Source: an optimization exercise on an open RTL-to-GDS flow (aim: small area and a short achievable clock period). Production flows keep margins and buffers that such runs may drop. Where RTL was checked, it was by simulation tests only, not by an equivalence proof against the original. The series may have gaps, and a smaller design here may also do less where the tests do not look. No functional check of the RTL was part of runs 2 to 5.

==> design/flow/design.v <==
module NineCoreProcessor(
    input clk,
    input reset,
    input [3:0] core_id,
    input [7:0] instruction,
    input [7:0] operand1,
    input [7:0] operand2,
    output reg [7:0] result
);
    reg [7:0] registers [0:31];  
    reg [7:0] memory [0:255];  
    reg [7:0] stack [0:15];  
    reg [3:0] sp;  
    wire [4:0] ra = {core_id[2:0], operand1[1:0]};
    wire [4:0] rb = {core_id[2:0], operand2[1:0]};
    wire [4:0] r0 = {core_id[2:0], 2'd0};
    wire [4:0] r2 = {core_id[2:0], 2'd2};
    wire [7:0] a = registers[ra];
    wire [7:0] b = registers[rb];
    wire [3:0] spm1 = sp - 4'd1;
    always @(posedge clk or posedge reset) begin
        if (reset) begin
            result <= 8'b0;
            sp <= 4'd0;
        end else begin
            case (instruction)
                8'h0C: begin
                    if (sp < 15) sp <= sp + 1;
                end  
                8'h0D: begin
                    if (sp > 0) sp <= sp - 1;
                end  
                8'h0E: begin
                    result <= operand1;
                end  
                8'h0F: begin
                    if (registers[r0] == 8'b0)
                        result <= operand1;
                end  
                8'h10: begin
                    if (registers[r0] != 8'b0)
                        result <= operand1;
                end  
                8'h12: begin
                    if (sp < 15) sp <= sp + 1;
                end  
                8'h13: begin
                    if (sp > 0) begin
                        sp <= sp - 1;
                        result <= stack[spm1];
                    end
                end  
                8'h14: begin
                    result <= 8'b11111111;
                end  
                8'h00, 8'h01, 8'h02, 8'h03, 8'h04, 8'h05, 8'h06, 8'h07,
                8'h08, 8'h09, 8'h0A, 8'h0B, 8'h11, 8'h15, 8'h16, 8'h17: ;
                default: begin
                    result <= 8'b00000000;
                end  
            endcase
        end
    end
    always @(posedge clk) begin
        if (!reset) begin
            case (instruction)
                8'h00: registers[ra] <= operand2;  
                8'h01: registers[ra] <= a + b;  
                8'h02: registers[ra] <= a - b;  
                8'h03: registers[ra] <= a * b;  
                8'h04: registers[ra] <= (b != 0) ? (a / b) : 8'b1;  
                8'h05: registers[ra] <= (b != 0) ? (a % b) : 8'b1;  
                8'h06: registers[ra] <= a & b;  
                8'h07: registers[ra] <= a | b;  
                8'h08: registers[ra] <= a ^ b;  
                8'h09: registers[ra] <= ~a;  
                8'h0A: registers[ra] <= a << operand2;  
                8'h0B: registers[ra] <= a >> operand2;  
                8'h0C: if (sp < 15) stack[sp] <= a;  
                8'h0D: if (sp > 0) registers[ra] <= stack[spm1];  
                8'h11: registers[r2] <= (a == b) ? 8'b1 : 8'b0;  
                8'h12: if (sp < 15) stack[sp] <= operand1;  
                8'h16: registers[ra] <= memory[operand2];  
                8'h17: memory[operand2] <= a;  
                default: ;
            endcase
        end
    end
endmodule
==> design/flow/run.sh <==
#!/bin/bash
# synth_recipe.tcl (not shown) runs the flow's synth.tcl, then flattens the netlist and writes it again
# the make line also repeats each setting of config.mk as NAME=value (left out here)
make -C /OpenROAD-flow-scripts/flow DESIGN_CONFIG=/design/flow/config.mk WORK_HOME=/design/flow/orfs CLKGATE_MAP_FILE= SYNTH_SCRIPT=/design/flow/synth_recipe.tcl finish
==> design/flow/config.mk <==
export PLATFORM = sky130hd
export DESIGN_NAME = NineCoreProcessor
export DESIGN_NICKNAME = NineCoreProcessor
export VERILOG_FILES = /design/flow/design.v
export SDC_FILE = /design/flow/constraint.sdc
export NUM_CORES = 4
export LEC_CHECK = 0
export CAP_MARGIN = 20
export CORE_MARGIN = 2
export CORE_UTILIZATION = 50
export SLEW_MARGIN = 20
==> design/flow/constraint.sdc <==
create_clock -name core_clock -period 17.0 [get_ports {clk}]
set_input_delay 3.4000 -clock core_clock [delete_from_list [all_inputs] [get_ports {clk}]]
set_output_delay 3.4000 -clock core_clock [all_outputs]
set_load 0.01 [all_outputs]
==> impl_metrics.py, run 1 <==
metrics = {
    "critical_path": {
        "r2r_slack_ns": 3.26,
        "required_ns": 17.69,
        "cp-end-kind": "flop",
        "crit_family": "compound AO/OA/AOI/OAI gates",
        "critPathBufInv": 14,
        "cpMaxStageDelayCell": "or4_1",
    },
    "timing": {
        "maxSlewHeadroom_pct": 22.7,
        "whs_ns": 0.606,
        "rsz0062_at_grt": "false",
    },
    "final_layout": {
        "multi_input_area_share_pct": 24.1,
        "bufAreaShareNonClock_pct": 2.07,
        "seq_cell_count": 2444,
        "multi_input_area_um2": 27700,
        "regArea_um2": 73300,
        "area_growth_pct": 12.3,
        "antenna_cells": 2,
        "largest_reg_flops": 2048,
        "clkCellAreaFrac_pct": 6.75,
        "num-nets-final": 5562,
        "n_fill_cell": 15346,
    },
    "floorplan": {
        "start_util_pct": 50.1,
        "num_tap_cells": 2688,
        "core-area_um2": 204000,
        "rows": 166,
    },
    "global_route": {
        "antenna_found_initial": 9,
        "grt_max_degree": 185,
        "grt_pass1_vias": 53729,
        "grt_use_met3_pct": 4.36,
        "grt_overflow": 0,
    },
    "logic_synthesis": {
        "synth_compound_area_share_pct": 2.88,
        "synth_top_family_by_area": "multiplexers",
        "yosys.area_share.simple_pct": 4.07,
        "synth_fa_ha_area_share_pct": 1.31,
        "yosysTopAreaCellShare_pct": 71.4,
        "synth_cell_types": 92,
        "ys_warn_count": 1,
        "synth-main-ff-cell": "edfxtp_1",
        "syn_inst": 5216,
        "synth_most_common_cell": "edfxtp_1",
        "syn-cell-area_um2": 102000,
        "synth_xor_area_share_pct": 0.262,
        "synthMuxAreaShare_pct": 18.1,
    },
    "min_path": {
        "min_path_type": "flop to flop",
    },
    "detailed_routing": {
        "post_drt_wl_per_cell_um": 32.7,
        "dr_wl_met2_um": 132000,
        "antenna_left": 0,
        "viasPerCell": 6.36,
        "wl_met1_um": 113000,
    },
    "placement": {
        "placed_cells": 7879,
        "gp_congestion": 0.937,
    },
    "clocking": {
        "cts_root_buf": "clkbuf_16",
    },
    "run_status": {
        "status": "timing/DRC/antenna clean",
    },
}
[run 1: path summary, 6_finish.rpt]
check,start,end,cells after the start
max,core_id[0],registers[5][6],70
min,sp[1],sp[1],2
max reg2reg,registers[16][0],registers[5][6],68
min reg2reg,sp[1],sp[1],2
max in group asynchronous,reset,sp[0],2
min in group asynchronous,reset,result[5],2
[run 1: repair_timing]
action,4_1_cts,5_1_grt
setup endpoints to repair,0,192
resized for setup,0,7
setup buffers,0,1
[run 1: cell usage in the layout, fill, tap and decap left out, types with 23 or more instances in the layout]
cell | Yosys | final
nand3_1 | 72 | 66
ha_1 | 83 | 80
o22ai_1 | 38 | 38
clkdlybuf4s50_1 | 0 | 26
a21oi_1 | 97 | 87
edfxtp_1 | 2432 | 2432
inv_1 | 69 | 62
mux2i_1 | 147 | 145
clkinv_1 | 2 | 59
nor3_1 | 62 | 57
nand2_1 | 152 | 142
buf_4 | 31 | 221
clkinv_2 | 0 | 54
clkbuf_16 | 0 | 241
nor2_1 | 447 | 446
mux4_2 | 749 | 749
o21ai_0 | 65 | 57
nand2b_1 | 25 | 23
a22oi_1 | 41 | 41
nor4_1 | 29 | 25
clkbuf_1 | 164 | 50
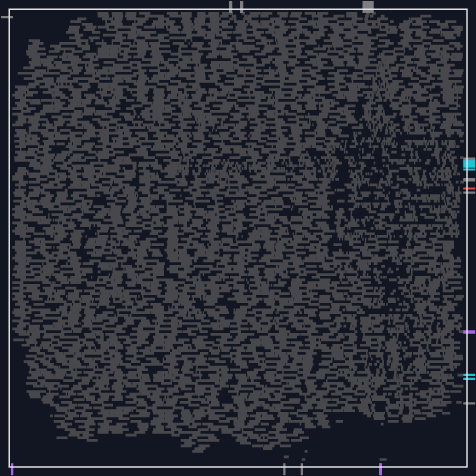
run_1/pins.png
(1 px per um) Pins as bars across the die edge, other pins in gray.
[purple] core_id | pins: 4 | direction: input | edge: 2 south, 2 east
[cyan] operand1 | pins: 8 | direction: input | edge: east
[red] reset | pins: 1 | direction: input | edge: east
die span in x: 456 um
PortBufs: 36
die height: 456 um

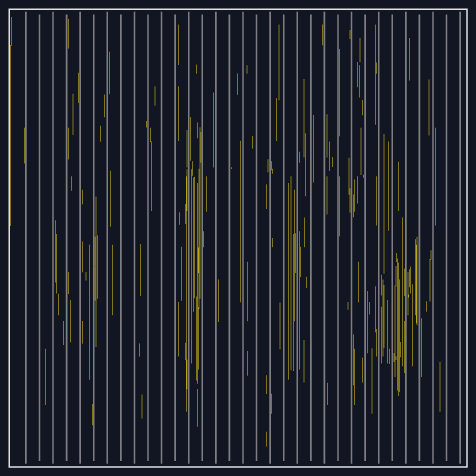
run_1/met4.png
(1 px per um) Supply wires on this layer in gray.
longest straight run: 235 um
wire length on this layer: 8,620 um
main direction: vertical
share of all routed wire: 3.2%
nets with wire on the layer: 96
routed wire length: 272,000 um
via count: 53,041

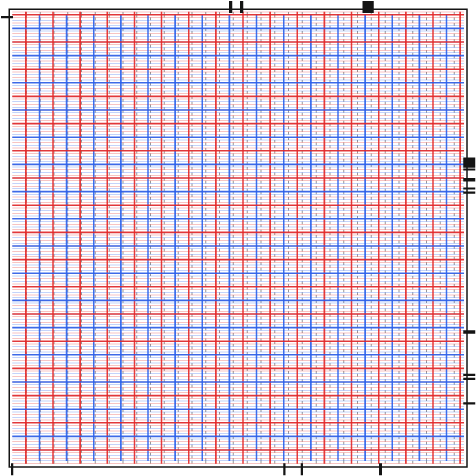
run_1/pdn.png
(1 px per um) Pins as bars on the die edge. Tap cells in gray.
[red] VSS
[blue] VDD
tap cells: 2,688
met1 rails: 167
met4 straps: 33

==> run 2, diff against run 1 <==
==> design/flow/design.v (replaced) <==
module NineCoreProcessor(
    input clk,
    input reset,
    input [3:0] core_id,
    input [7:0] instruction,
    input [7:0] operand1,
    input [7:0] operand2,
    output reg [7:0] result
);
    reg [7:0] registers [0:31];  
    reg [7:0] memory [0:255];
    reg [7:0] stack [0:14];
    reg [3:0] sp;
    reg        pv;       
    reg        ps;       
    reg        pp;       
    reg [4:0]  pd;       
    reg [4:0]  pop;      
    reg [7:0]  pa, pb;   
    reg [7:0] q, r;
    reg [8:0] t;
    integer i;
    always @* begin
        r = 8'd0;
        q = 8'd0;
        for (i = 7; i >= 0; i = i - 1) begin
            t = {r, pa[i]} - {1'b0, pb};
            if (!t[8]) begin
                r = t[7:0];
                q[i] = 1'b1;
            end else begin
                r = {r[6:0], pa[i]};
            end
        end
        if (pb == 8'd0) begin
            q = 8'd1;
            r = 8'd1;
        end
    end
    wire [7:0] mem_rd = memory[pb];
    wire       big = |pb[7:3];
    wire [7:0] shl = big ? 8'd0 : (pa << pb[2:0]);
    wire [7:0] shr = big ? 8'd0 : (pa >> pb[2:0]);
    reg [7:0] R;
    always @* begin
        case (pop)
            5'h01: R = pa + pb;
            5'h02: R = pa - pb;
            5'h03: R = pa * pb;
            5'h04: R = q;
            5'h05: R = r;
            5'h06: R = pa & pb;
            5'h07: R = pa | pb;
            5'h08: R = pa ^ pb;
            5'h09: R = ~pa;
            5'h0A: R = shl;
            5'h0B: R = shr;
            5'h11: R = {7'd0, pa == pb};
            5'h16: R = mem_rd;
            default: R = pb;  
        endcase
    end
    wire [4:0] ra = {core_id[2:0], operand1[1:0]};
    wire [4:0] rb = {core_id[2:0], operand2[1:0]};
    wire [4:0] r0 = {core_id[2:0], 2'd0};
    wire [7:0] a  = (pv && pd == ra) ? R : registers[ra];
    wire [7:0] b  = (pv && pd == rb) ? R : registers[rb];
    wire [7:0] a0 = (pv && pd == r0) ? R : registers[r0];
    wire [3:0] spm1 = sp - 4'd1;
    wire [7:0] top = pp ? pa : stack[spm1];
    wire ins_alu = (instruction >= 8'h01 && instruction <= 8'h0B) || instruction == 8'h11;
    wire sp_full = (sp == 4'd15);
    wire sp_empty = (sp == 4'd0);
    always @(posedge clk or posedge reset) begin
        if (reset) begin
            result <= 8'b0;
            sp <= 4'd0;
        end else begin
            case (instruction)
                8'h0C, 8'h12: if (!sp_full) sp <= sp + 4'd1;     
                8'h0D: if (!sp_empty) sp <= spm1;                
                8'h0E: result <= operand1;                       
                8'h0F: if (a0 == 8'd0) result <= operand1;       
                8'h10: if (a0 != 8'd0) result <= operand1;       
                8'h13: if (!sp_empty) begin                      
                    sp <= spm1;
                    result <= top;
                end
                8'h14: result <= 8'hFF;                          
                8'h00, 8'h01, 8'h02, 8'h03, 8'h04, 8'h05, 8'h06, 8'h07,
                8'h08, 8'h09, 8'h0A, 8'h0B, 8'h11, 8'h15, 8'h16, 8'h17: ;
                default: result <= 8'h00;
            endcase
        end
    end
    always @(posedge clk) begin
        pv <= 1'b0;
        ps <= 1'b0;
        pp <= 1'b0;
        pop <= instruction[4:0];
        pd <= (instruction == 8'h11) ? {core_id[2:0], 2'd2} : ra;
        pa <= a;
        pb <= b;
        if (!reset) begin
            if (ins_alu) pv <= 1'b1;
            case (instruction)
                8'h00: begin pv <= 1'b1; pb <= operand2; end                  
                8'h0A, 8'h0B: pb <= operand2;                                 
                8'h0C: if (!sp_full) pp <= 1'b1;                              
                8'h0D: if (!sp_empty) begin pv <= 1'b1; pb <= top; end        
                8'h12: if (!sp_full) begin pp <= 1'b1; pa <= operand1; end    
                8'h16: begin pv <= 1'b1; pb <= operand2; end                  
                8'h17: begin ps <= 1'b1; pb <= operand2; end                  
                default: ;
            endcase
        end
    end
    always @(posedge clk) begin
        if (pv) registers[pd] <= R;
        if (ps) memory[pb] <= pa;
        if (pp) stack[spm1] <= pa;
    end
endmodule
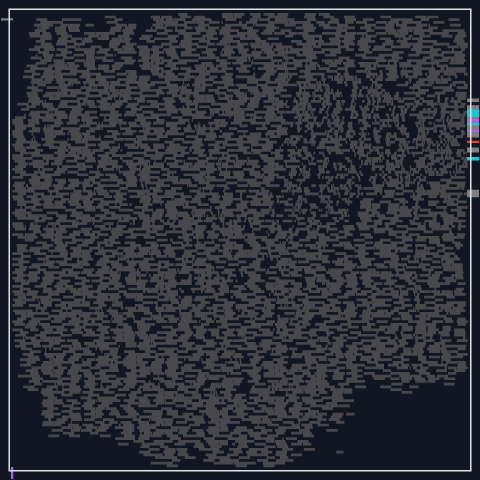
run_2/pins.png
(1 px per um) Pins as bars across the die edge, other pins in gray.
[red] reset | pins: 1 | direction: input | edge: east
[purple] core_id | pins: 4 | direction: input | edge: 3 east, 1 south
[cyan] operand1 | pins: 8 | direction: input | edge: east

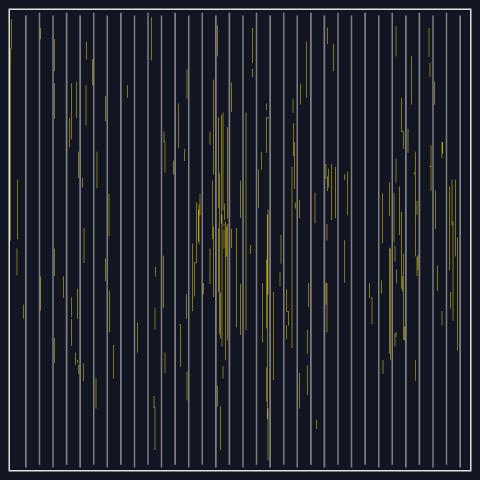
run_2/met4.png
(1 px per um) Supply wires on this layer in gray.
main direction: vertical
wire length on this layer: 7,260 um
nets with wire on the layer: 111
routed wire length: 262,000 um
via count: 52,584

==> impl_metrics.py, run 2 <==
metrics = {
    "global_route": {
        "antenna_found_initial": 14,
        "grt_overflow": 0,
        "grt_max_degree": 218,
    },
    "final_layout": {
        "area_growth_pct": 12.0,
        "n_fill_cell": 15607,
    },
    "critical_path": {
        "crit_family": "compound AO/OA/AOI/OAI gates",
        "cpMaxStageDelayCell": "mux2_2",
        "cp.depth": 82,
        "rr_worst_depth": 82,
        "reg2reg_from": "pa[7]",
        "cp-startpoint": "pa[7]",
    },
    "floorplan": {
        "die_x_um": 460,
        "start_util_pct": 50.2,
        "die_h_um": 460,
    },
    "run_status": {
        "status": "timing/DRC/antenna clean",
    },
    "min_path": {
        "whs_endpoint": "result[3]",
        "min_path_type": "flop to flop",
    },
    "logic_synthesis": {
        "ys_warn_count": 1,
        "yosysTopAreaCellShare_pct": 70.0,
        "syn-cell-area_um2": 104000,
        "synth_xor_area_share_pct": 0.675,
        "synthMuxAreaShare_pct": 19.0,
    },
    "placement": {
        "placed_cells": 7804,
    },
}
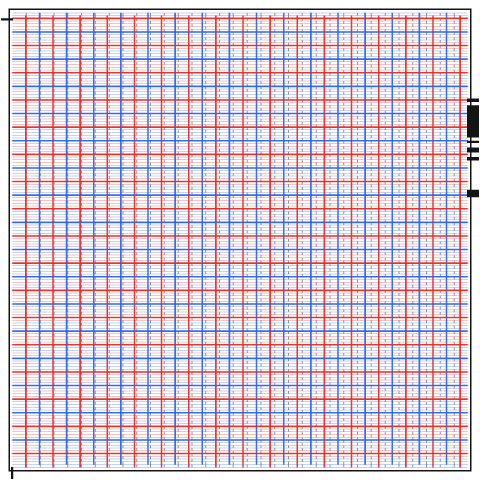
run_2/pdn.png
(1 px per um) Pins as bars on the die edge. Tap cells in gray.
[red] VSS
[blue] VDD
tap cells: 2,704
rows: 167
core area: 207,000 um^2

## run 2: per-layer routing
metal	share of wire (%)	GRT usage, %	vias up
met1	42	35.6	28235
met3	6.6	4.20	415
li1	-	-	22047
met2	49	40.1	1885
met5	0.0050	0	-
met4	2.8	7.21	2
## run 2: per-stage QoR
stage	hold slack [ns]	util (%)	setup TNS (ns)	worst slack [ns]
3_3_place_gp	0.478	52.2	0	0.113
5_1_grt	0.546	56.2	-0.592	-0.109
4_1_cts	0.504	56.1	0	0.00743
3_5_place_dp	0.487	52.2	-1.00	-0.134
2_1_floorplan	0.506	-	0	0.0183
6_report	0.505	56.2	0	0.790
## run 2: layout make-up
class | instances | share of cell area (%)
Antenna cell | 2 | 0.00430
Multi-Input combinational cell | 2375 | 25.0
Tap cell | 2704 | 2.91
Inverter | 74 | 0.250
Clock buffer | 336 | 6.20
Timing Repair Buffer | 202 | 1.53
Clock inverter | 123 | 0.729
Sequential cell | 2465 | 63.4
## run 2: timing repair
action	in CTS	in global routing
gates cloned	0	0
hold buffers	0	0
endpoints found under the setup margin	8	280
resized for setup	4	26
pin swaps	2	21
setup buffers	1	13
--- run 3 (changed files replaced; the others as in run 2) ---
==> design/flow/design.v <==
module NineCoreProcessor(
    input clk,
    input reset,
    input [3:0] core_id,
    input [7:0] instruction,
    input [7:0] operand1,
    input [7:0] operand2,
    output reg [7:0] result
);
    reg [7:0] registers [0:31];  
    reg [7:0] memory [0:255];
    reg [7:0] stack [0:14];
    reg [3:0] sp;
    reg        pv;       
    reg        ps;       
    reg        pp;       
    reg [4:0]  pd;       
    reg [4:0]  pop;      
    reg [7:0]  pa, pb;   
    wire [7:0] q, r;
    divcore u_div(.a(pa), .b(pb), .q(q), .r(r));
    wire [7:0] mem_rd = memory[pb];
    wire       big = |pb[7:3];
    wire [7:0] shl = big ? 8'd0 : (pa << pb[2:0]);
    wire [7:0] shr = big ? 8'd0 : (pa >> pb[2:0]);
    reg [7:0] R;
    always @* begin
        case (pop)
            5'h01: R = pa + pb;
            5'h02: R = pa - pb;
            5'h03: R = pa * pb;
            5'h04: R = q;
            5'h05: R = r;
            5'h06: R = pa & pb;
            5'h07: R = pa | pb;
            5'h08: R = pa ^ pb;
            5'h09: R = ~pa;
            5'h0A: R = shl;
            5'h0B: R = shr;
            5'h11: R = {7'd0, pa == pb};
            5'h16: R = mem_rd;
            default: R = pb;  
        endcase
    end
    wire [4:0] ra = {core_id[2:0], operand1[1:0]};
    wire [4:0] rb = {core_id[2:0], operand2[1:0]};
    wire [4:0] r0 = {core_id[2:0], 2'd0};
    wire [7:0] a  = (pv && pd == ra) ? R : registers[ra];
    wire [7:0] b  = (pv && pd == rb) ? R : registers[rb];
    wire [7:0] a0 = (pv && pd == r0) ? R : registers[r0];
    wire [3:0] spm1 = sp - 4'd1;
    wire [7:0] top = pp ? pa : stack[spm1];
    wire ins_alu = (instruction >= 8'h01 && instruction <= 8'h0B) || instruction == 8'h11;
    wire sp_full = (sp == 4'd15);
    wire sp_empty = (sp == 4'd0);
    always @(posedge clk or posedge reset) begin
        if (reset) begin
            result <= 8'b0;
            sp <= 4'd0;
        end else begin
            case (instruction)
                8'h0C, 8'h12: if (!sp_full) sp <= sp + 4'd1;     
                8'h0D: if (!sp_empty) sp <= spm1;                
                8'h0E: result <= operand1;                       
                8'h0F: if (a0 == 8'd0) result <= operand1;       
                8'h10: if (a0 != 8'd0) result <= operand1;       
                8'h13: if (!sp_empty) begin                      
                    sp <= spm1;
                    result <= top;
                end
                8'h14: result <= 8'hFF;                          
                8'h00, 8'h01, 8'h02, 8'h03, 8'h04, 8'h05, 8'h06, 8'h07,
                8'h08, 8'h09, 8'h0A, 8'h0B, 8'h11, 8'h15, 8'h16, 8'h17: ;
                default: result <= 8'h00;
            endcase
        end
    end
    always @(posedge clk) begin
        pv <= 1'b0;
        ps <= 1'b0;
        pp <= 1'b0;
        pop <= instruction[4:0];
        pd <= (instruction == 8'h11) ? {core_id[2:0], 2'd2} : ra;
        pa <= a;
        pb <= b;
        if (!reset) begin
            if (ins_alu) pv <= 1'b1;
            case (instruction)
                8'h00: begin pv <= 1'b1; pb <= operand2; end                  
                8'h0A, 8'h0B: pb <= operand2;                                 
                8'h0C: if (!sp_full) pp <= 1'b1;                              
                8'h0D: if (!sp_empty) begin pv <= 1'b1; pb <= top; end        
                8'h12: if (!sp_full) begin pp <= 1'b1; pa <= operand1; end    
                8'h16: begin pv <= 1'b1; pb <= operand2; end                  
                8'h17: begin ps <= 1'b1; pb <= operand2; end                  
                default: ;
            endcase
        end
    end
    always @(posedge clk) begin
        if (pv) registers[pd] <= R;
        if (ps) memory[pb] <= pa;
        if (pp) stack[spm1] <= pa;
    end
endmodule
module divcore(input [7:0] a, input [7:0] b, output [7:0] q, output [7:0] r);
    function [2:0] sub2;  
        input [1:0] x, y;
        reg [1:0] g, p, G, P, Gn, Pn, c, yn;
        integer s, j;
        begin
            yn = ~y;
            g = x & yn;
            p = x | yn;
            g[0] = g[0] | p[0];
            G = g; P = p;
            for (s = 1; s < 2; s = s * 2) begin
                Gn = G; Pn = P;
                for (j = s; j < 2; j = j + 1) begin
                    Gn[j] = G[j] | (P[j] & G[j-s]);
                    Pn[j] = P[j] & P[j-s];
                end
                G = Gn; P = Pn;
            end
            c = {G[0:0], 1'b1};
            sub2 = {G[1], x ^ (yn ^ c)};
        end
    endfunction
    function [5:0] sub5;  
        input [4:0] x, y;
        reg [4:0] g, p, G, P, Gn, Pn, c, yn;
        integer s, j;
        begin
            yn = ~y;
            g = x & yn;
            p = x | yn;
            g[0] = g[0] | p[0];
            G = g; P = p;
            for (s = 1; s < 5; s = s * 2) begin
                Gn = G; Pn = P;
                for (j = s; j < 5; j = j + 1) begin
                    Gn[j] = G[j] | (P[j] & G[j-s]);
                    Pn[j] = P[j] & P[j-s];
                end
                G = Gn; P = Pn;
            end
            c = {G[3:0], 1'b1};
            sub5 = {G[4], x ^ (yn ^ c)};
        end
    endfunction
    function [8:0] sub8;  
        input [7:0] x, y;
        reg [7:0] g, p, G, P, Gn, Pn, c, yn;
        integer s, j;
        begin
            yn = ~y;
            g = x & yn;
            p = x | yn;
            g[0] = g[0] | p[0];
            G = g; P = p;
            for (s = 1; s < 8; s = s * 2) begin
                Gn = G; Pn = P;
                for (j = s; j < 8; j = j + 1) begin
                    Gn[j] = G[j] | (P[j] & G[j-s]);
                    Pn[j] = P[j] & P[j-s];
                end
                G = Gn; P = Pn;
            end
            c = {G[6:0], 1'b1};
            sub8 = {G[7], x ^ (yn ^ c)};
        end
    endfunction
    wire [11:0] mb2 = 2 * {4'd0, b};
    wire [11:0] mb3 = 3 * {4'd0, b};
    wire [11:0] mb4 = 4 * {4'd0, b};
    wire [11:0] mb5 = 5 * {4'd0, b};
    wire [11:0] mb6 = 6 * {4'd0, b};
    wire [11:0] mb7 = 7 * {4'd0, b};
    wire [11:0] mb1 = {4'd0, b};
    wire [1:0] x0 = a[7:6];
    wire [2:0] d0_1 = sub2(x0, mb1[1:0]);
    wire ge0_1 = d0_1[2] & ~(b >= 8'd4);
    wire [2:0] d0_2 = sub2(x0, mb2[1:0]);
    wire ge0_2 = d0_2[2] & ~(b >= 8'd2);
    wire [2:0] d0_3 = sub2(x0, mb3[1:0]);
    wire ge0_3 = d0_3[2] & ~(b >= 8'd2);
    wire s0_0 = ~ge0_1;
    wire s0_1 = ge0_1 & ~ge0_2;
    wire s0_2 = ge0_2 & ~ge0_3;
    wire s0_3 = ge0_3;
    wire [1:0] r0 = ({2{s0_0}} & x0[1:0]) | ({2{s0_1}} & d0_1[1:0]) | ({2{s0_2}} & d0_2[1:0]) | ({2{s0_3}} & d0_3[1:0]);
    wire [1:0] q0 = ({2{s0_1}} & 2'd1) | ({2{s0_2}} & 2'd2) | ({2{s0_3}} & 2'd3);
    wire [4:0] x1 = {r0[1:0], a[5:3]};
    wire [5:0] d1_1 = sub5(x1, mb1[4:0]);
    wire ge1_1 = d1_1[5] & ~(b >= 8'd32);
    wire [5:0] d1_2 = sub5(x1, mb2[4:0]);
    wire ge1_2 = d1_2[5] & ~(b >= 8'd16);
    wire [5:0] d1_3 = sub5(x1, mb3[4:0]);
    wire ge1_3 = d1_3[5] & ~(b >= 8'd11);
    wire [5:0] d1_4 = sub5(x1, mb4[4:0]);
    wire ge1_4 = d1_4[5] & ~(b >= 8'd8);
    wire [5:0] d1_5 = sub5(x1, mb5[4:0]);
    wire ge1_5 = d1_5[5] & ~(b >= 8'd7);
    wire [5:0] d1_6 = sub5(x1, mb6[4:0]);
    wire ge1_6 = d1_6[5] & ~(b >= 8'd6);
    wire [5:0] d1_7 = sub5(x1, mb7[4:0]);
    wire ge1_7 = d1_7[5] & ~(b >= 8'd5);
    wire s1_0 = ~ge1_1;
    wire s1_1 = ge1_1 & ~ge1_2;
    wire s1_2 = ge1_2 & ~ge1_3;
    wire s1_3 = ge1_3 & ~ge1_4;
    wire s1_4 = ge1_4 & ~ge1_5;
    wire s1_5 = ge1_5 & ~ge1_6;
    wire s1_6 = ge1_6 & ~ge1_7;
    wire s1_7 = ge1_7;
    wire [4:0] r1 = ({5{s1_0}} & x1[4:0]) | ({5{s1_1}} & d1_1[4:0]) | ({5{s1_2}} & d1_2[4:0]) | ({5{s1_3}} & d1_3[4:0]) | ({5{s1_4}} & d1_4[4:0]) | ({5{s1_5}} & d1_5[4:0]) | ({5{s1_6}} & d1_6[4:0]) | ({5{s1_7}} & d1_7[4:0]);
    wire [2:0] q1 = ({3{s1_1}} & 3'd1) | ({3{s1_2}} & 3'd2) | ({3{s1_3}} & 3'd3) | ({3{s1_4}} & 3'd4) | ({3{s1_5}} & 3'd5) | ({3{s1_6}} & 3'd6) | ({3{s1_7}} & 3'd7);
    wire [7:0] x2 = {r1[4:0], a[2:0]};
    wire [8:0] d2_1 = sub8(x2, mb1[7:0]);
    wire ge2_1 = d2_1[8] & ~1'b0;
    wire [8:0] d2_2 = sub8(x2, mb2[7:0]);
    wire ge2_2 = d2_2[8] & ~(b >= 8'd128);
    wire [8:0] d2_3 = sub8(x2, mb3[7:0]);
    wire ge2_3 = d2_3[8] & ~(b >= 8'd86);
    wire [8:0] d2_4 = sub8(x2, mb4[7:0]);
    wire ge2_4 = d2_4[8] & ~(b >= 8'd64);
    wire [8:0] d2_5 = sub8(x2, mb5[7:0]);
    wire ge2_5 = d2_5[8] & ~(b >= 8'd52);
    wire [8:0] d2_6 = sub8(x2, mb6[7:0]);
    wire ge2_6 = d2_6[8] & ~(b >= 8'd43);
    wire [8:0] d2_7 = sub8(x2, mb7[7:0]);
    wire ge2_7 = d2_7[8] & ~(b >= 8'd37);
    wire s2_0 = ~ge2_1;
    wire s2_1 = ge2_1 & ~ge2_2;
    wire s2_2 = ge2_2 & ~ge2_3;
    wire s2_3 = ge2_3 & ~ge2_4;
    wire s2_4 = ge2_4 & ~ge2_5;
    wire s2_5 = ge2_5 & ~ge2_6;
    wire s2_6 = ge2_6 & ~ge2_7;
    wire s2_7 = ge2_7;
    wire [7:0] r2 = ({8{s2_0}} & x2[7:0]) | ({8{s2_1}} & d2_1[7:0]) | ({8{s2_2}} & d2_2[7:0]) | ({8{s2_3}} & d2_3[7:0]) | ({8{s2_4}} & d2_4[7:0]) | ({8{s2_5}} & d2_5[7:0]) | ({8{s2_6}} & d2_6[7:0]) | ({8{s2_7}} & d2_7[7:0]);
    wire [2:0] q2 = ({3{s2_1}} & 3'd1) | ({3{s2_2}} & 3'd2) | ({3{s2_3}} & 3'd3) | ({3{s2_4}} & 3'd4) | ({3{s2_5}} & 3'd5) | ({3{s2_6}} & 3'd6) | ({3{s2_7}} & 3'd7);
    wire bz = (b == 8'd0);
    assign q = bz ? 8'd1 : {q0, q1, q2};
    assign r = bz ? 8'd1 : r2;
endmodule
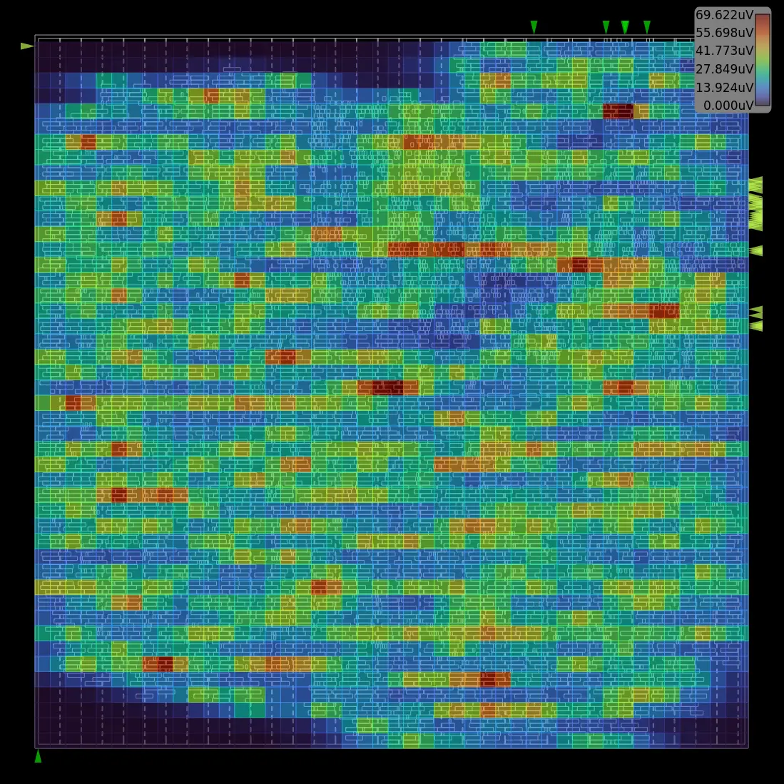
run_3/final_ir_drop.png

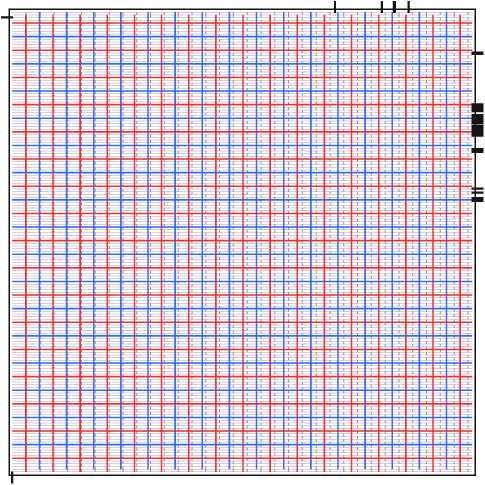
run_3/pdn.png
(1 px per um) Pins as bars on the die edge. Tap cells in gray.
[red] VSS
[blue] VDD
met5 straps: 33
met4 straps: 33
rows: 169
tap cells: 2,821
met1 rails: 170

==> impl_metrics.py, run 3 <==
metrics = {
    "run_status": {
        "status": "timing/DRC/antenna clean",
    },
    "critical_path": {
        "reg2reg_from": "pb[0]",
        "cpMaxStageDelayCell": "ha_1",
        "rr_worst_depth": 24,
        "cp-startpoint": "pb[0]",
    },
    "min_path": {
        "min_path_type": "flop to flop",
    },
    "final_layout": {
        "clkCellAreaFrac_pct": 7.02,
        "nMultiInputCombCells": 2553,
        "bufAreaShareNonClock_pct": 1.10,
        "layout-drive-gt1-share_pct": 25.0,
        "inv_count": 83,
        "largestClassByArea": "sequential cells",
        "antenna_cells": 3,
        "seq_share_pct": 62.4,
        "n_fill_cell": 16007,
        "nNonClkBuffers": 145,
        "multi_input_area_share_pct": 26.2,
        "clockBufferCount": 345,
        "seq_cell_count": 2465,
    },
    "detailed_routing": {
        "wl_met1_um": 115000,
        "dr.max_layer_used": "met5",
        "dr_wl_met3_um": 19000,
        "wl_um": 270000,
        "route.detailed.drc": 0,
        "vias": 54406,
        "dr_wl_met2_um": 130000,
    },
    "logic_synthesis": {
        "ys_warn_count": 2,
        "synth_cell_types": 108,
        "syn-cell-area_um2": 106000,
    },
    "clocking": {
        "insertion_delay_ns": 0.94,
        "post-cts-setup-buffers": 0,
        "cts_resized": 0,
        "hold_buffers": 0,
    },
    "global_route": {
        "grt_util_met1_pct": 36.9,
        "grt_overflow": 0,
        "grt_use_met2_pct": 39.3,
        "antenna_found_initial": 9,
        "grt-busiest-layer": "met2",
        "grt_use_met3_pct": 4.40,
    },
    "flow_run": {
        "maxCapViolCount": 0,
    },
    "floorplan": {
        "dieArea_um2": 216000,
        "start_util_pct": 50.2,
        "num_tap_cells": 2821,
        "core-area_um2": 211000,
    },
    "timing": {
        "worst_pin_slew_ns": 1.22,
        "fin_setup_tns_ns": 0,
        "setup_ws_ns": 6.83,
    },
    "placement": {
        "place_ws_ns": 7.21,
    },
}
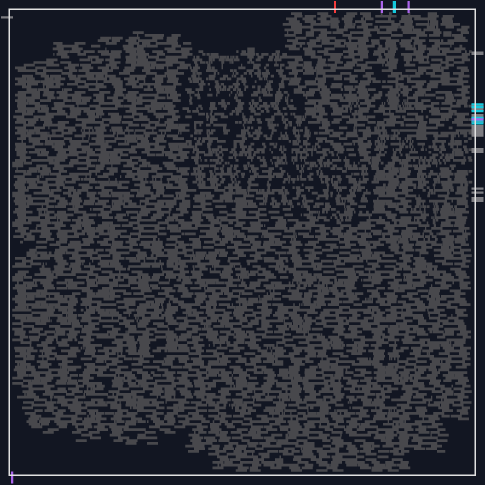
run_3/pins.png
(1 px per um) Pins as bars across the die edge, other pins in gray.
[purple] core_id | pins: 4 | direction: input | edge: 2 north, 1 east, 1 south
[red] reset | pins: 1 | direction: input | edge: north
[cyan] operand1 | pins: 8 | direction: input | edge: 6 east, 2 north
all pins by edge: 31 east, 5 north, 1 west, 1 south
die span in x: 465 um
die height: 465 um

run 3: cell families after synthesis:
logic type	after synthesis	share of synthesized area (%)
fa+ha+maj	183	2.25
flops	2465	69.5
mux	909	18.8
simple gates	848	3.59
xor+xnor	134	1.11
compound gates	479	3.30
buf+inv	413	1.51
run 3: metrics by stage:
step                hold WS, ns  cells  util, %
finish                    0.528   8539     55.8
global route              0.545   8538     55.8
CTS                       0.531   8535     55.8
detailed placement        0.520   8066     51.9
global placement          0.514   8062     51.9
floorplan                 0.541   5431        -
==> run 4, diff against run 3 <==
--- a/design/flow/config.mk
+++ b/design/flow/config.mk
@@ -6,4 +6,5 @@
 export NUM_CORES = 4
 export LEC_CHECK = 0
+export ABC_CLOCK_PERIOD_IN_PS = 4000
 export CAP_MARGIN = 20
 export CORE_MARGIN = 2
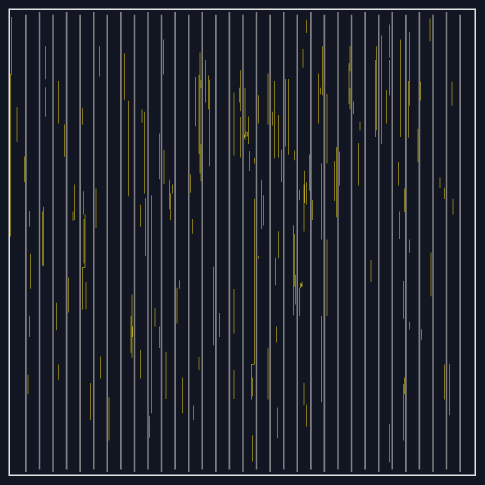
run_4/met4.png
(1 px per um) Supply wires on this layer in gray.
share of all routed wire: 2.3%
nets with wire on the layer: 110
longest straight run: 218 um
main direction: vertical
wire length on this layer: 6,280 um
routed wire length: 270,000 um
via count: 54,406

==> impl_metrics.py, run 4 <==
metrics = {
    "logic_synthesis": {
        "synth_cell_types": 108,
        "synth-seq-area-share_pct": 69.5,
        "ys_warn_count": 2,
        "syn-cell-area_um2": 106000,
    },
    "global_route": {
        "antenna_found_initial": 9,
        "grt_util_met1_pct": 36.9,
        "grt_use_met2_pct": 39.3,
        "grt-busiest-layer": "met2",
        "grt_overflow": 0,
        "grt_max_degree": 207,
        "grt_use_met3_pct": 4.40,
    },
    "placement": {
        "place_ws_ns": 7.21,
    },
    "clocking": {
        "hold_buffers": 0,
        "cts_resized": 0,
        "cts_root_buf": "clkbuf_16",
        "insertion_delay_ns": 0.94,
    },
    "critical_path": {
        "cpMaxStageDelayCell": "ha_1",
        "critPathBufInv": 3,
        "rr_worst_depth": 24,
        "reg2reg_from": "pb[0]",
        "cp-startpoint": "pb[0]",
    },
    "timing": {
        "fin_setup_tns_ns": 0,
        "setup_ws_ns": 6.83,
        "worst_pin_slew_ns": 1.22,
        "rsz0062_at_grt": "false",
        "whs_ns": 0.528,
        "timing.fmax_ghz": 0.0983,
    },
    "detailed_routing": {
        "dr_wl_met2_um": 130000,
        "dr_wl_met3_um": 19000,
        "route.detailed.drc": 0,
        "wl_met1_um": 115000,
        "dr.max_layer_used": "met5",
    },
    "floorplan": {
        "core-area_um2": 211000,
        "dieArea_um2": 216000,
        "start_util_pct": 50.2,
        "die_x_um": 465,
        "die_h_um": 465,
    },
    "flow_run": {
        "maxCapViolCount": 0,
    },
    "run_status": {
        "status": "timing/DRC/antenna clean",
    },
    "final_layout": {
        "final_common_cell": "edfxtp_1",
        "postLayoutCoreUtil_pct": 55.8,
    },
    "min_path": {
        "min_path_type": "flop to flop",
    },
}
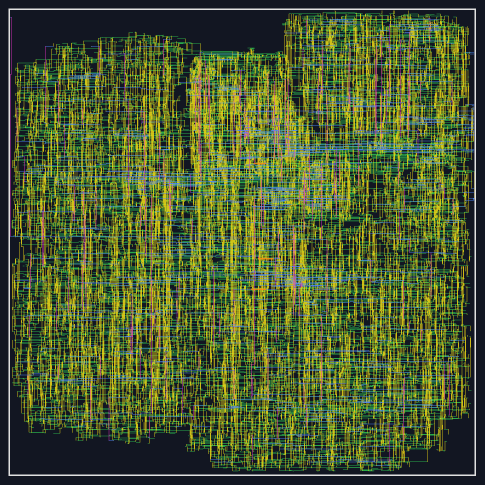
run_4/metal_stack.png
(1 px per um)
[blue] met3 | wire length: 19,000 um
[orange] met5 | wire length: 38.6 um
[green] met1 | wire length: 115 mm
[yellow] met2 | wire length: 130 mm
[magenta] met4 | wire length: 6,280 um
Avg WL per Cell: 31.7 um
Tot GR Track Use: 25.1%

-- run 4: cell counts after synthesis --
Identical to the previous run, type by type.
-- run 4: final cells by class --
class                           instances  area (um^2)
Clock buffer                          345         7290
Clock inverter                        124         1000
Multi-Input combinational cell       2553        30900
Inverter                               83          320
Fill cell                           16007        93400
Antenna cell                            3         7.51
Tap cell                             2821         3530
Timing Repair Buffer                  145         1300
Sequential cell                      2465        73700
-- run 4: kinds of logic (layout without fill, tap and decap cells) --
logic type                 count (synthesis)  after routing  synth area share (%)
xor gates and xnor gates                 134            134                  1.11
DFF                                     2465           2465                  69.5
muxes                                    909            909                  18.8
and+or+nand+nor                          848            848                  3.59
buffers and inverters                    413            697                  1.51
adders and majority gates                183            183                  2.25
other                                      0              3                     0
AOI/OAI and AO/OA                        479            479                  3.30
-- run 4: metrics by stage --
| step | cells |
|---|---|
| CTS | 8535 |
| global placement | 8062 |
| detailed placement | 8066 |
| global route | 8538 |
| finish | 8539 |
| floorplan | 5431 |
==> run 5, diff against run 4 <==
==> design/flow/flow/run.sh (new file) <==
#!/bin/bash
set -euo pipefail
MARGIN=$(cat flow/margin.txt)
bash standard.sh SETUP_SLACK_MARGIN=$MARGIN finish > standard_flow.log 2>&1
==> design/flow/flow/margin.txt (new file) <==
9
==> design/flow/standard.sh (new file) <==
#!/bin/bash
# synth_recipe.tcl (not shown) runs the flow's synth.tcl, then flattens the netlist and writes it again
# the make line also repeats each setting of config.mk as NAME=value (left out here)
make -C /OpenROAD-flow-scripts/flow DESIGN_CONFIG=/design/flow/config.mk WORK_HOME=/design/flow/orfs CLKGATE_MAP_FILE= SYNTH_SCRIPT=/design/flow/synth_recipe.tcl "${@:-finish}"
--- a/design/flow/config.mk
+++ b/design/flow/config.mk
@@ -6,5 +6,4 @@
 export NUM_CORES = 4
 export LEC_CHECK = 0
-export ABC_CLOCK_PERIOD_IN_PS = 4000
 export CAP_MARGIN = 20
 export CORE_MARGIN = 2
removed: design/flow/run.sh
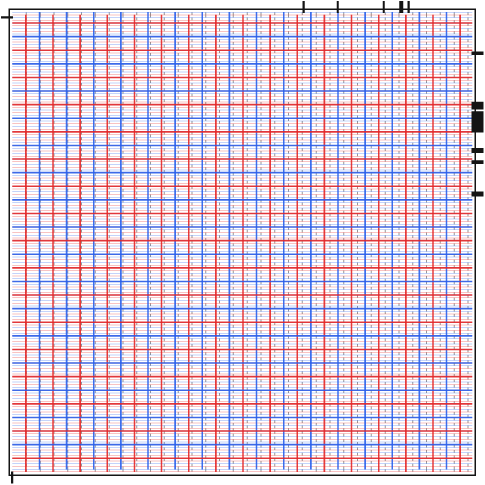
run_5/pdn.png
(1 px per um) Pins as bars on the die edge. Tap cells in gray.
[blue] VDD
[red] VSS
rows: 169
signal pins: 38
met5 straps: 33
tap cells: 2,821
core area: 211,000 um^2

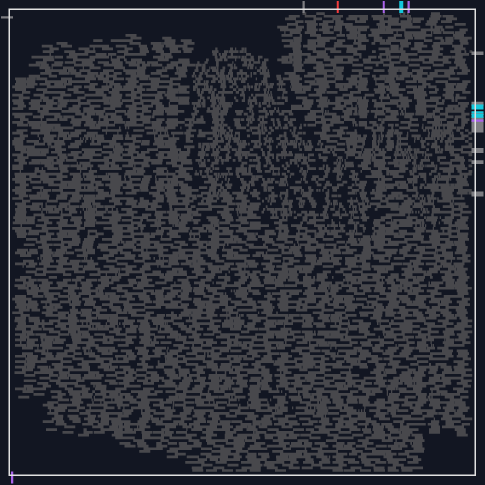
run_5/pins.png
(1 px per um) Pins as bars across the die edge, other pins in gray.
[red] reset | pins: 1 | direction: input | edge: north
[cyan] operand1 | pins: 8 | direction: input | edge: 6 east, 2 north
[purple] core_id | pins: 4 | direction: input | edge: 2 north, 1 east, 1 south
all pins by edge: 30 east, 6 north, 1 west, 1 south

==> impl_metrics.py, run 5 <==
metrics = {
    "run_status": {
        "status": "timing/DRC/antenna clean",
    },
    "timing": {
        "timing.fmax_ghz": 0.128,
        "fin_setup_tns_ns": 0,
        "worst_pin_slew_ns": 1.14,
        "whs_ns": 0.528,
    },
    "detailed_routing": {
        "post_drt_wl_per_cell_um": 32.0,
        "dr_wl_met3_um": 18100,
        "dr.max_layer_used": "met5",
        "vias": 55070,
        "wl_met1_um": 119000,
        "dr_wl_met2_um": 131000,
        "route.detailed.drc": 0,
    },
    "logic_synthesis": {
        "synth_cell_types": 108,
        "synth_top_family_by_area": "multiplexers",
        "syn-cell-area_um2": 106000,
        "yosys.area_share.simple_pct": 3.59,
        "synth_fa_ha_area_share_pct": 2.25,
    },
    "clocking": {
        "cts_root_buf": "clkbuf_16",
        "insertion_delay_ns": 0.95,
    },
    "global_route": {
        "grt_use_met2_pct": 39.6,
        "grt_overflow": 0,
        "grt_util_met1_pct": 37.8,
        "grt-busiest-layer": "met2",
        "antenna_found_initial": 8,
        "grt_max_degree": 210,
        "grt_use_total_pct": 25.3,
    },
    "min_path": {
        "min_path_type": "flop to flop",
    },
    "critical_path": {
        "critPathBufInv": 8,
    },
    "placement": {
        "place_ws_ns": 7.13,
        "placed_cells": 8056,
    },
    "final_layout": {
        "postLayoutCoreUtil_pct": 56.3,
        "n_fill_cell": 15955,
        "multi_input_area_um2": 31400,
        "final_cells": 8588,
        "regArea_um2": 73700,
    },
    "floorplan": {
        "die_x_um": 465,
        "start_util_pct": 50.2,
    },
    "flow_run": {
        "maxCapViolCount": 0,
    },
}
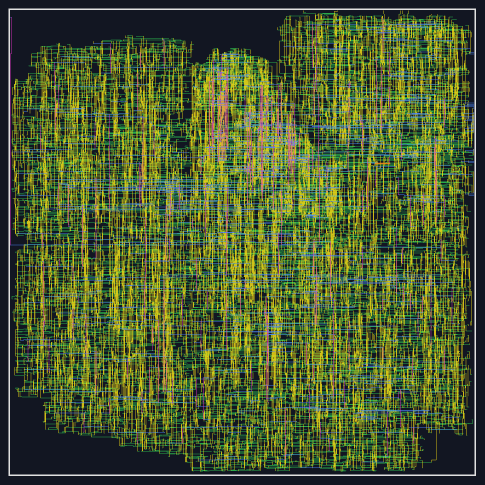
run_5/metal_stack.png
(1 px per um)
[green] met1 | wire length: 119 mm
[blue] met3 | wire length: 18,100 um
[magenta] met4 | wire length: 6,600 um
[yellow] met2 | wire length: 131 mm
[orange] met5 | wire length: 13.8 um

-- run 5: cell counts after synthesis --
Identical to the previous run, type by type.
-- run 5: final cells by class --
class	instances	share of cell area, %
multi-input cells	2555	26.3
diodes	3	0.00631
well taps	2821	2.97
clock inverters	121	0.634
flip-flops and latches	2465	61.9
inverters	83	0.292
clock buffers	343	6.17
repair buffers	197	1.64
-- run 5: cells by family (layout without fill, tap and decap cells) --
logic type | count (synthesis) | count (layout)
xor gates and xnor gates | 134 | 134
buffers and inverters | 413 | 744
and+or+nand+nor | 848 | 849
other | 0 | 3
AOI/OAI and AO/OA | 479 | 480
adders and majority gates | 183 | 183
muxes | 909 | 909
DFF | 2465 | 2465
-- run 5: repair_timing --
item / CTS / global route
endpoints found under the setup margin: 280 / 9
buffers inserted: 34 / 25
gates cloned: 1 / 4
hold buffers: 0 / 0
resized for setup: 56 / 52
pin swaps: 8 / 15
-- run 5: path summary, 6_finish.rpt --
check / cells past startpoint / from / end
min in group asynchronous: 2 / reset / result[6]
max: 28 / pb[0] / result[5]
min reg2reg: 2 / result[7] / result[7]
max in group asynchronous: 2 / reset / sp[0]
min: 2 / result[7] / result[7]
max reg2reg: 28 / pb[0] / result[5]
==> run 6: a larger rewrite; changed files in full <==
==> design/flow/design.v <==
module NineCoreProcessor(
    input clk,
    input reset,
    input [3:0] core_id,
    input [7:0] instruction,
    input [7:0] operand1,
    input [7:0] operand2,
    output reg [7:0] result
);
    reg [7:0] registers [0:31];  
    reg [7:0] memory [0:255];
    reg [7:0] stack [0:14];
    reg [3:0] sp;
    reg        pv;       
    reg [4:0]  pd;       
    reg [4:0]  pop;      
    reg [7:0]  pa, pb;   
    reg        ps;       
    reg        pp;       
    reg [7:0]  md;       
    reg [7:0]  mad;      
    reg        rv;
    reg [4:0]  rd;
    reg [7:0]  rr;
    wire [7:0] q, r;
    wire qz, rz;
    divcore u_div(.a(pa), .b(pb), .q(q), .r(r), .qz(qz), .rz(rz));
    wire [7:0] mem_rd = memory[mad];
    integer i;
    wire       big = |pb[7:3];
    wire [7:0] shl = big ? 8'd0 : (pa << pb[2:0]);
    wire [7:0] shr = big ? 8'd0 : (pa >> pb[2:0]);
    wire is_div = (pop == 5'h04);
    wire is_mod = (pop == 5'h05);
    reg [7:0] Rf;    
    always @* begin
        case (pop)
            5'h01: Rf = pa + pb;
            5'h02: Rf = pa - pb;
            5'h03: Rf = pa * pb;
            5'h04, 5'h05: Rf = 8'd0;
            5'h06: Rf = pa & pb;
            5'h07: Rf = pa | pb;
            5'h08: Rf = pa ^ pb;
            5'h09: Rf = ~pa;
            5'h0A: Rf = shl;
            5'h0B: Rf = shr;
            5'h11: Rf = {7'd0, pa == pb};
            5'h16: Rf = mem_rd;
            default: Rf = pb;  
        endcase
    end
    wire [7:0] R  = ({8{is_div}} & q) | ({8{is_mod}} & r) | Rf;
    wire       Rz = (is_div & qz) | (is_mod & rz) | (~is_div & ~is_mod & ~|Rf);
    wire [4:0] ra = {core_id[2:0], operand1[1:0]};
    wire [4:0] rb = {core_id[2:0], operand2[1:0]};
    wire [4:0] r0 = {core_id[2:0], 2'd0};
    wire [7:0] ra_reg = (rv && rd == ra) ? rr : registers[ra];
    wire [7:0] rb_reg = (rv && rd == rb) ? rr : registers[rb];
    wire [7:0] a  = (pv && pd == ra) ? R : ra_reg;
    wire [7:0] b  = (pv && pd == rb) ? R : rb_reg;
    wire       r0z_reg = (rv && rd == r0) ? ~|rr : ~|registers[r0];
    wire       a0z = (pv && pd == r0) ? Rz : r0z_reg;
    wire [3:0] spm1 = sp - 4'd1;
    wire [7:0] top = pp ? md : stack[spm1];
    wire ins_alu = (instruction >= 8'h01 && instruction <= 8'h0B) || instruction == 8'h11;
    wire sp_full = (sp == 4'd15);
    wire sp_empty = (sp == 4'd0);
    always @(posedge clk or posedge reset) begin
        if (reset) begin
            result <= 8'b0;
            sp <= 4'd0;
        end else begin
            case (instruction)
                8'h0C, 8'h12: if (!sp_full) sp <= sp + 4'd1;     
                8'h0D: if (!sp_empty) sp <= spm1;                
                8'h0E: result <= operand1;                       
                8'h0F: if (a0z) result <= operand1;              
                8'h10: if (!a0z) result <= operand1;             
                8'h13: if (!sp_empty) begin                      
                    sp <= spm1;
                    result <= top;
                end
                8'h14: result <= 8'hFF;                          
                8'h00, 8'h01, 8'h02, 8'h03, 8'h04, 8'h05, 8'h06, 8'h07,
                8'h08, 8'h09, 8'h0A, 8'h0B, 8'h11, 8'h15, 8'h16, 8'h17: ;
                default: result <= 8'h00;
            endcase
        end
    end
    always @(posedge clk) begin
        pv <= 1'b0;
        ps <= 1'b0;
        pp <= 1'b0;
        pop <= instruction[4:0];
        pd <= (instruction == 8'h11) ? r0 | 5'd2 : ra;
        pa <= a;
        pb <= b;
        md <= (instruction == 8'h12) ? operand1 : a;
        mad <= operand2;
        if (!reset) begin
            if (ins_alu) pv <= 1'b1;
            case (instruction)
                8'h00: begin pv <= 1'b1; pb <= operand2; end                  
                8'h0A, 8'h0B: pb <= operand2;                                 
                8'h0C, 8'h12: if (!sp_full) pp <= 1'b1;                       
                8'h0D: if (!sp_empty) begin pv <= 1'b1; pb <= top; end        
                8'h16: pv <= 1'b1;                                            
                8'h17: ps <= 1'b1;                                            
                default: ;
            endcase
        end
    end
    always @(posedge clk) begin
        rv <= pv;
        rd <= pd;
        rr <= R;
        if (rv) registers[rd] <= rr;
        if (pp) stack[spm1] <= md;
        if (ps) memory[mad] <= md;
    end
endmodule
module divcore(input [7:0] a, input [7:0] b, output [7:0] q, output [7:0] r, output qz, output rz);
    function [2:0] sub2;  
        input [1:0] x, y;
        reg [1:0] g, p, G, P, Gn, Pn, c, yn;
        integer s, j;
        begin
            yn = ~y;
            g = x & yn;
            p = x | yn;
            g[0] = g[0] | p[0];
            G = g; P = p;
            for (s = 1; s < 2; s = s * 2) begin
                Gn = G; Pn = P;
                for (j = s; j < 2; j = j + 1) begin
                    Gn[j] = G[j] | (P[j] & G[j-s]);
                    Pn[j] = P[j] & P[j-s];
                end
                G = Gn; P = Pn;
            end
            c = {G[0:0], 1'b1};
            sub2 = {G[1], x ^ (yn ^ c)};
        end
    endfunction
    function [5:0] sub5;  
        input [4:0] x, y;
        reg [4:0] g, p, G, P, Gn, Pn, c, yn;
        integer s, j;
        begin
            yn = ~y;
            g = x & yn;
            p = x | yn;
            g[0] = g[0] | p[0];
            G = g; P = p;
            for (s = 1; s < 5; s = s * 2) begin
                Gn = G; Pn = P;
                for (j = s; j < 5; j = j + 1) begin
                    Gn[j] = G[j] | (P[j] & G[j-s]);
                    Pn[j] = P[j] & P[j-s];
                end
                G = Gn; P = Pn;
            end
            c = {G[3:0], 1'b1};
            sub5 = {G[4], x ^ (yn ^ c)};
        end
    endfunction
    function [8:0] sub8;  
        input [7:0] x, y;
        reg [7:0] g, p, G, P, Gn, Pn, c, yn;
        integer s, j;
        begin
            yn = ~y;
            g = x & yn;
            p = x | yn;
            g[0] = g[0] | p[0];
            G = g; P = p;
            for (s = 1; s < 8; s = s * 2) begin
                Gn = G; Pn = P;
                for (j = s; j < 8; j = j + 1) begin
                    Gn[j] = G[j] | (P[j] & G[j-s]);
                    Pn[j] = P[j] & P[j-s];
                end
                G = Gn; P = Pn;
            end
            c = {G[6:0], 1'b1};
            sub8 = {G[7], x ^ (yn ^ c)};
        end
    endfunction
    function [11:0] add12;  
        input [11:0] x, y;
        reg [11:0] g, p, G, P, Gn, Pn, c;
        integer s, j;
        begin
            g = x & y;
            p = x | y;
            G = g; P = p;
            for (s = 1; s < 12; s = s * 2) begin
                Gn = G; Pn = P;
                for (j = s; j < 12; j = j + 1) begin
                    Gn[j] = G[j] | (P[j] & G[j-s]);
                    Pn[j] = P[j] & P[j-s];
                end
                G = Gn; P = Pn;
            end
            c = {G[10:0], 1'b0};
            add12 = x ^ (y ^ c);
        end
    endfunction
    wire [11:0] mb2 = {3'd0, b, 1'b0};
    wire [11:0] mb3 = add12({4'd0, b}, {3'd0, b, 1'b0});
    wire [11:0] mb4 = {2'd0, b, 2'd0};
    wire [11:0] mb5 = add12({4'd0, b}, {2'd0, b, 2'd0});
    wire [11:0] mb6 = {mb3[10:0], 1'b0};
    wire [11:0] mb7 = add12({1'd0, b, 3'd0}, add12(~{4'd0, b}, 12'd1));
    wire [11:0] mb1 = {4'd0, b};
    wire [1:0] x0 = a[7:6];
    wire [2:0] d0_1 = sub2(x0, mb1[1:0]);
    wire ge0_1 = d0_1[2] & ~(b >= 8'd4);
    wire [2:0] d0_2 = sub2(x0, mb2[1:0]);
    wire ge0_2 = d0_2[2] & ~(b >= 8'd2);
    wire [2:0] d0_3 = sub2(x0, mb3[1:0]);
    wire ge0_3 = d0_3[2] & ~(b >= 8'd2);
    wire s0_0 = ~ge0_1;
    wire s0_1 = ge0_1 & ~ge0_2;
    wire s0_2 = ge0_2 & ~ge0_3;
    wire s0_3 = ge0_3;
    wire [1:0] r0 = ({2{s0_0}} & x0[1:0]) | ({2{s0_1}} & d0_1[1:0]) | ({2{s0_2}} & d0_2[1:0]) | ({2{s0_3}} & d0_3[1:0]);
    wire [1:0] q0 = ({2{s0_1}} & 2'd1) | ({2{s0_2}} & 2'd2) | ({2{s0_3}} & 2'd3);
    wire [4:0] x1 = {r0[1:0], a[5:3]};
    wire [5:0] d1_1 = sub5(x1, mb1[4:0]);
    wire ge1_1 = d1_1[5] & ~(b >= 8'd32);
    wire [5:0] d1_2 = sub5(x1, mb2[4:0]);
    wire ge1_2 = d1_2[5] & ~(b >= 8'd16);
    wire [5:0] d1_3 = sub5(x1, mb3[4:0]);
    wire ge1_3 = d1_3[5] & ~(b >= 8'd11);
    wire [5:0] d1_4 = sub5(x1, mb4[4:0]);
    wire ge1_4 = d1_4[5] & ~(b >= 8'd8);
    wire [5:0] d1_5 = sub5(x1, mb5[4:0]);
    wire ge1_5 = d1_5[5] & ~(b >= 8'd7);
    wire [5:0] d1_6 = sub5(x1, mb6[4:0]);
    wire ge1_6 = d1_6[5] & ~(b >= 8'd6);
    wire [5:0] d1_7 = sub5(x1, mb7[4:0]);
    wire ge1_7 = d1_7[5] & ~(b >= 8'd5);
    wire s1_0 = ~ge1_1;
    wire s1_1 = ge1_1 & ~ge1_2;
    wire s1_2 = ge1_2 & ~ge1_3;
    wire s1_3 = ge1_3 & ~ge1_4;
    wire s1_4 = ge1_4 & ~ge1_5;
    wire s1_5 = ge1_5 & ~ge1_6;
    wire s1_6 = ge1_6 & ~ge1_7;
    wire s1_7 = ge1_7;
    wire [4:0] r1 = ({5{s1_0}} & x1[4:0]) | ({5{s1_1}} & d1_1[4:0]) | ({5{s1_2}} & d1_2[4:0]) | ({5{s1_3}} & d1_3[4:0]) | ({5{s1_4}} & d1_4[4:0]) | ({5{s1_5}} & d1_5[4:0]) | ({5{s1_6}} & d1_6[4:0]) | ({5{s1_7}} & d1_7[4:0]);
    wire [2:0] q1 = ({3{s1_1}} & 3'd1) | ({3{s1_2}} & 3'd2) | ({3{s1_3}} & 3'd3) | ({3{s1_4}} & 3'd4) | ({3{s1_5}} & 3'd5) | ({3{s1_6}} & 3'd6) | ({3{s1_7}} & 3'd7);
    wire [7:0] x2 = {r1[4:0], a[2:0]};
    wire [8:0] d2_1 = sub8(x2, mb1[7:0]);
    wire ge2_1 = d2_1[8] & ~1'b0;
    wire [8:0] d2_2 = sub8(x2, mb2[7:0]);
    wire ge2_2 = d2_2[8] & ~(b >= 8'd128);
    wire [8:0] d2_3 = sub8(x2, mb3[7:0]);
    wire ge2_3 = d2_3[8] & ~(b >= 8'd86);
    wire [8:0] d2_4 = sub8(x2, mb4[7:0]);
    wire ge2_4 = d2_4[8] & ~(b >= 8'd64);
    wire [8:0] d2_5 = sub8(x2, mb5[7:0]);
    wire ge2_5 = d2_5[8] & ~(b >= 8'd52);
    wire [8:0] d2_6 = sub8(x2, mb6[7:0]);
    wire ge2_6 = d2_6[8] & ~(b >= 8'd43);
    wire [8:0] d2_7 = sub8(x2, mb7[7:0]);
    wire ge2_7 = d2_7[8] & ~(b >= 8'd37);
    wire s2_0 = ~ge2_1;
    wire s2_1 = ge2_1 & ~ge2_2;
    wire s2_2 = ge2_2 & ~ge2_3;
    wire s2_3 = ge2_3 & ~ge2_4;
    wire s2_4 = ge2_4 & ~ge2_5;
    wire s2_5 = ge2_5 & ~ge2_6;
    wire s2_6 = ge2_6 & ~ge2_7;
    wire s2_7 = ge2_7;
    wire [7:0] r2 = ({8{s2_0}} & x2[7:0]) | ({8{s2_1}} & d2_1[7:0]) | ({8{s2_2}} & d2_2[7:0]) | ({8{s2_3}} & d2_3[7:0]) | ({8{s2_4}} & d2_4[7:0]) | ({8{s2_5}} & d2_5[7:0]) | ({8{s2_6}} & d2_6[7:0]) | ({8{s2_7}} & d2_7[7:0]);
    wire [2:0] q2 = ({3{s2_1}} & 3'd1) | ({3{s2_2}} & 3'd2) | ({3{s2_3}} & 3'd3) | ({3{s2_4}} & 3'd4) | ({3{s2_5}} & 3'd5) | ({3{s2_6}} & 3'd6) | ({3{s2_7}} & 3'd7);
    wire bz = (b == 8'd0);
    assign q = bz ? 8'd1 : {q0, q1, q2};
    assign r = bz ? 8'd1 : r2;
    assign rz = ~bz & ((s2_0 & ~|x2[7:0]) | (s2_1 & ~|d2_1[7:0]) | (s2_2 & ~|d2_2[7:0]) | (s2_3 & ~|d2_3[7:0]) | (s2_4 & ~|d2_4[7:0]) | (s2_5 & ~|d2_5[7:0]) | (s2_6 & ~|d2_6[7:0]) | (s2_7 & ~|d2_7[7:0]));
    wire [8:0] dab = sub8(a, b);
    assign qz = ~bz & ~dab[8];
endmodule
==> design/flow/flow/run.sh <==
#!/bin/bash
# Own layout flow:
#  1. the standard synthesis (standard.sh synth), unchanged;
#  2. its combinational logic re-mapped by ABC with the full and half adder
#     cells broken up again (flow/resynth.sh), so that ABC can optimise across
#     them; every flip-flop instance is kept as it is (name, cell, pins);
set -euo pipefail
MARGIN=$(cat flow/margin.txt)
R=orfs/results/sky130hd/NineCoreProcessor/base
bash standard.sh synth > standard_synth.log 2>&1
cp $R/1_2_yosys.v $R/1_2_yosys_standard.v
bash flow/resynth.sh $R/1_2_yosys_standard.v $R/1_2_yosys.v resynth_yosys.log 17
rm -f $R/1_synth.odb $R/1_synth.sdc
bash standard.sh synth > standard_synth_odb.log 2>&1
bash standard.sh SETUP_SLACK_MARGIN=$MARGIN finish > standard_flow.log 2>&1
==> design/flow/flow/abc.constr <==
set_driving_cell sky130_fd_sc_hd__buf_1
set_load 5
==> design/flow/flow/dontuse.txt <==
-dont_use sky130_fd_sc_hd__probe_p_8 -dont_use sky130_fd_sc_hd__probec_p_8 -dont_use sky130_fd_sc_hd__lpflow_bleeder_1 -dont_use sky130_fd_sc_hd__lpflow_clkbufkapwr_1 -dont_use sky130_fd_sc_hd__lpflow_clkbufkapwr_16 -dont_use sky130_fd_sc_hd__lpflow_clkbufkapwr_2 -dont_use sky130_fd_sc_hd__lpflow_clkbufkapwr_4 -dont_use sky130_fd_sc_hd__lpflow_clkbufkapwr_8 -dont_use sky130_fd_sc_hd__lpflow_clkinvkapwr_1 -dont_use sky130_fd_sc_hd__lpflow_clkinvkapwr_16 -dont_use sky130_fd_sc_hd__lpflow_clkinvkapwr_2 -dont_use sky130_fd_sc_hd__lpflow_clkinvkapwr_4 -dont_use sky130_fd_sc_hd__lpflow_clkinvkapwr_8 -dont_use sky130_fd_sc_hd__lpflow_decapkapwr_12 -dont_use sky130_fd_sc_hd__lpflow_decapkapwr_3 -dont_use sky130_fd_sc_hd__lpflow_decapkapwr_4 -dont_use sky130_fd_sc_hd__lpflow_decapkapwr_6 -dont_use sky130_fd_sc_hd__lpflow_decapkapwr_8 -dont_use sky130_fd_sc_hd__lpflow_inputiso0n_1 -dont_use sky130_fd_sc_hd__lpflow_inputiso0p_1 -dont_use sky130_fd_sc_hd__lpflow_inputiso1n_1 -dont_use sky130_fd_sc_hd__lpflow_inputiso1p_1 -dont_use sky130_fd_sc_hd__lpflow_inputisolatch_1 -dont_use sky130_fd_sc_hd__lpflow_isobufsrc_1 -dont_use sky130_fd_sc_hd__lpflow_isobufsrc_16 -dont_use sky130_fd_sc_hd__lpflow_isobufsrc_2 -dont_use sky130_fd_sc_hd__lpflow_isobufsrc_4 -dont_use sky130_fd_sc_hd__lpflow_isobufsrc_8 -dont_use sky130_fd_sc_hd__lpflow_isobufsrckapwr_16 -dont_use sky130_fd_sc_hd__lpflow_lsbuf_lh_hl_isowell_tap_1 -dont_use sky130_fd_sc_hd__lpflow_lsbuf_lh_hl_isowell_tap_2 -dont_use sky130_fd_sc_hd__lpflow_lsbuf_lh_hl_isowell_tap_4 -dont_use sky130_fd_sc_hd__lpflow_lsbuf_lh_isowell_4 -dont_use sky130_fd_sc_hd__lpflow_lsbuf_lh_isowell_tap_1 -dont_use sky130_fd_sc_hd__lpflow_lsbuf_lh_isowell_tap_2 -dont_use sky130_fd_sc_hd__lpflow_lsbuf_lh_isowell_tap_4 
==> design/flow/flow/libfuncs.py <==
#!/usr/bin/env python3
"""Write Verilog models of the combinational cells of a liberty file (for techmap)."""
import re, sys
lib = open(sys.argv[1]).read()
out = []
for m in re.finditer(r'\n\s*cell\s*\(\s*"?([\w]+)"?\s*\)\s*\{', lib):
    name = m.group(1)
    # find the cell body by brace matching
    i = m.end(); depth = 1
    while depth:
        c = lib[i]
        depth += (c == '{') - (c == '}')
        i += 1
    body = lib[m.end():i]
    if re.search(r'\b(ff|latch|statetable|ff_bank|latch_bank)\s*\(', body):
        continue
    pins = []
    for pm in re.finditer(r'\n\s*pin\s*\(\s*"?(\w+)"?\s*\)\s*\{', body):
        j = pm.end(); d = 1
        while d:
            c = body[j]; d += (c == '{') - (c == '}'); j += 1
        pb = body[pm.end():j]
        dm = re.search(r'direction\s*:\s*"?(\w+)"?', pb)
        fm = re.search(r'\n\s*function\s*:\s*"([^"]*)"', pb)
        pins.append((pm.group(1), dm.group(1) if dm else None, fm.group(1) if fm else None))
    outs = [p for p in pins if p[1] == 'output']
    if not outs or any(p[2] is None for p in outs):
        continue
    ins = [p[0] for p in pins if p[1] == 'input']
    ports = ins + [p[0] for p in outs]
    s = f"module {name}({', '.join(ports)});\n"
    for p in ins: s += f"  input {p};\n"
    for p in outs:
        f = p[2].replace('!', '~').replace('+', '|').replace('*', '&')
        f = re.sub(r'\b1\b', "1'b1", f); f = re.sub(r'\b0\b', "1'b0", f)
        s += f"  output {p[0]};\n  assign {p[0]} = {f};\n"
    s += "endmodule\n"
    out.append(s)
open(sys.argv[2], 'w').write("\n".join(out))
print(len(out), "combinational cells")
==> design/flow/flow/margin.txt <==
11
==> design/flow/flow/resynth.sh <==
#!/bin/bash
# resynth.sh IN.v OUT.v LOG DELAY_PS
# Re-map the combinational logic of a synthesized netlist with ABC, leaving
# every flip-flop instance (name, type, connections) untouched.
set -euo pipefail
HERE=$(cd "$(dirname "$0")" && pwd)
IN=$1; OUT=$2; LOG=$3; D=${4:-17}
LIB=${FLOW_HOME:-/OpenROAD-flow-scripts/flow}/platforms/sky130hd/lib/sky130_fd_sc_hd__tt_025C_1v80.lib
SCRIPT=${FLOW_HOME:-/OpenROAD-flow-scripts/flow}/scripts/abc_speed.script
TMP=$(mktemp -d "$PWD/resynth.XXXX")
python3 "$HERE/libfuncs.py" "$LIB" "$TMP/cells_comb.v" > /dev/null
cat > "$TMP/r.ys" <<EOY
read_liberty -lib $LIB
read_verilog $IN
hierarchy -check -top NineCoreProcessor
techmap -map $TMP/cells_comb.v
techmap
opt -fast
opt -purge
abc -script $SCRIPT -liberty $LIB $(cat "$HERE/dontuse.txt") -constr $HERE/abc.constr -D $D
opt_clean -purge
hilomap -singleton -hicell sky130_fd_sc_hd__conb_1 HI -locell sky130_fd_sc_hd__conb_1 LO
insbuf -buf sky130_fd_sc_hd__buf_4 A X
splitnets
opt_clean -purge
check -assert -mapped
stat -liberty $LIB
write_verilog -noattr -nohex -nodec $OUT
EOY
yosys -s "$TMP/r.ys" > "$LOG" 2>&1
rm -rf "$TMP"
==> design/flow/config.mk <==
export PLATFORM = sky130hd
export DESIGN_NAME = NineCoreProcessor
export DESIGN_NICKNAME = NineCoreProcessor
export VERILOG_FILES = /design/flow/design.v
export SDC_FILE = /design/flow/constraint.sdc
export NUM_CORES = 4
export LEC_CHECK = 0
export CAP_MARGIN = 20
export CORE_MARGIN = 2
export CORE_UTILIZATION = 50
export CTS_BUF_LIST = sky130_fd_sc_hd__clkbuf_4 sky130_fd_sc_hd__clkbuf_8
export SLEW_MARGIN = 20
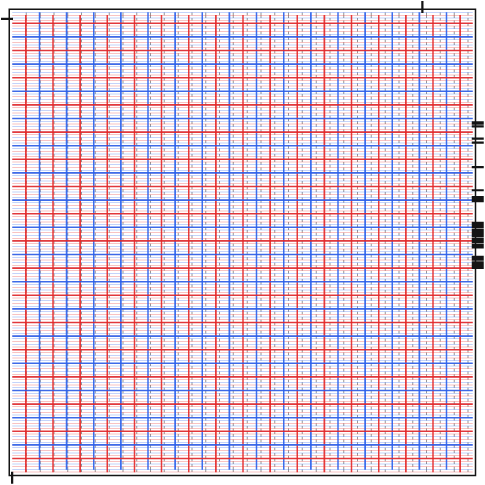
run_6/pdn.png
(1 px per um) Pins as bars on the die edge. Tap cells in gray.
[blue] VDD
[red] VSS
met4 straps: 33
signal pins: 38
met5 straps: 33
rows: 169

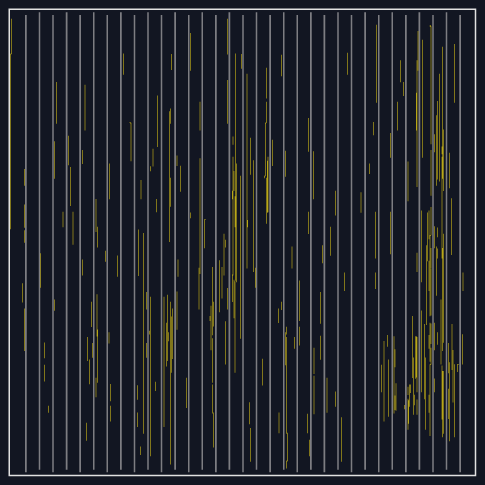
run_6/met4.png
(1 px per um) Supply wires on this layer in gray.
nets with wire on the layer: 155
wire length on this layer: 9,820 um

==> impl_metrics.py, run 6 <==
metrics = {
    "min_path": {
        "min_path_type": "flop to flop",
    },
    "flow_run": {
        "maxCapViolCount": 0,
    },
    "clocking": {
        "hold_buffers": 0,
        "cts_root_buf": "clkbuf_8",
    },
    "detailed_routing": {
        "dr.max_layer_used": "met5",
        "dr_wl_met2_um": 137000,
        "vias": 57758,
        "wl_met1_um": 117000,
        "dr_wl_met3_um": 20800,
        "post_drt_wl_per_cell_um": 31.5,
    },
    "timing": {
        "whs_ns": 0.356,
        "timing.fmax_ghz": 0.166,
        "fin_setup_tns_ns": 0,
    },
    "placement": {
        "place_ws_ns": 8.75,
        "placed_cells": 8251,
    },
    "critical_path": {
        "critPathBufInv": 4,
    },
    "floorplan": {
        "start_util_pct": 50.2,
        "core-area_um2": 212000,
        "die_x_um": 465,
    },
    "global_route": {
        "grt_util_met1_pct": 37.1,
        "grt_use_total_pct": 26.1,
        "grt_use_met2_pct": 41.3,
        "antenna_found_initial": 10,
        "grt-busiest-layer": "met2",
        "grt_max_degree": 112,
        "grt_overflow": 0,
    },
    "final_layout": {
        "final_cells": 9048,
    },
    "run_status": {
        "status": "timing/DRC/antenna clean",
    },
}
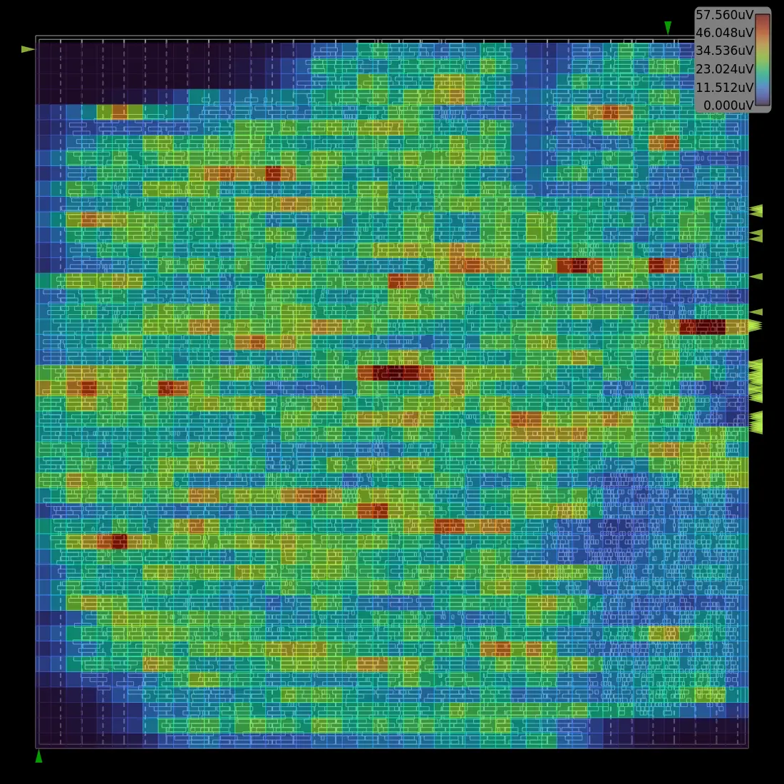
run_6/final_ir_drop.png

run 6: layout make-up:
type	instances	area [um^2]
fill	16141	92500
sequential	2495	74300
multi-input combinational	2739	30700
clock buffer	550	6800
tap	2821	3530
timing repair buffer	212	2530
clock inverter	188	1040
inverter	37	150
antenna	6	15.0
run 6: final timing paths:
path,start,endpoint,cells after the start
max,core_id[0],result[1],16
min,pd[2],rd[2],0
max reg2reg,pb[5],result[1],20
min reg2reg,pd[2],rd[2],0
max in group asynchronous,reset,sp[0],2
min in group asynchronous,reset,result[6],2
run 6: timing repair:
item,4_1_cts,5_1_grt
cloned,7,5
setup buffers,24,13
resized for setup,108,58
setup endpoints to repair,40,35
pin swaps,6,11
run 6: through the flow:
stage | utilization [%] | area, um^2
final | 56.3 | 119000
after global routing | 56.3 | 119000
after CTS | 56.0 | 119000
after detailed placement | 51.8 | 110000
after global placement | 51.8 | 110000
after floorplan | - | 106000
==> run 7, diff against run 6 <==
==> design/flow/flow/margin.txt (replaced) <==
13
--- a/design/flow/config.mk
+++ b/design/flow/config.mk
@@ -11,2 +11,3 @@
 export CTS_BUF_LIST = sky130_fd_sc_hd__clkbuf_4 sky130_fd_sc_hd__clkbuf_8
 export SLEW_MARGIN = 20
+export TNS_END_PERCENT = 10
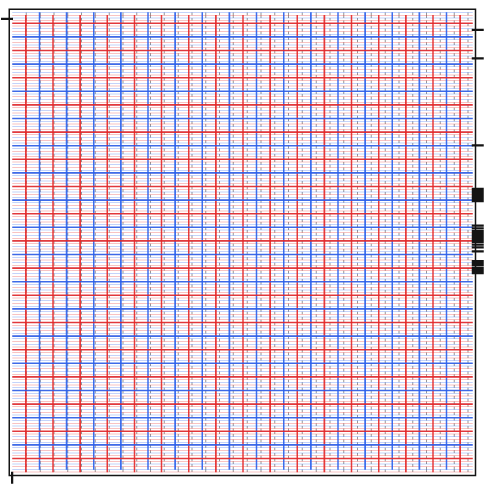
run_7/pdn.png
(1 px per um) Pins as bars on the die edge. Tap cells in gray.
[blue] VDD
[red] VSS
met5 straps: 33
signal pins: 38
die height: 465 um
die span in x: 465 um
core area: 212,000 um^2

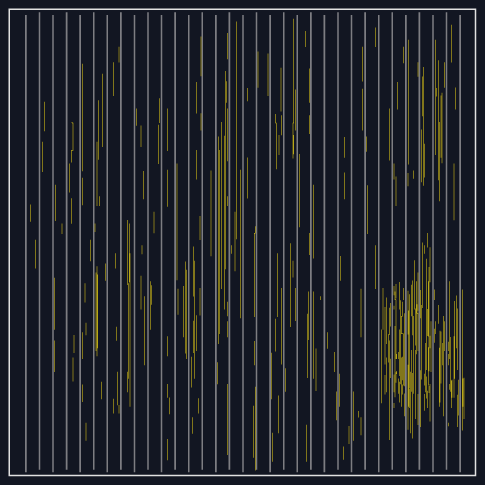
run_7/met4.png
(1 px per um) Supply wires on this layer in gray.
share of all routed wire: 4.0%
wire length on this layer: 12,100 um
longest straight run: 218 um
nets with wire on the layer: 176
via count: 59,442
routed wire length: 301,000 um

==> impl_metrics.py, run 7 <==
metrics = {
    "clocking": {
        "hold_buffers": 0,
        "insertion_delay_ns": 1.07,
        "cts_root_buf": "clkbuf_8",
        "cts_max_level": 5,
        "cts_resized": 351,
        "post-cts-setup-buffers": 96,
    },
    "timing": {
        "fin_crit_ns": 5.56,
        "worst_pin_slew_ns": 1.28,
        "fin_setup_tns_ns": 0,
        "maxSlewHeadroom_pct": 14.5,
        "whs_ns": 0.361,
        "hold_viol_final": 0,
    },
    "detailed_routing": {
        "dr_wl_met3_um": 23400,
        "post_drt_wl_per_cell_um": 32.6,
        "dr_wl_met2_um": 145000,
        "dr.max_layer_used": "met5",
        "wl_met1_um": 121000,
    },
    "global_route": {
        "grt_use_met2_pct": 43.3,
        "grt-busiest-layer": "met2",
        "grt_util_met1_pct": 38.4,
        "grt_use_total_pct": 27.3,
        "antenna_found_initial": 9,
        "grt_max_degree": 209,
        "grt_overflow": 0,
    },
    "logic_synthesis": {
        "avgSynthCellArea_um2": 18.8,
        "syn-cell-area_um2": 106000,
    },
    "final_layout": {
        "top_register": "memory",
        "final_cells": 9227,
        "postLayoutCoreUtil_pct": 58.2,
        "postLayoutCellArea_um2": 123000,
        "n_fill_cell": 15691,
    },
    "critical_path": {
        "reg2reg_from": "mad[0]",
        "cp-startpoint": "core_id[0]",
        "critPathBufInv": 4,
    },
    "flow_run": {
        "maxCapViolCount": 0,
    },
    "placement": {
        "placed_area_um2": 110000,
        "place_ws_ns": 9.24,
        "placed_cells": 8248,
    },
    "min_path": {
        "min_from": "pv",
        "min_path_type": "flop to flop",
    },
    "floorplan": {
        "start_util_pct": 50.2,
    },
    "run_status": {
        "status": "timing/DRC/antenna clean",
    },
}
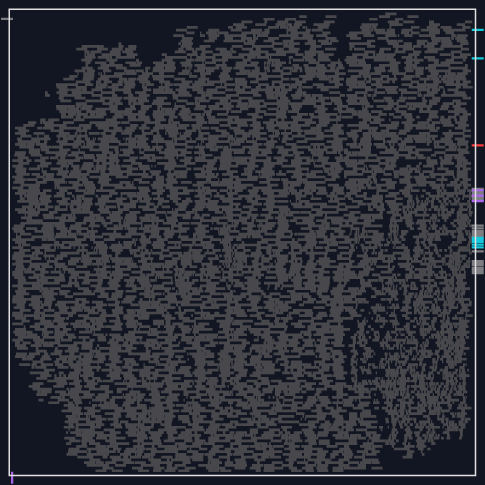
run_7/pins.png
(1 px per um) Pins as bars across the die edge, other pins in gray.
[cyan] operand1 | pins: 8 | direction: input | edge: east
[purple] core_id | pins: 4 | direction: input | edge: 3 east, 1 south
[red] reset | pins: 1 | direction: input | edge: east
all pins by edge: 36 east, 1 west, 1 south

-- run 7: cell types whose count changed in the layout (fill, tap and decap cells not counted), sizes merged, moves of 5 or more --
cell,change
bufbuf,+6
buf,+177
clkdlybuf4s50,-18
clkbuf,+66
clkinvlp,-5
clkinv,-45
-- run 7: cell type report --
cell class                 instances  area (um^2)  area share, %
clock buffer                     590         7090           5.76
sequential                      2495        74300           60.4
clock inverter                   135          768          0.624
tap                             2821         3530           2.87
multi-input combinational       2739        32100           26.1
antenna                            5         12.5         0.0102
timing repair buffer             405         5170           4.20
inverter                          37          153          0.124
-- run 7: path summary, 6_finish.rpt --
path	cells past startpoint	slack, ns	endpoint
setup / recovery	16	11.44	result[4]
hold / removal	0	0.36	rv
setup reg to reg	17	11.44	md[5]
hold reg to reg	0	0.36	rv
max in group asynchronous	2	13.23	sp[0]
min in group asynchronous	2	3.20	sp[3]
==> run 8, diff against run 7 <==
==> design/flow/flow/margin.txt (replaced) <==
12
--- a/design/flow/config.mk
+++ b/design/flow/config.mk
@@ -11,3 +11,2 @@
 export CTS_BUF_LIST = sky130_fd_sc_hd__clkbuf_4 sky130_fd_sc_hd__clkbuf_8
 export SLEW_MARGIN = 20
-export TNS_END_PERCENT = 10
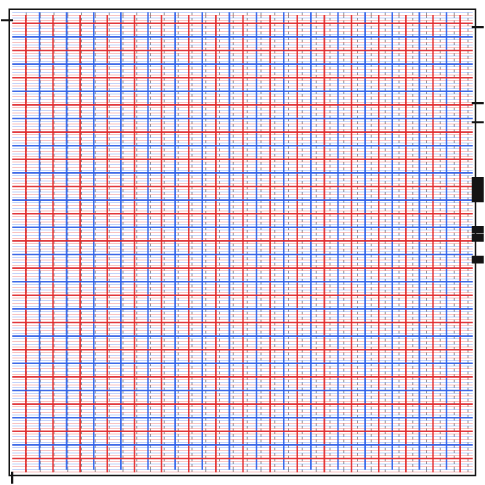
run_8/pdn.png
(1 px per um) Pins as bars on the die edge. Tap cells in gray.
[red] VSS
[blue] VDD
rows: 169
met4 straps: 33
tap cells: 2,821
met1 rails: 170
signal pins: 38

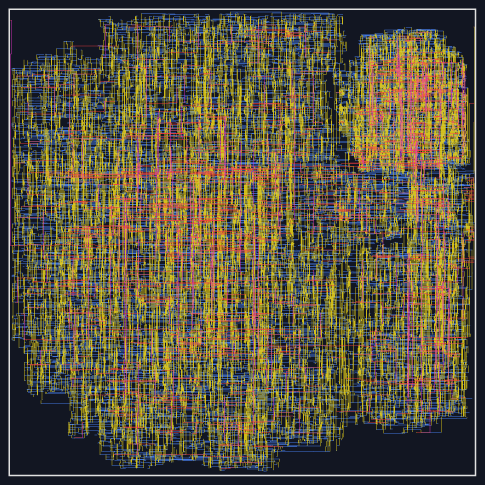
run_8/metal_stack.png
(1 px per um)
[red] met3 | wire length: 22.2 mm
[magenta] met4 | wire length: 9,490 um
[yellow] met2 | wire length: 145 mm
[blue] met1 | wire length: 122 mm
Tot GR Track Use: 27.5%
via count: 59,132

==> impl_metrics.py, run 8 <==
metrics = {
    "detailed_routing": {
        "dr_wl_met2_um": 145000,
        "wl_met1_um": 122000,
        "dr.max_layer_used": "met4",
        "dr_wl_met3_um": 22200,
        "post_drt_wl_per_cell_um": 32.5,
    },
    "final_layout": {
        "postLayoutCellArea_um2": 123000,
        "top_register": "memory",
        "n_fill_cell": 15893,
    },
    "critical_path": {
        "reg2reg_from": "mad[0]",
        "r2r_slack_ns": 11.44,
        "cp.depth": 15,
        "cp-startpoint": "core_id[2]",
        "cp-endpoint": "result[4]",
        "rr_worst_depth": 16,
    },
    "run_status": {
        "status": "timing/DRC/antenna clean",
    },
    "flow_run": {
        "maxCapViolCount": 0,
    },
    "global_route": {
        "grt_use_met2_pct": 44.0,
        "grt_max_degree": 208,
        "grt_util_met1_pct": 39.3,
        "grt_overflow": 0,
    },
    "timing": {
        "hold_viol_final": 0,
        "worst_pin_slew_ns": 1.25,
        "fin_crit_ns": 5.56,
        "whs_ns": 0.364,
        "fin_setup_tns_ns": 0,
    },
    "clocking": {
        "cts_max_level": 5,
        "insertion_delay_ns": 1.12,
    },
    "min_path": {
        "whs_endpoint": "rd[2]",
        "holdPathStages": 0,
        "min_path_type": "flop to flop",
        "min_from": "pd[2]",
    },
    "logic_synthesis": {
        "syn-cell-area_um2": 106000,
    },
    "floorplan": {
        "die_x_um": 465,
        "core-area_um2": 212000,
    },
}
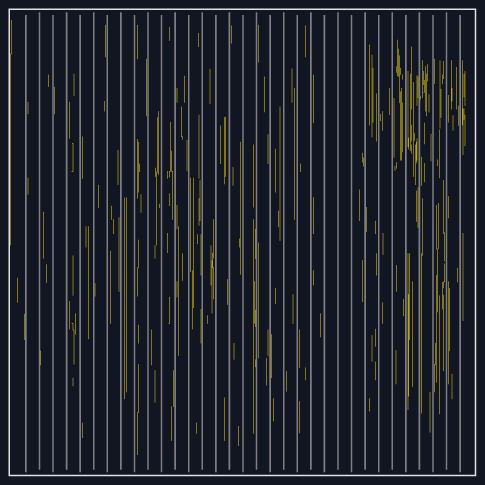
run_8/met4.png
(1 px per um) Supply wires on this layer in gray.
nets with wire on the layer: 164
longest straight run: 214 um
wire length on this layer: 9,490 um
routed wire length: 298,000 um

## run 8: per-stage QoR
step                setup WS (ns)  util (%)  cells
floorplan                   11.37         -   5652
detailed placement           8.81      51.9   8246
global placement             8.83      51.8   8245
global route                11.38      57.9   9185
finish                      11.44      57.9   9186
CTS                         11.49      57.4   9145
## run 8: timing repair
action | in CTS | in global routing
pin swaps | 51 | 39
setup endpoints to repair | 906 | 43
hold buffers | 0 | 0
gates resized for setup | 327 | 105
setup buffers | 126 | 31
gates cloned | 48 | 3
## run 8: final cells by class
class / count / share of cell area [%]
antenna: 5 / 0.0102
clock buffer: 586 / 5.77
clock inverter: 139 / 0.588
inverter: 37 / 0.118
multi-input combinational: 2738 / 25.8
sequential: 2495 / 60.7
tap: 2821 / 2.88
timing repair buffer: 365 / 4.12
==> run 9, diff against run 8 <==
--- a/design/flow/config.mk
+++ b/design/flow/config.mk
@@ -8,5 +8,5 @@
 export CAP_MARGIN = 20
 export CORE_MARGIN = 2
-export CORE_UTILIZATION = 50
+export CORE_UTILIZATION = 58
 export CTS_BUF_LIST = sky130_fd_sc_hd__clkbuf_4 sky130_fd_sc_hd__clkbuf_8
 export SLEW_MARGIN = 20
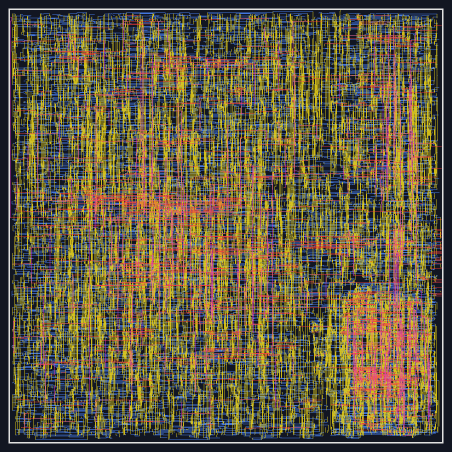
run_9/metal_stack.png
(1 px per um)
[red] met3 | wire length: 23.1 mm
[blue] met1 | wire length: 115 mm
[yellow] met2 | wire length: 144 mm
[magenta] met4 | wire length: 10,600 um

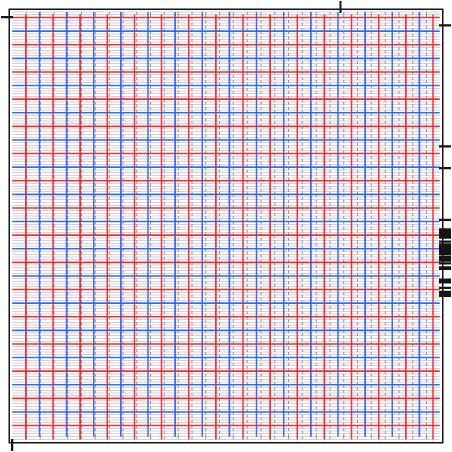
run_9/pdn.png
(1 px per um) Pins as bars on the die edge. Tap cells in gray.
[red] VSS
[blue] VDD
met4 straps: 31
rows: 157
die height: 432 um
die span in x: 432 um

==> impl_metrics.py, run 9 <==
metrics = {
    "logic_synthesis": {
        "syn-cell-area_um2": 106000,
    },
    "global_route": {
        "grt_max_degree": 216,
        "grt_use_met2_pct": 50.3,
        "grt_overflow": 0,
    },
    "critical_path": {
        "crit_path_start_kind": "flop",
        "cpMaxStageDelayCell": "or4_4",
    },
    "timing": {
        "fin_crit_ns": 5.49,
        "fin_setup_tns_ns": 0,
        "setup_ws_ns": 11.51,
        "hold_viol_final": 0,
        "worst_pin_slew_ns": 1.19,
    },
    "final_layout": {
        "final_cells": 8730,
        "postLayoutCoreUtil_pct": 66.7,
        "postLayoutCellArea_um2": 122000,
    },
    "min_path": {
        "min_path_type": "flop to flop",
    },
    "floorplan": {
        "core-area_um2": 182000,
    },
    "placement": {
        "place_ws_ns": 8.85,
    },
    "detailed_routing": {
        "post_drt_wl_per_cell_um": 33.5,
        "vias": 58680,
        "wl_met1_um": 115000,
        "dr_wl_met3_um": 23100,
        "wl_um": 292000,
        "dr.max_layer_used": "met4",
        "dr_wl_met2_um": 144000,
    },
    "flow_run": {
        "maxCapViolCount": 0,
    },
    "clocking": {
        "insertion_delay_ns": 1.10,
        "cts_max_level": 5,
        "hold_buffers": 0,
    },
    "run_status": {
        "status": "timing/DRC/antenna clean",
    },
}
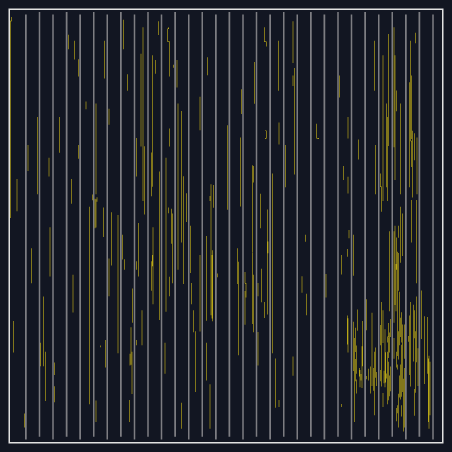
run_9/met4.png
(1 px per um) Supply wires on this layer in gray.
longest straight run: 197 um
share of all routed wire: 3.6%

## run 9: final timing paths
kind                       startpoint         to  slack (ns)  cells after the start
min                             pd[4]      rd[4]        0.37                      0
max                             pb[3]  result[3]       11.51                     21
max in group asynchronous       reset      sp[0]       13.32                      2
min in group asynchronous       reset      sp[2]        3.21                      2
max reg2reg                     pb[3]  result[3]       11.51                     21
min reg2reg                     pd[4]      rd[4]        0.37                      0
## run 9: timing repair
| item | in CTS | in global routing |
|---|---|---|
| setup endpoints to repair | 426 | 48 |
| setup buffers | 116 | 57 |
| pin swaps | 83 | 67 |
| gates resized for setup | 383 | 91 |
| gates cloned | 30 | 15 |
## run 9: final cells by class
cell class / instances / area [um^2]
tap: 2385 / 2980
multi-input combinational: 2738 / 31800
timing repair buffer: 383 / 4960
antenna: 4 / 10.0
inverter: 37 / 148
fill: 12266 / 60700
clock inverter: 147 / 921
sequential: 2495 / 74300
clock buffer: 541 / 6650
==> run 10, diff against run 9 <==
--- a/design/flow/config.mk
+++ b/design/flow/config.mk
@@ -9,4 +9,6 @@
 export CORE_MARGIN = 2
 export CORE_UTILIZATION = 58
-export CTS_BUF_LIST = sky130_fd_sc_hd__clkbuf_4 sky130_fd_sc_hd__clkbuf_8
+export CTS_BUF_LIST = sky130_fd_sc_hd__clkbuf_8 sky130_fd_sc_hd__clkbuf_16
+export CTS_CLUSTER_DIAMETER = 60
+export CTS_CLUSTER_SIZE = 14
 export SLEW_MARGIN = 20
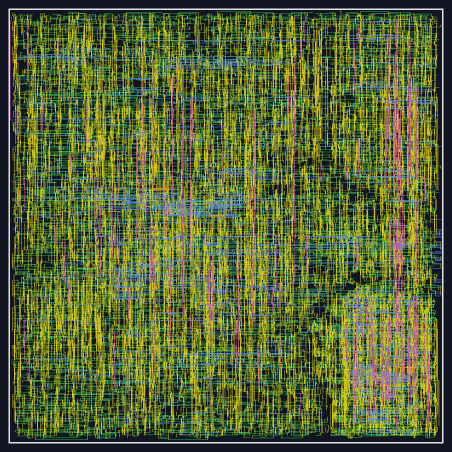
run_10/metal_stack.png
(1 px per um)
[orange] met5 | wire length: 27.6 um
[yellow] met2 | wire length: 141 mm
[blue] met3 | wire length: 22.4 mm
[green] met1 | wire length: 114 mm
[magenta] met4 | wire length: 11,500 um
via count: 57,590
Tot GR Track Use: 31.1%

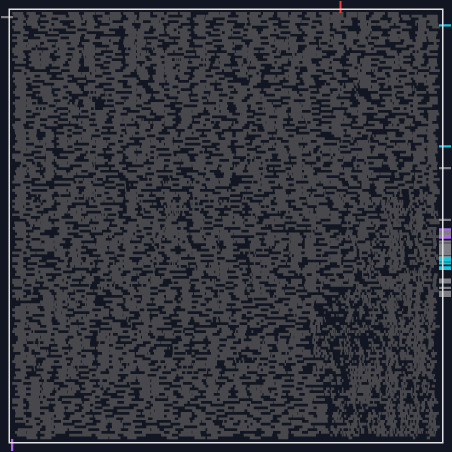
run_10/pins.png
(1 px per um) Pins as bars across the die edge, other pins in gray.
[purple] core_id | pins: 4 | direction: input | edge: 3 east, 1 south
[red] reset | pins: 1 | direction: input | edge: north
[cyan] operand1 | pins: 8 | direction: input | edge: east

==> impl_metrics.py, run 10 <==
metrics = {
    "run_status": {
        "status": "timing/DRC/antenna clean",
    },
    "clocking": {
        "cts_resized": 399,
        "cts_max_level": 4,
        "hold_buffers": 0,
        "insertion_delay_ns": 0.85,
    },
    "logic_synthesis": {
        "syn-cell-area_um2": 106000,
    },
    "global_route": {
        "grt_overflow": 0,
        "grt_use_met2_pct": 49.9,
        "grt_max_degree": 216,
    },
    "detailed_routing": {
        "dr_wl_met2_um": 141000,
        "dr.max_layer_used": "met5",
        "post_drt_wl_per_cell_um": 34.7,
        "wl_um": 289000,
        "dr_wl_met3_um": 22400,
    },
    "final_layout": {
        "n_fill_cell": 12154,
        "antenna_cells": 0,
    },
    "timing": {
        "fin_crit_ns": 5.54,
        "hold_viol_final": 0,
    },
    "floorplan": {
        "core-area_um2": 182000,
        "die_h_um": 432,
        "die_x_um": 432,
    },
    "flow_run": {
        "maxCapViolCount": 0,
    },
    "min_path": {
        "min_path_type": "flop to flop",
    },
}
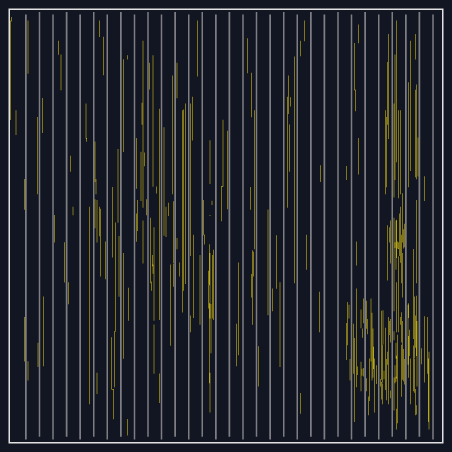
run_10/met4.png
(1 px per um) Supply wires on this layer in gray.
share of all routed wire: 4.0%
main direction: vertical

==> run 10: metrics by stage <==
step	cells	worst slack [ns]	instance area [um^2]	util, %	hold slack (ns)
detailed placement	7817	8.85	109000	59.8	0.357
floorplan	5652	11.37	107000	-	0.331
finish	8331	11.46	120000	66.0	0.367
CTS	8269	11.56	119000	65.3	0.370
global route	8331	11.36	120000	66.0	0.375
global placement	7817	8.86	109000	59.8	0.351
==> run 10: area by class of cell <==
class / instances / area, um^2 / share of cell area (%)
well taps: 2385 / 2980 / 2.48
flip-flops and latches: 2495 / 74300 / 61.7
clock inverters: 76 / 569 / 0.473
multi-input cells: 2738 / 32000 / 26.5
inverters: 37 / 150 / 0.125
repair buffers: 393 / 5260 / 4.37
clock buffers: 207 / 5170 / 4.29
==> run 10: path summary, 6_finish.rpt <==
path,start,end,slack (ns),depth (start not counted)
max,core_id[1],result[6],11.46,13
min,pd[4],rd[4],0.37,0
max reg2reg,mad[0],result[6],11.47,19
min reg2reg,pd[4],rd[4],0.37,0
max in group asynchronous,reset,result[0],13.33,3
min in group asynchronous,reset,sp[2],3.52,3
==> run 11, diff against run 10 <==
--- a/design/flow/config.mk
+++ b/design/flow/config.mk
@@ -9,6 +9,6 @@
 export CORE_MARGIN = 2
 export CORE_UTILIZATION = 58
-export CTS_BUF_LIST = sky130_fd_sc_hd__clkbuf_8 sky130_fd_sc_hd__clkbuf_16
+export CTS_BUF_LIST = sky130_fd_sc_hd__clkbuf_8
 export CTS_CLUSTER_DIAMETER = 60
-export CTS_CLUSTER_SIZE = 14
+export CTS_CLUSTER_SIZE = 16
 export SLEW_MARGIN = 20
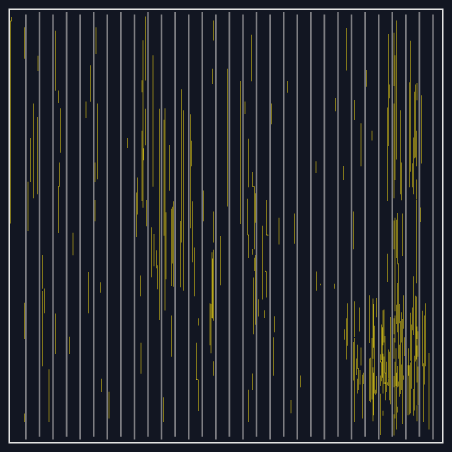
run_11/met4.png
(1 px per um) Supply wires on this layer in gray.
wire length on this layer: 10,500 um
longest straight run: 211 um

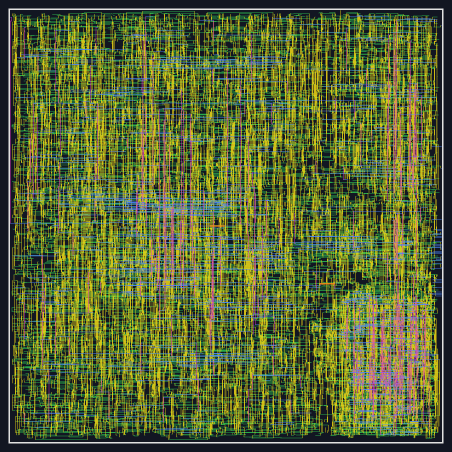
run_11/metal_stack.png
(1 px per um)
[magenta] met4 | wire length: 10,500 um
[yellow] met2 | wire length: 144 mm
[blue] met3 | wire length: 22.4 mm
[green] met1 | wire length: 115 mm
[orange] met5 | wire length: 27.6 um
Tot GR Track Use: 31.2%
routed wire length: 292,000 um
Avg WL per Cell: 34.8 um
via count: 57,711

==> impl_metrics.py, run 11 <==
metrics = {
    "run_status": {
        "status": "timing/DRC/antenna clean",
    },
    "floorplan": {
        "core-area_um2": 182000,
        "die_x_um": 432,
    },
    "final_layout": {
        "postLayoutCellArea_um2": 119000,
        "postLayoutCoreUtil_pct": 65.1,
        "final_cells": 8377,
        "most-common-layout-cells": "2,424 x edfxtp_1, 833 x mux4_2, 437 x nor2_1, 223 x buf_4, 212 x nand2_1",
    },
    "critical_path": {
        "worstPathCellList": "buf_8 > nor3_1 > a311oi_4 > a21oi_1 > a21oi_2 > mux2_2 > inv_1 > a21oi_2 > o2111a_1 > o2111ai_2 > a21o_1 > a21oi_2 > o21ai_4 > buf_12 > mux2_4",
        "cp-end-kind": "flop",
        "rr_worst_depth": 23,
        "cp.arrival_ns": 6.41,
        "r2r_slack_ns": 11.54,
        "cp_max_fo": 17,
        "cp-startpoint": "core_id[0]",
        "cp.depth": 15,
        "timing.rr.end": "md[6]",
        "cp-endpoint": "result[5]",
        "reg2reg_from": "pb[6]",
    },
    "placement": {
        "placed_area_um2": 109000,
        "place_ws_ns": 8.85,
        "placed_cells": 7817,
        "gp_congestion": 0.929,
    },
    "min_path": {
        "holdPathStages": 0,
        "whs_endpoint": "rd[4]",
        "min_from": "pd[4]",
    },
    "clocking": {
        "cts_max_level": 4,
        "insertion_delay_ns": 1.01,
    },
    "detailed_routing": {
        "dr_wl_met3_um": 22400,
        "drt-pass1-iter-count": 6,
        "dr_wl_met2_um": 144000,
    },
    "timing": {
        "whs_ns": 0.372,
        "hold_viol_final": 0,
        "fin_setup_tns_ns": 0,
        "fin_crit_ns": 5.58,
        "setup_ws_ns": 11.42,
    },
    "global_route": {
        "grt_overflow": 0,
        "grt_max_degree": 216,
        "grt_use_met2_pct": 50.7,
    },
    "logic_synthesis": {
        "syn-cell-area_um2": 106000,
        "avgSynthCellArea_um2": 18.8,
    },
}
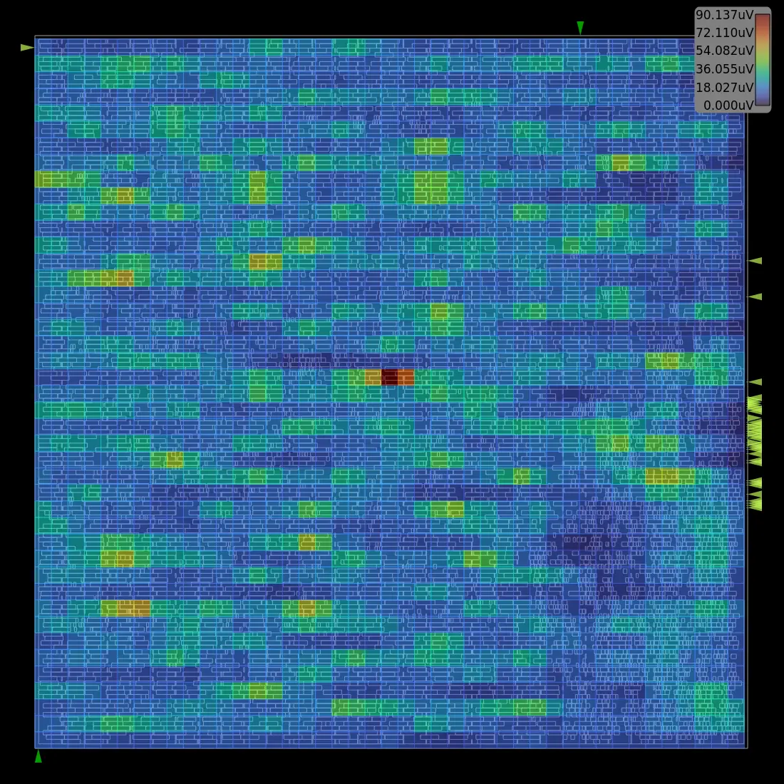
run_11/final_ir_drop.png

-- run 11: cell count changes in the layout (fill, tap and decap cells not counted), sizes merged, moves of 8 or more --
cell	before	now
buf	335	381
clkinv	20	33
clkbuf	212	194
diode	0	8
inv	86	73
-- run 11: repair_timing --
| item | CTS | global route |
|---|---|---|
| setup endpoints to repair | 472 | 40 |
| gates resized for setup | 407 | 164 |
| buffers inserted | 137 | 82 |
| gates cloned | 48 | 9 |
| hold endpoints to repair | 0 | 0 |
| hold buffers | 0 | 0 |
| pin swaps | 68 | 79 |
-- run 11: layout make-up --
class | instances | area [um^2]
diodes | 8 | 20.0
clock buffers | 185 | 2550
clock inverters | 89 | 781
fillers | 12391 | 63700
inverters | 37 | 150
multi-input cells | 2739 | 32100
flip-flops and latches | 2495 | 74300
well taps | 2385 | 2980
repair buffers | 439 | 5870
==> run 12, diff against run 11 <==
--- a/design/flow/config.mk
+++ b/design/flow/config.mk
@@ -8,5 +8,5 @@
 export CAP_MARGIN = 20
 export CORE_MARGIN = 2
-export CORE_UTILIZATION = 58
+export CORE_UTILIZATION = 65
 export CTS_BUF_LIST = sky130_fd_sc_hd__clkbuf_8
 export CTS_CLUSTER_DIAMETER = 60
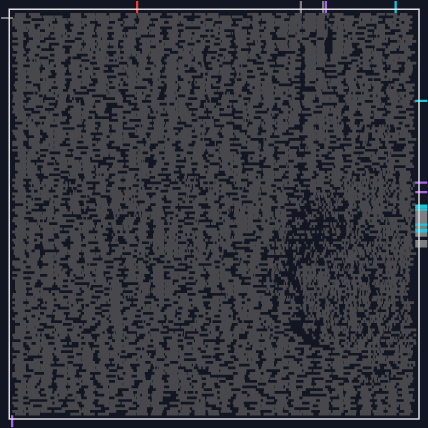
run_12/pins.png
(1 px per um) Pins as bars across the die edge, other pins in gray.
[cyan] operand1 | pins: 8 | direction: input | edge: 7 east, 1 north
[red] reset | pins: 1 | direction: input | edge: north
[purple] core_id | pins: 4 | direction: input | edge: 2 east, 1 north, 1 south
all pins by edge: 31 east, 5 north, 1 west, 1 south
die height: 408 um
die span in x: 408 um

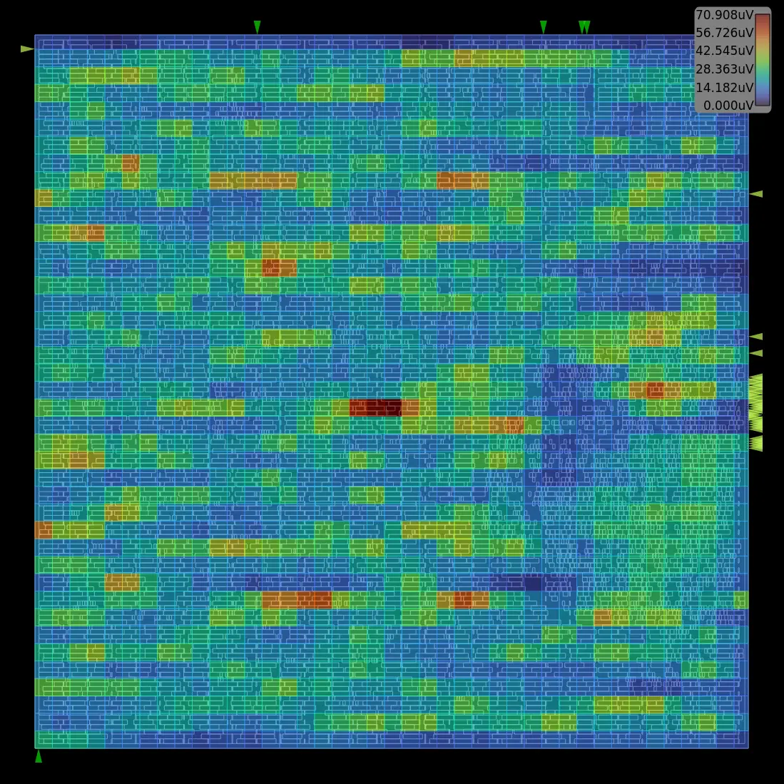
run_12/final_ir_drop.png

==> impl_metrics.py, run 12 <==
metrics = {
    "run_status": {
        "status": "timing/DRC/antenna clean",
    },
    "timing": {
        "hold_viol_final": 0,
        "fin_setup_tns_ns": 0,
        "setup_ws_ns": 11.38,
        "fin_crit_ns": 5.62,
        "drv_slew": 0,
        "maxSlewHeadroom_pct": 17.7,
    },
    "global_route": {
        "grt_use_total_pct": 34.2,
        "grt_overflow": 0,
        "grt_max_degree": 252,
        "grt-busiest-layer": "met2",
        "grt_use_met2_pct": 54.8,
    },
    "logic_synthesis": {
        "syn-cell-area_um2": 106000,
        "avgSynthCellArea_um2": 18.8,
    },
    "critical_path": {
        "worst_path_most_repeated_cell": "buf_6",
        "worstPathCellList": "buf_12 > or4_4 > buf_6 > o41ai_4 > buf_4 > buf_6 > nor3_4 > a211o_1 > a32o_2 > o31ai_4 > xnor2_2 > buf_6 > buf_4 > a221oi_4 > o31a_1 > or4_4 > o31ai_4 > a21o_1 > a31oi_1 > o211ai_1 > a31oi_2 > mux2i_2 > mux2_4",
        "critPathBufInv": 6,
        "cp_max_fo": 6,
        "cp-end-kind": "flop",
        "crit_path_start_kind": "flop",
        "cp.arrival_ns": 6.51,
    },
    "floorplan": {
        "start_util_pct": 65.3,
        "pin_count": 38,
        "core-area_um2": 163000,
        "rows": 148,
    },
    "detailed_routing": {
        "drt-pass1-iter-count": 6,
        "dr_wl_met2_um": 138000,
        "vias": 57997,
        "route.detailed.drc": 0,
        "viasPerCell": 7.19,
        "dr_wl_met3_um": 25100,
        "post_drt_wl_per_cell_um": 35.0,
        "wl_um": 282000,
    },
    "final_layout": {
        "postLayoutCellArea_um2": 117000,
        "largestRegisters": "memory: 2048 flops, registers: 256 flops, stack: 120 flops",
        "most-common-layout-cells": "2,424 x edfxtp_1, 833 x mux4_2, 439 x nor2_1, 218 x nand2_1, 201 x buf_4",
        "num-nets-final": 5852,
    },
    "min_path": {
        "min_path_type": "flop to flop",
    },
    "placement": {
        "placed_area_um2": 109000,
        "place_ws_ns": 8.89,
        "hpwlAfterDp_um": 162000,
        "gp_congestion": 0.972,
    },
    "clocking": {
        "hold_buffers": 0,
        "cts_resized": 363,
        "post-cts-setup-buffers": 136,
        "numCtsBuffers": 180,
        "cts_max_level": 4,
        "insertion_delay_ns": 0.99,
    },
}
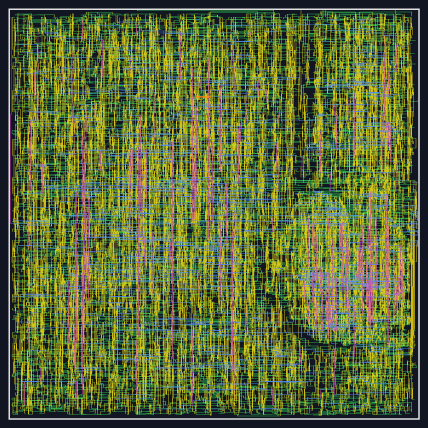
run_12/metal_stack.png
(1 px per um)
[green] met1 | wire length: 107 mm
[orange] met5 | wire length: 13.8 um
[yellow] met2 | wire length: 138 mm
[blue] met3 | wire length: 25.1 mm
[magenta] met4 | wire length: 11,500 um

==> run 12: layout make-up <==
type	instances	area [um^2]
Fill cell	9912	45900
Clock inverter	59	364
Timing Repair inverter	1	5.00
Clock buffer	185	2550
Multi-Input combinational cell	2739	31700
Tap cell	2175	2720
Antenna cell	7	17.5
Sequential cell	2495	74300
Inverter	37	154
Timing Repair Buffer	368	4850
==> run 12: worst paths after layout <==
kind	from	to	slack, ns	depth (start not counted)
max	pb[4]	md[6]	11.38	23
min	pv	rv	0.37	0
max reg2reg	pb[4]	md[6]	11.38	23
min reg2reg	pv	rv	0.37	0
max in group asynchronous	reset	result[6]	13.67	4
min in group asynchronous	reset	result[7]	3.09	4
==> run 12: stage by stage <==
stage | hold slack [ns] | std cells | util (%)
floorplan | 0.331 | 5652 | -
detailed placement | 0.357 | 7599 | 67.0
finish | 0.370 | 8066 | 71.8
global route | 0.379 | 8061 | 71.8
global placement | 0.347 | 7599 | 67.0
CTS | 0.367 | 8022 | 71.2
==> run 13, diff against run 12 <==
==> design/flow/flow/margin.txt (replaced) <==
12.5
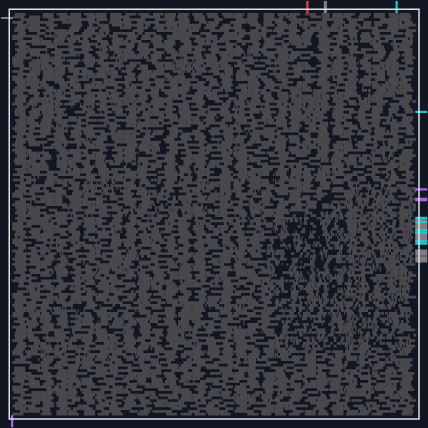
run_13/pins.png
(1 px per um) Pins as bars across the die edge, other pins in gray.
[cyan] operand1 | pins: 8 | direction: input | edge: 7 east, 1 north
[red] reset | pins: 1 | direction: input | edge: north
[purple] core_id | pins: 4 | direction: input | edge: 3 east, 1 south

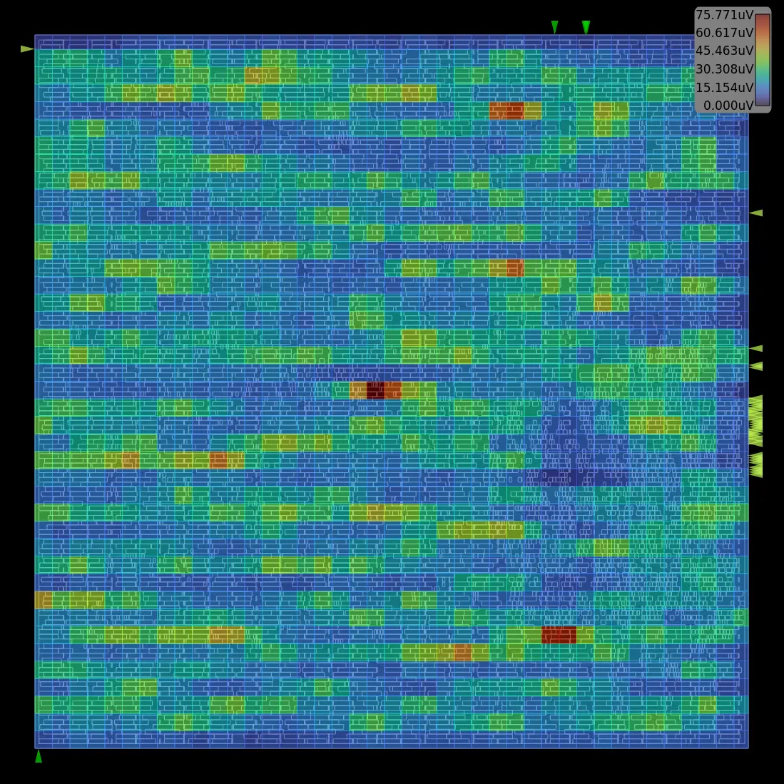
run_13/final_ir_drop.png

==> impl_metrics.py, run 13 <==
metrics = {
    "placement": {
        "placed_area_um2": 109000,
        "hpwlAfterDp_um": 163000,
        "placed_cells": 7609,
        "place_ws_ns": 9.37,
    },
    "final_layout": {
        "multi_input_area_share_pct": 27.1,
        "n_fill_cell": 9998,
        "clkCellAreaFrac_pct": 2.55,
        "multi_input_area_um2": 31500,
        "inv_count": 37,
        "largestRegisters": "memory: 2048 flops, registers: 256 flops, stack: 120 flops",
        "clockBufferCount": 184,
        "num-nets-final": 5814,
        "postLayoutCoreUtil_pct": 71.6,
        "largestClassByArea": "sequential cells",
    },
    "global_route": {
        "grt_overflow": 0,
    },
    "timing": {
        "setup_ws_ns": 11.41,
        "hold_viol_final": 0,
        "whs_ns": 0.374,
        "fin_setup_tns_ns": 0,
        "drv_slew": 0,
    },
    "detailed_routing": {
        "route.detailed.drc": 0,
        "viasPerCell": 7.21,
        "drt-pass1-iter-count": 6,
        "post_drt_wl_per_cell_um": 35.2,
    },
    "min_path": {
        "min_from": "pv",
    },
    "critical_path": {
        "cp-startpoint": "mad[0]",
        "cp.arrival_ns": 6.48,
        "cp_max_fo": 24,
        "timing.rr.end": "result[5]",
        "critPathBufInv": 4,
        "reg2reg_from": "mad[0]",
        "cp-endpoint": "result[5]",
        "cp-end-kind": "flop",
        "rr_worst_depth": 18,
        "r2r_slack_ns": 11.41,
    },
    "logic_synthesis": {
        "syn-cell-area_um2": 106000,
        "avgSynthCellArea_um2": 18.8,
    },
    "floorplan": {
        "rows": 148,
        "start_util_pct": 65.3,
    },
    "clocking": {
        "insertion_delay_ns": 1.01,
        "cts_max_level": 4,
    },
    "run_status": {
        "status": "timing/DRC/antenna clean",
    },
}
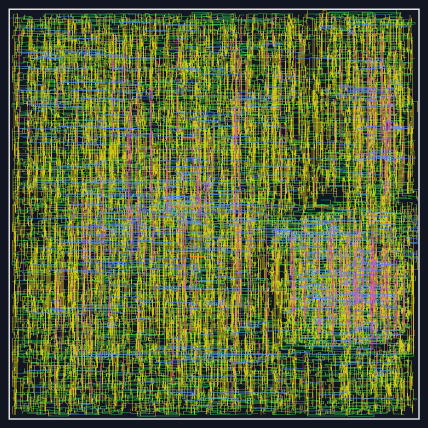
run_13/metal_stack.png
(1 px per um)
[yellow] met2 | wire length: 135 mm
[orange] met5 | wire length: 78.2 um
[green] met1 | wire length: 107 mm
[blue] met3 | wire length: 27.4 mm
[magenta] met4 | wire length: 12,600 um
routed wire length: 283,000 um
Tot GR Track Use: 34.2%
via count: 57,827

run 13: changes by cell type in the layout (fill, tap and decap cells not counted), moves of 5 or more:
cell,change
bufbuf_16,+6
buf_4,-28
o21ai_1,-5
inv_6,+5
dlygate4sd2_1,+5
buf_12,-14
buf_2,-5
nor2_1,+5
nor2_2,-6
nor4_4,-5
run 13: metal layers:
layer  global-route usage (%)  wire length [um]  vias to the layer above  share of wire [%]
met3                     5.46             27400                      571                9.7
met5                    0.172                78                        -              0.028
met4                     12.6             12600                        8                4.4
li1                         -                 -                    23510                  -
met2                     53.7            135000                     3473                 48
met1                     49.7            107000                    30265                 38
run 13: repair_timing:
action | 4_1_cts | 5_1_grt
setup buffers | 107 | 9
cloned | 47 | 4
endpoints found under the setup margin | 129 | 49
pin swaps | 67 | 16
gates resized for setup | 351 | 55
==> run 14, diff against run 13 <==
--- a/design/flow/config.mk
+++ b/design/flow/config.mk
@@ -8,5 +8,5 @@
 export CAP_MARGIN = 20
 export CORE_MARGIN = 2
-export CORE_UTILIZATION = 65
+export CORE_UTILIZATION = 70
 export CTS_BUF_LIST = sky130_fd_sc_hd__clkbuf_8
 export CTS_CLUSTER_DIAMETER = 60
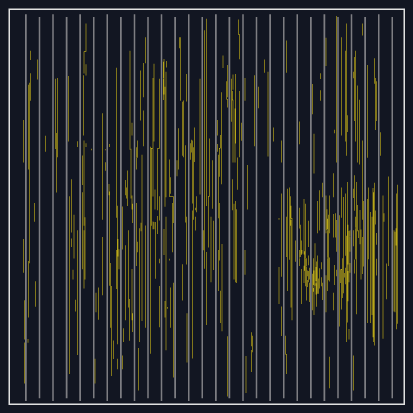
run_14/met4.png
(1 px per um) Supply wires on this layer in gray.
main direction: vertical
share of all routed wire: 5.3%
nets with wire on the layer: 208
longest straight run: 238 um
wire length on this layer: 15,100 um
routed wire length: 284,000 um
via count: 59,221

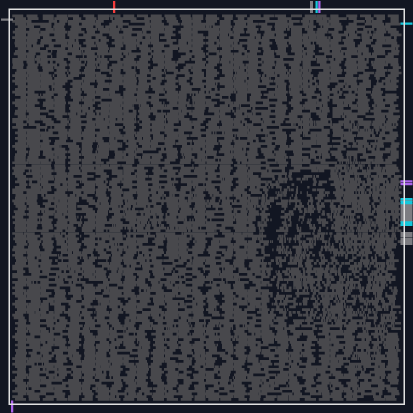
run_14/pins.png
(1 px per um) Pins as bars across the die edge, other pins in gray.
[red] reset | pins: 1 | direction: input | edge: north
[cyan] operand1 | pins: 8 | direction: input | edge: 7 east, 1 north
[purple] core_id | pins: 4 | direction: input | edge: 2 east, 1 north, 1 south
all pins by edge: 31 east, 5 north, 1 west, 1 south
die height: 393 um
die span in x: 393 um

==> impl_metrics.py, run 14 <==
metrics = {
    "critical_path": {
        "cp-end-kind": "flop",
        "cp.arrival_ns": 6.48,
        "critPathBufInv": 6,
        "cp_max_fo": 7,
    },
    "logic_synthesis": {
        "avgSynthCellArea_um2": 18.8,
        "syn-cell-area_um2": 106000,
    },
    "flow_run": {
        "maxCapViolCount": 0,
    },
    "timing": {
        "whs_ns": 0.367,
        "fin_setup_tns_ns": 0,
        "drv_slew": 0,
        "setup_ws_ns": 11.37,
        "hold_viol_final": 0,
    },
    "detailed_routing": {
        "drt-pass1-iter-count": 9,
        "dr_wl_met3_um": 32300,
        "wl_met1_um": 100000,
        "viasPerCell": 7.45,
        "dr.max_layer_used": "met5",
        "route.detailed.drc": 0,
        "dr_wl_met2_um": 136000,
    },
    "global_route": {
        "grt_util_met1_pct": 52.4,
        "antenna_found_initial": 10,
        "grt_use_met2_pct": 56.7,
        "grt-busiest-layer": "met2",
        "grt_use_met3_pct": 6.31,
        "grt_overflow": 0,
    },
    "final_layout": {
        "postLayoutCoreUtil_pct": 77.7,
        "final_common_cell": "edfxtp_1",
        "largest_reg_flops": 2048,
        "multi_input_area_um2": 31700,
        "largestRegisters": "memory: 2048 flops, registers: 256 flops, stack: 120 flops",
    },
    "run_status": {
        "status": "timing/DRC/antenna clean",
    },
    "clocking": {
        "insertion_delay_ns": 0.98,
        "cts_max_level": 4,
        "cts_max_path_buffers": 3,
    },
    "placement": {
        "placed_cells": 7438,
        "placed_area_um2": 109000,
        "hpwlAfterDp_um": 161000,
        "place_ws_ns": 9.13,
    },
    "floorplan": {
        "pin_count": 38,
        "rows": 142,
        "core-area_um2": 150000,
        "start_util_pct": 70.6,
    },
}
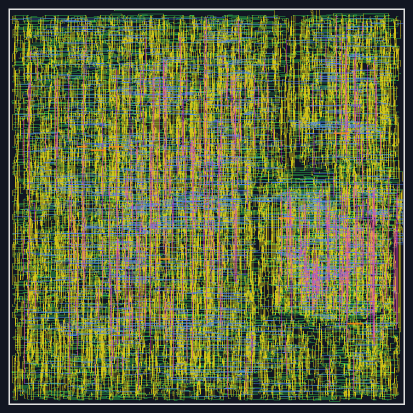
run_14/metal_stack.png
(1 px per um)
[blue] met3 | wire length: 32.3 mm
[yellow] met2 | wire length: 136 mm
[orange] met5 | wire length: 87.4 um
[green] met1 | wire length: 100 mm
[magenta] met4 | wire length: 15,100 um
Tot GR Track Use: 36.3%
Avg WL per Cell: 35.7 um

[run 14: layout make-up]
class / instances / area share, %
antenna: 4 / 0.00857
timing repair buffer: 395 / 4.35
inverter: 37 / 0.127
multi-input combinational: 2739 / 27.1
sequential: 2495 / 63.6
clock inverter: 80 / 0.410
tap: 2016 / 2.16
clock buffer: 184 / 2.17
[run 14: path summary, 6_finish.rpt]
path | slack [ns] | cells after the start | startpoint | endpoint
min reg2reg | 0.37 | 0 | pv | rv
max in group asynchronous | 13.28 | 3 | reset | result[7]
min in group asynchronous | 3.51 | 3 | reset | sp[3]
max | 11.37 | 23 | pb[5] | md[6]
max reg2reg | 11.37 | 23 | pb[5] | md[6]
min | 0.37 | 0 | pv | rv
[run 14: timing repair]
action / CTS / global route
setup endpoints to repair: 1971 / 50
hold endpoints to repair: 0 / 0
gates cloned: 43 / 7
buffers inserted: 117 / 74
pin swaps: 69 / 43
hold buffers: 0 / 0
gates resized for setup: 353 / 78

port drivers added, routing unchanged:
Ports are ideal in the flow. The routed layouts listed here were re-timed in OpenROAD. Step 1 assumes that a clkbuf_16 drives the clock port and a buf_2 every other input. Step 2 adds t to the input delays and takes it off the output delays; t is the mean of the earliest and latest rising clock arrival at the registers after step 1. Input paths then give back, and output paths get back, about the clock's delay inside the block. Three values: no drivers, after step 1, after step 2; two values: the first two.
| run | t (ns) | slack for setup (ns) | slew at the worst register clock pin (ns) |
|---|---|---|---|
| run 1 | 0.950 | 0.829 / 0.871 / -0.079 | 0.07 / 0.07 |
| run 2 | 0.972 | 0.790 / 0.790 / 0.790 | 0.07 / 0.07 |
| run 3 | 0.988 | 6.832 / 6.832 / 6.832 | 0.07 / 0.07 |
| run 4 | 0.988 | 6.832 / 6.832 / 6.832 | 0.07 / 0.07 |
| run 5 | 0.979 | 9.174 / 9.174 / 9.174 | 0.07 / 0.07 |
| run 6 | 1.126 | 10.960 / 11.021 / 9.895 | 0.07 / 0.07 |
| run 7 | 1.124 | 11.437 / 11.440 / 10.351 | 0.08 / 0.08 |
| run 8 | 1.131 | 11.437 / 11.444 / 10.349 | 0.07 / 0.07 |
| run 9 | 1.141 | 11.508 / 11.508 / 10.428 | 0.07 / 0.07 |
| run 10 | 0.932 | 11.462 / 11.469 / 10.578 | 0.07 / 0.07 |
| run 11 | 1.042 | 11.416 / 11.440 / 10.398 | 0.11 / 0.11 |
| run 12 | 1.042 | 11.380 / 11.380 / 10.449 | 0.12 / 0.12 |
| run 13 | 1.075 | 11.407 / 11.407 / 10.516 | 0.11 / 0.11 |
| run 14 | 1.053 | 11.374 / 11.374 / 10.514 | 0.11 / 0.11 |
Met with ideal ports but missed after step 2: setup timing in run 1. For run 8, which loses most, drivers alone change the setup slack by +0.007 ns; drivers and shift together by -1.088 ns.
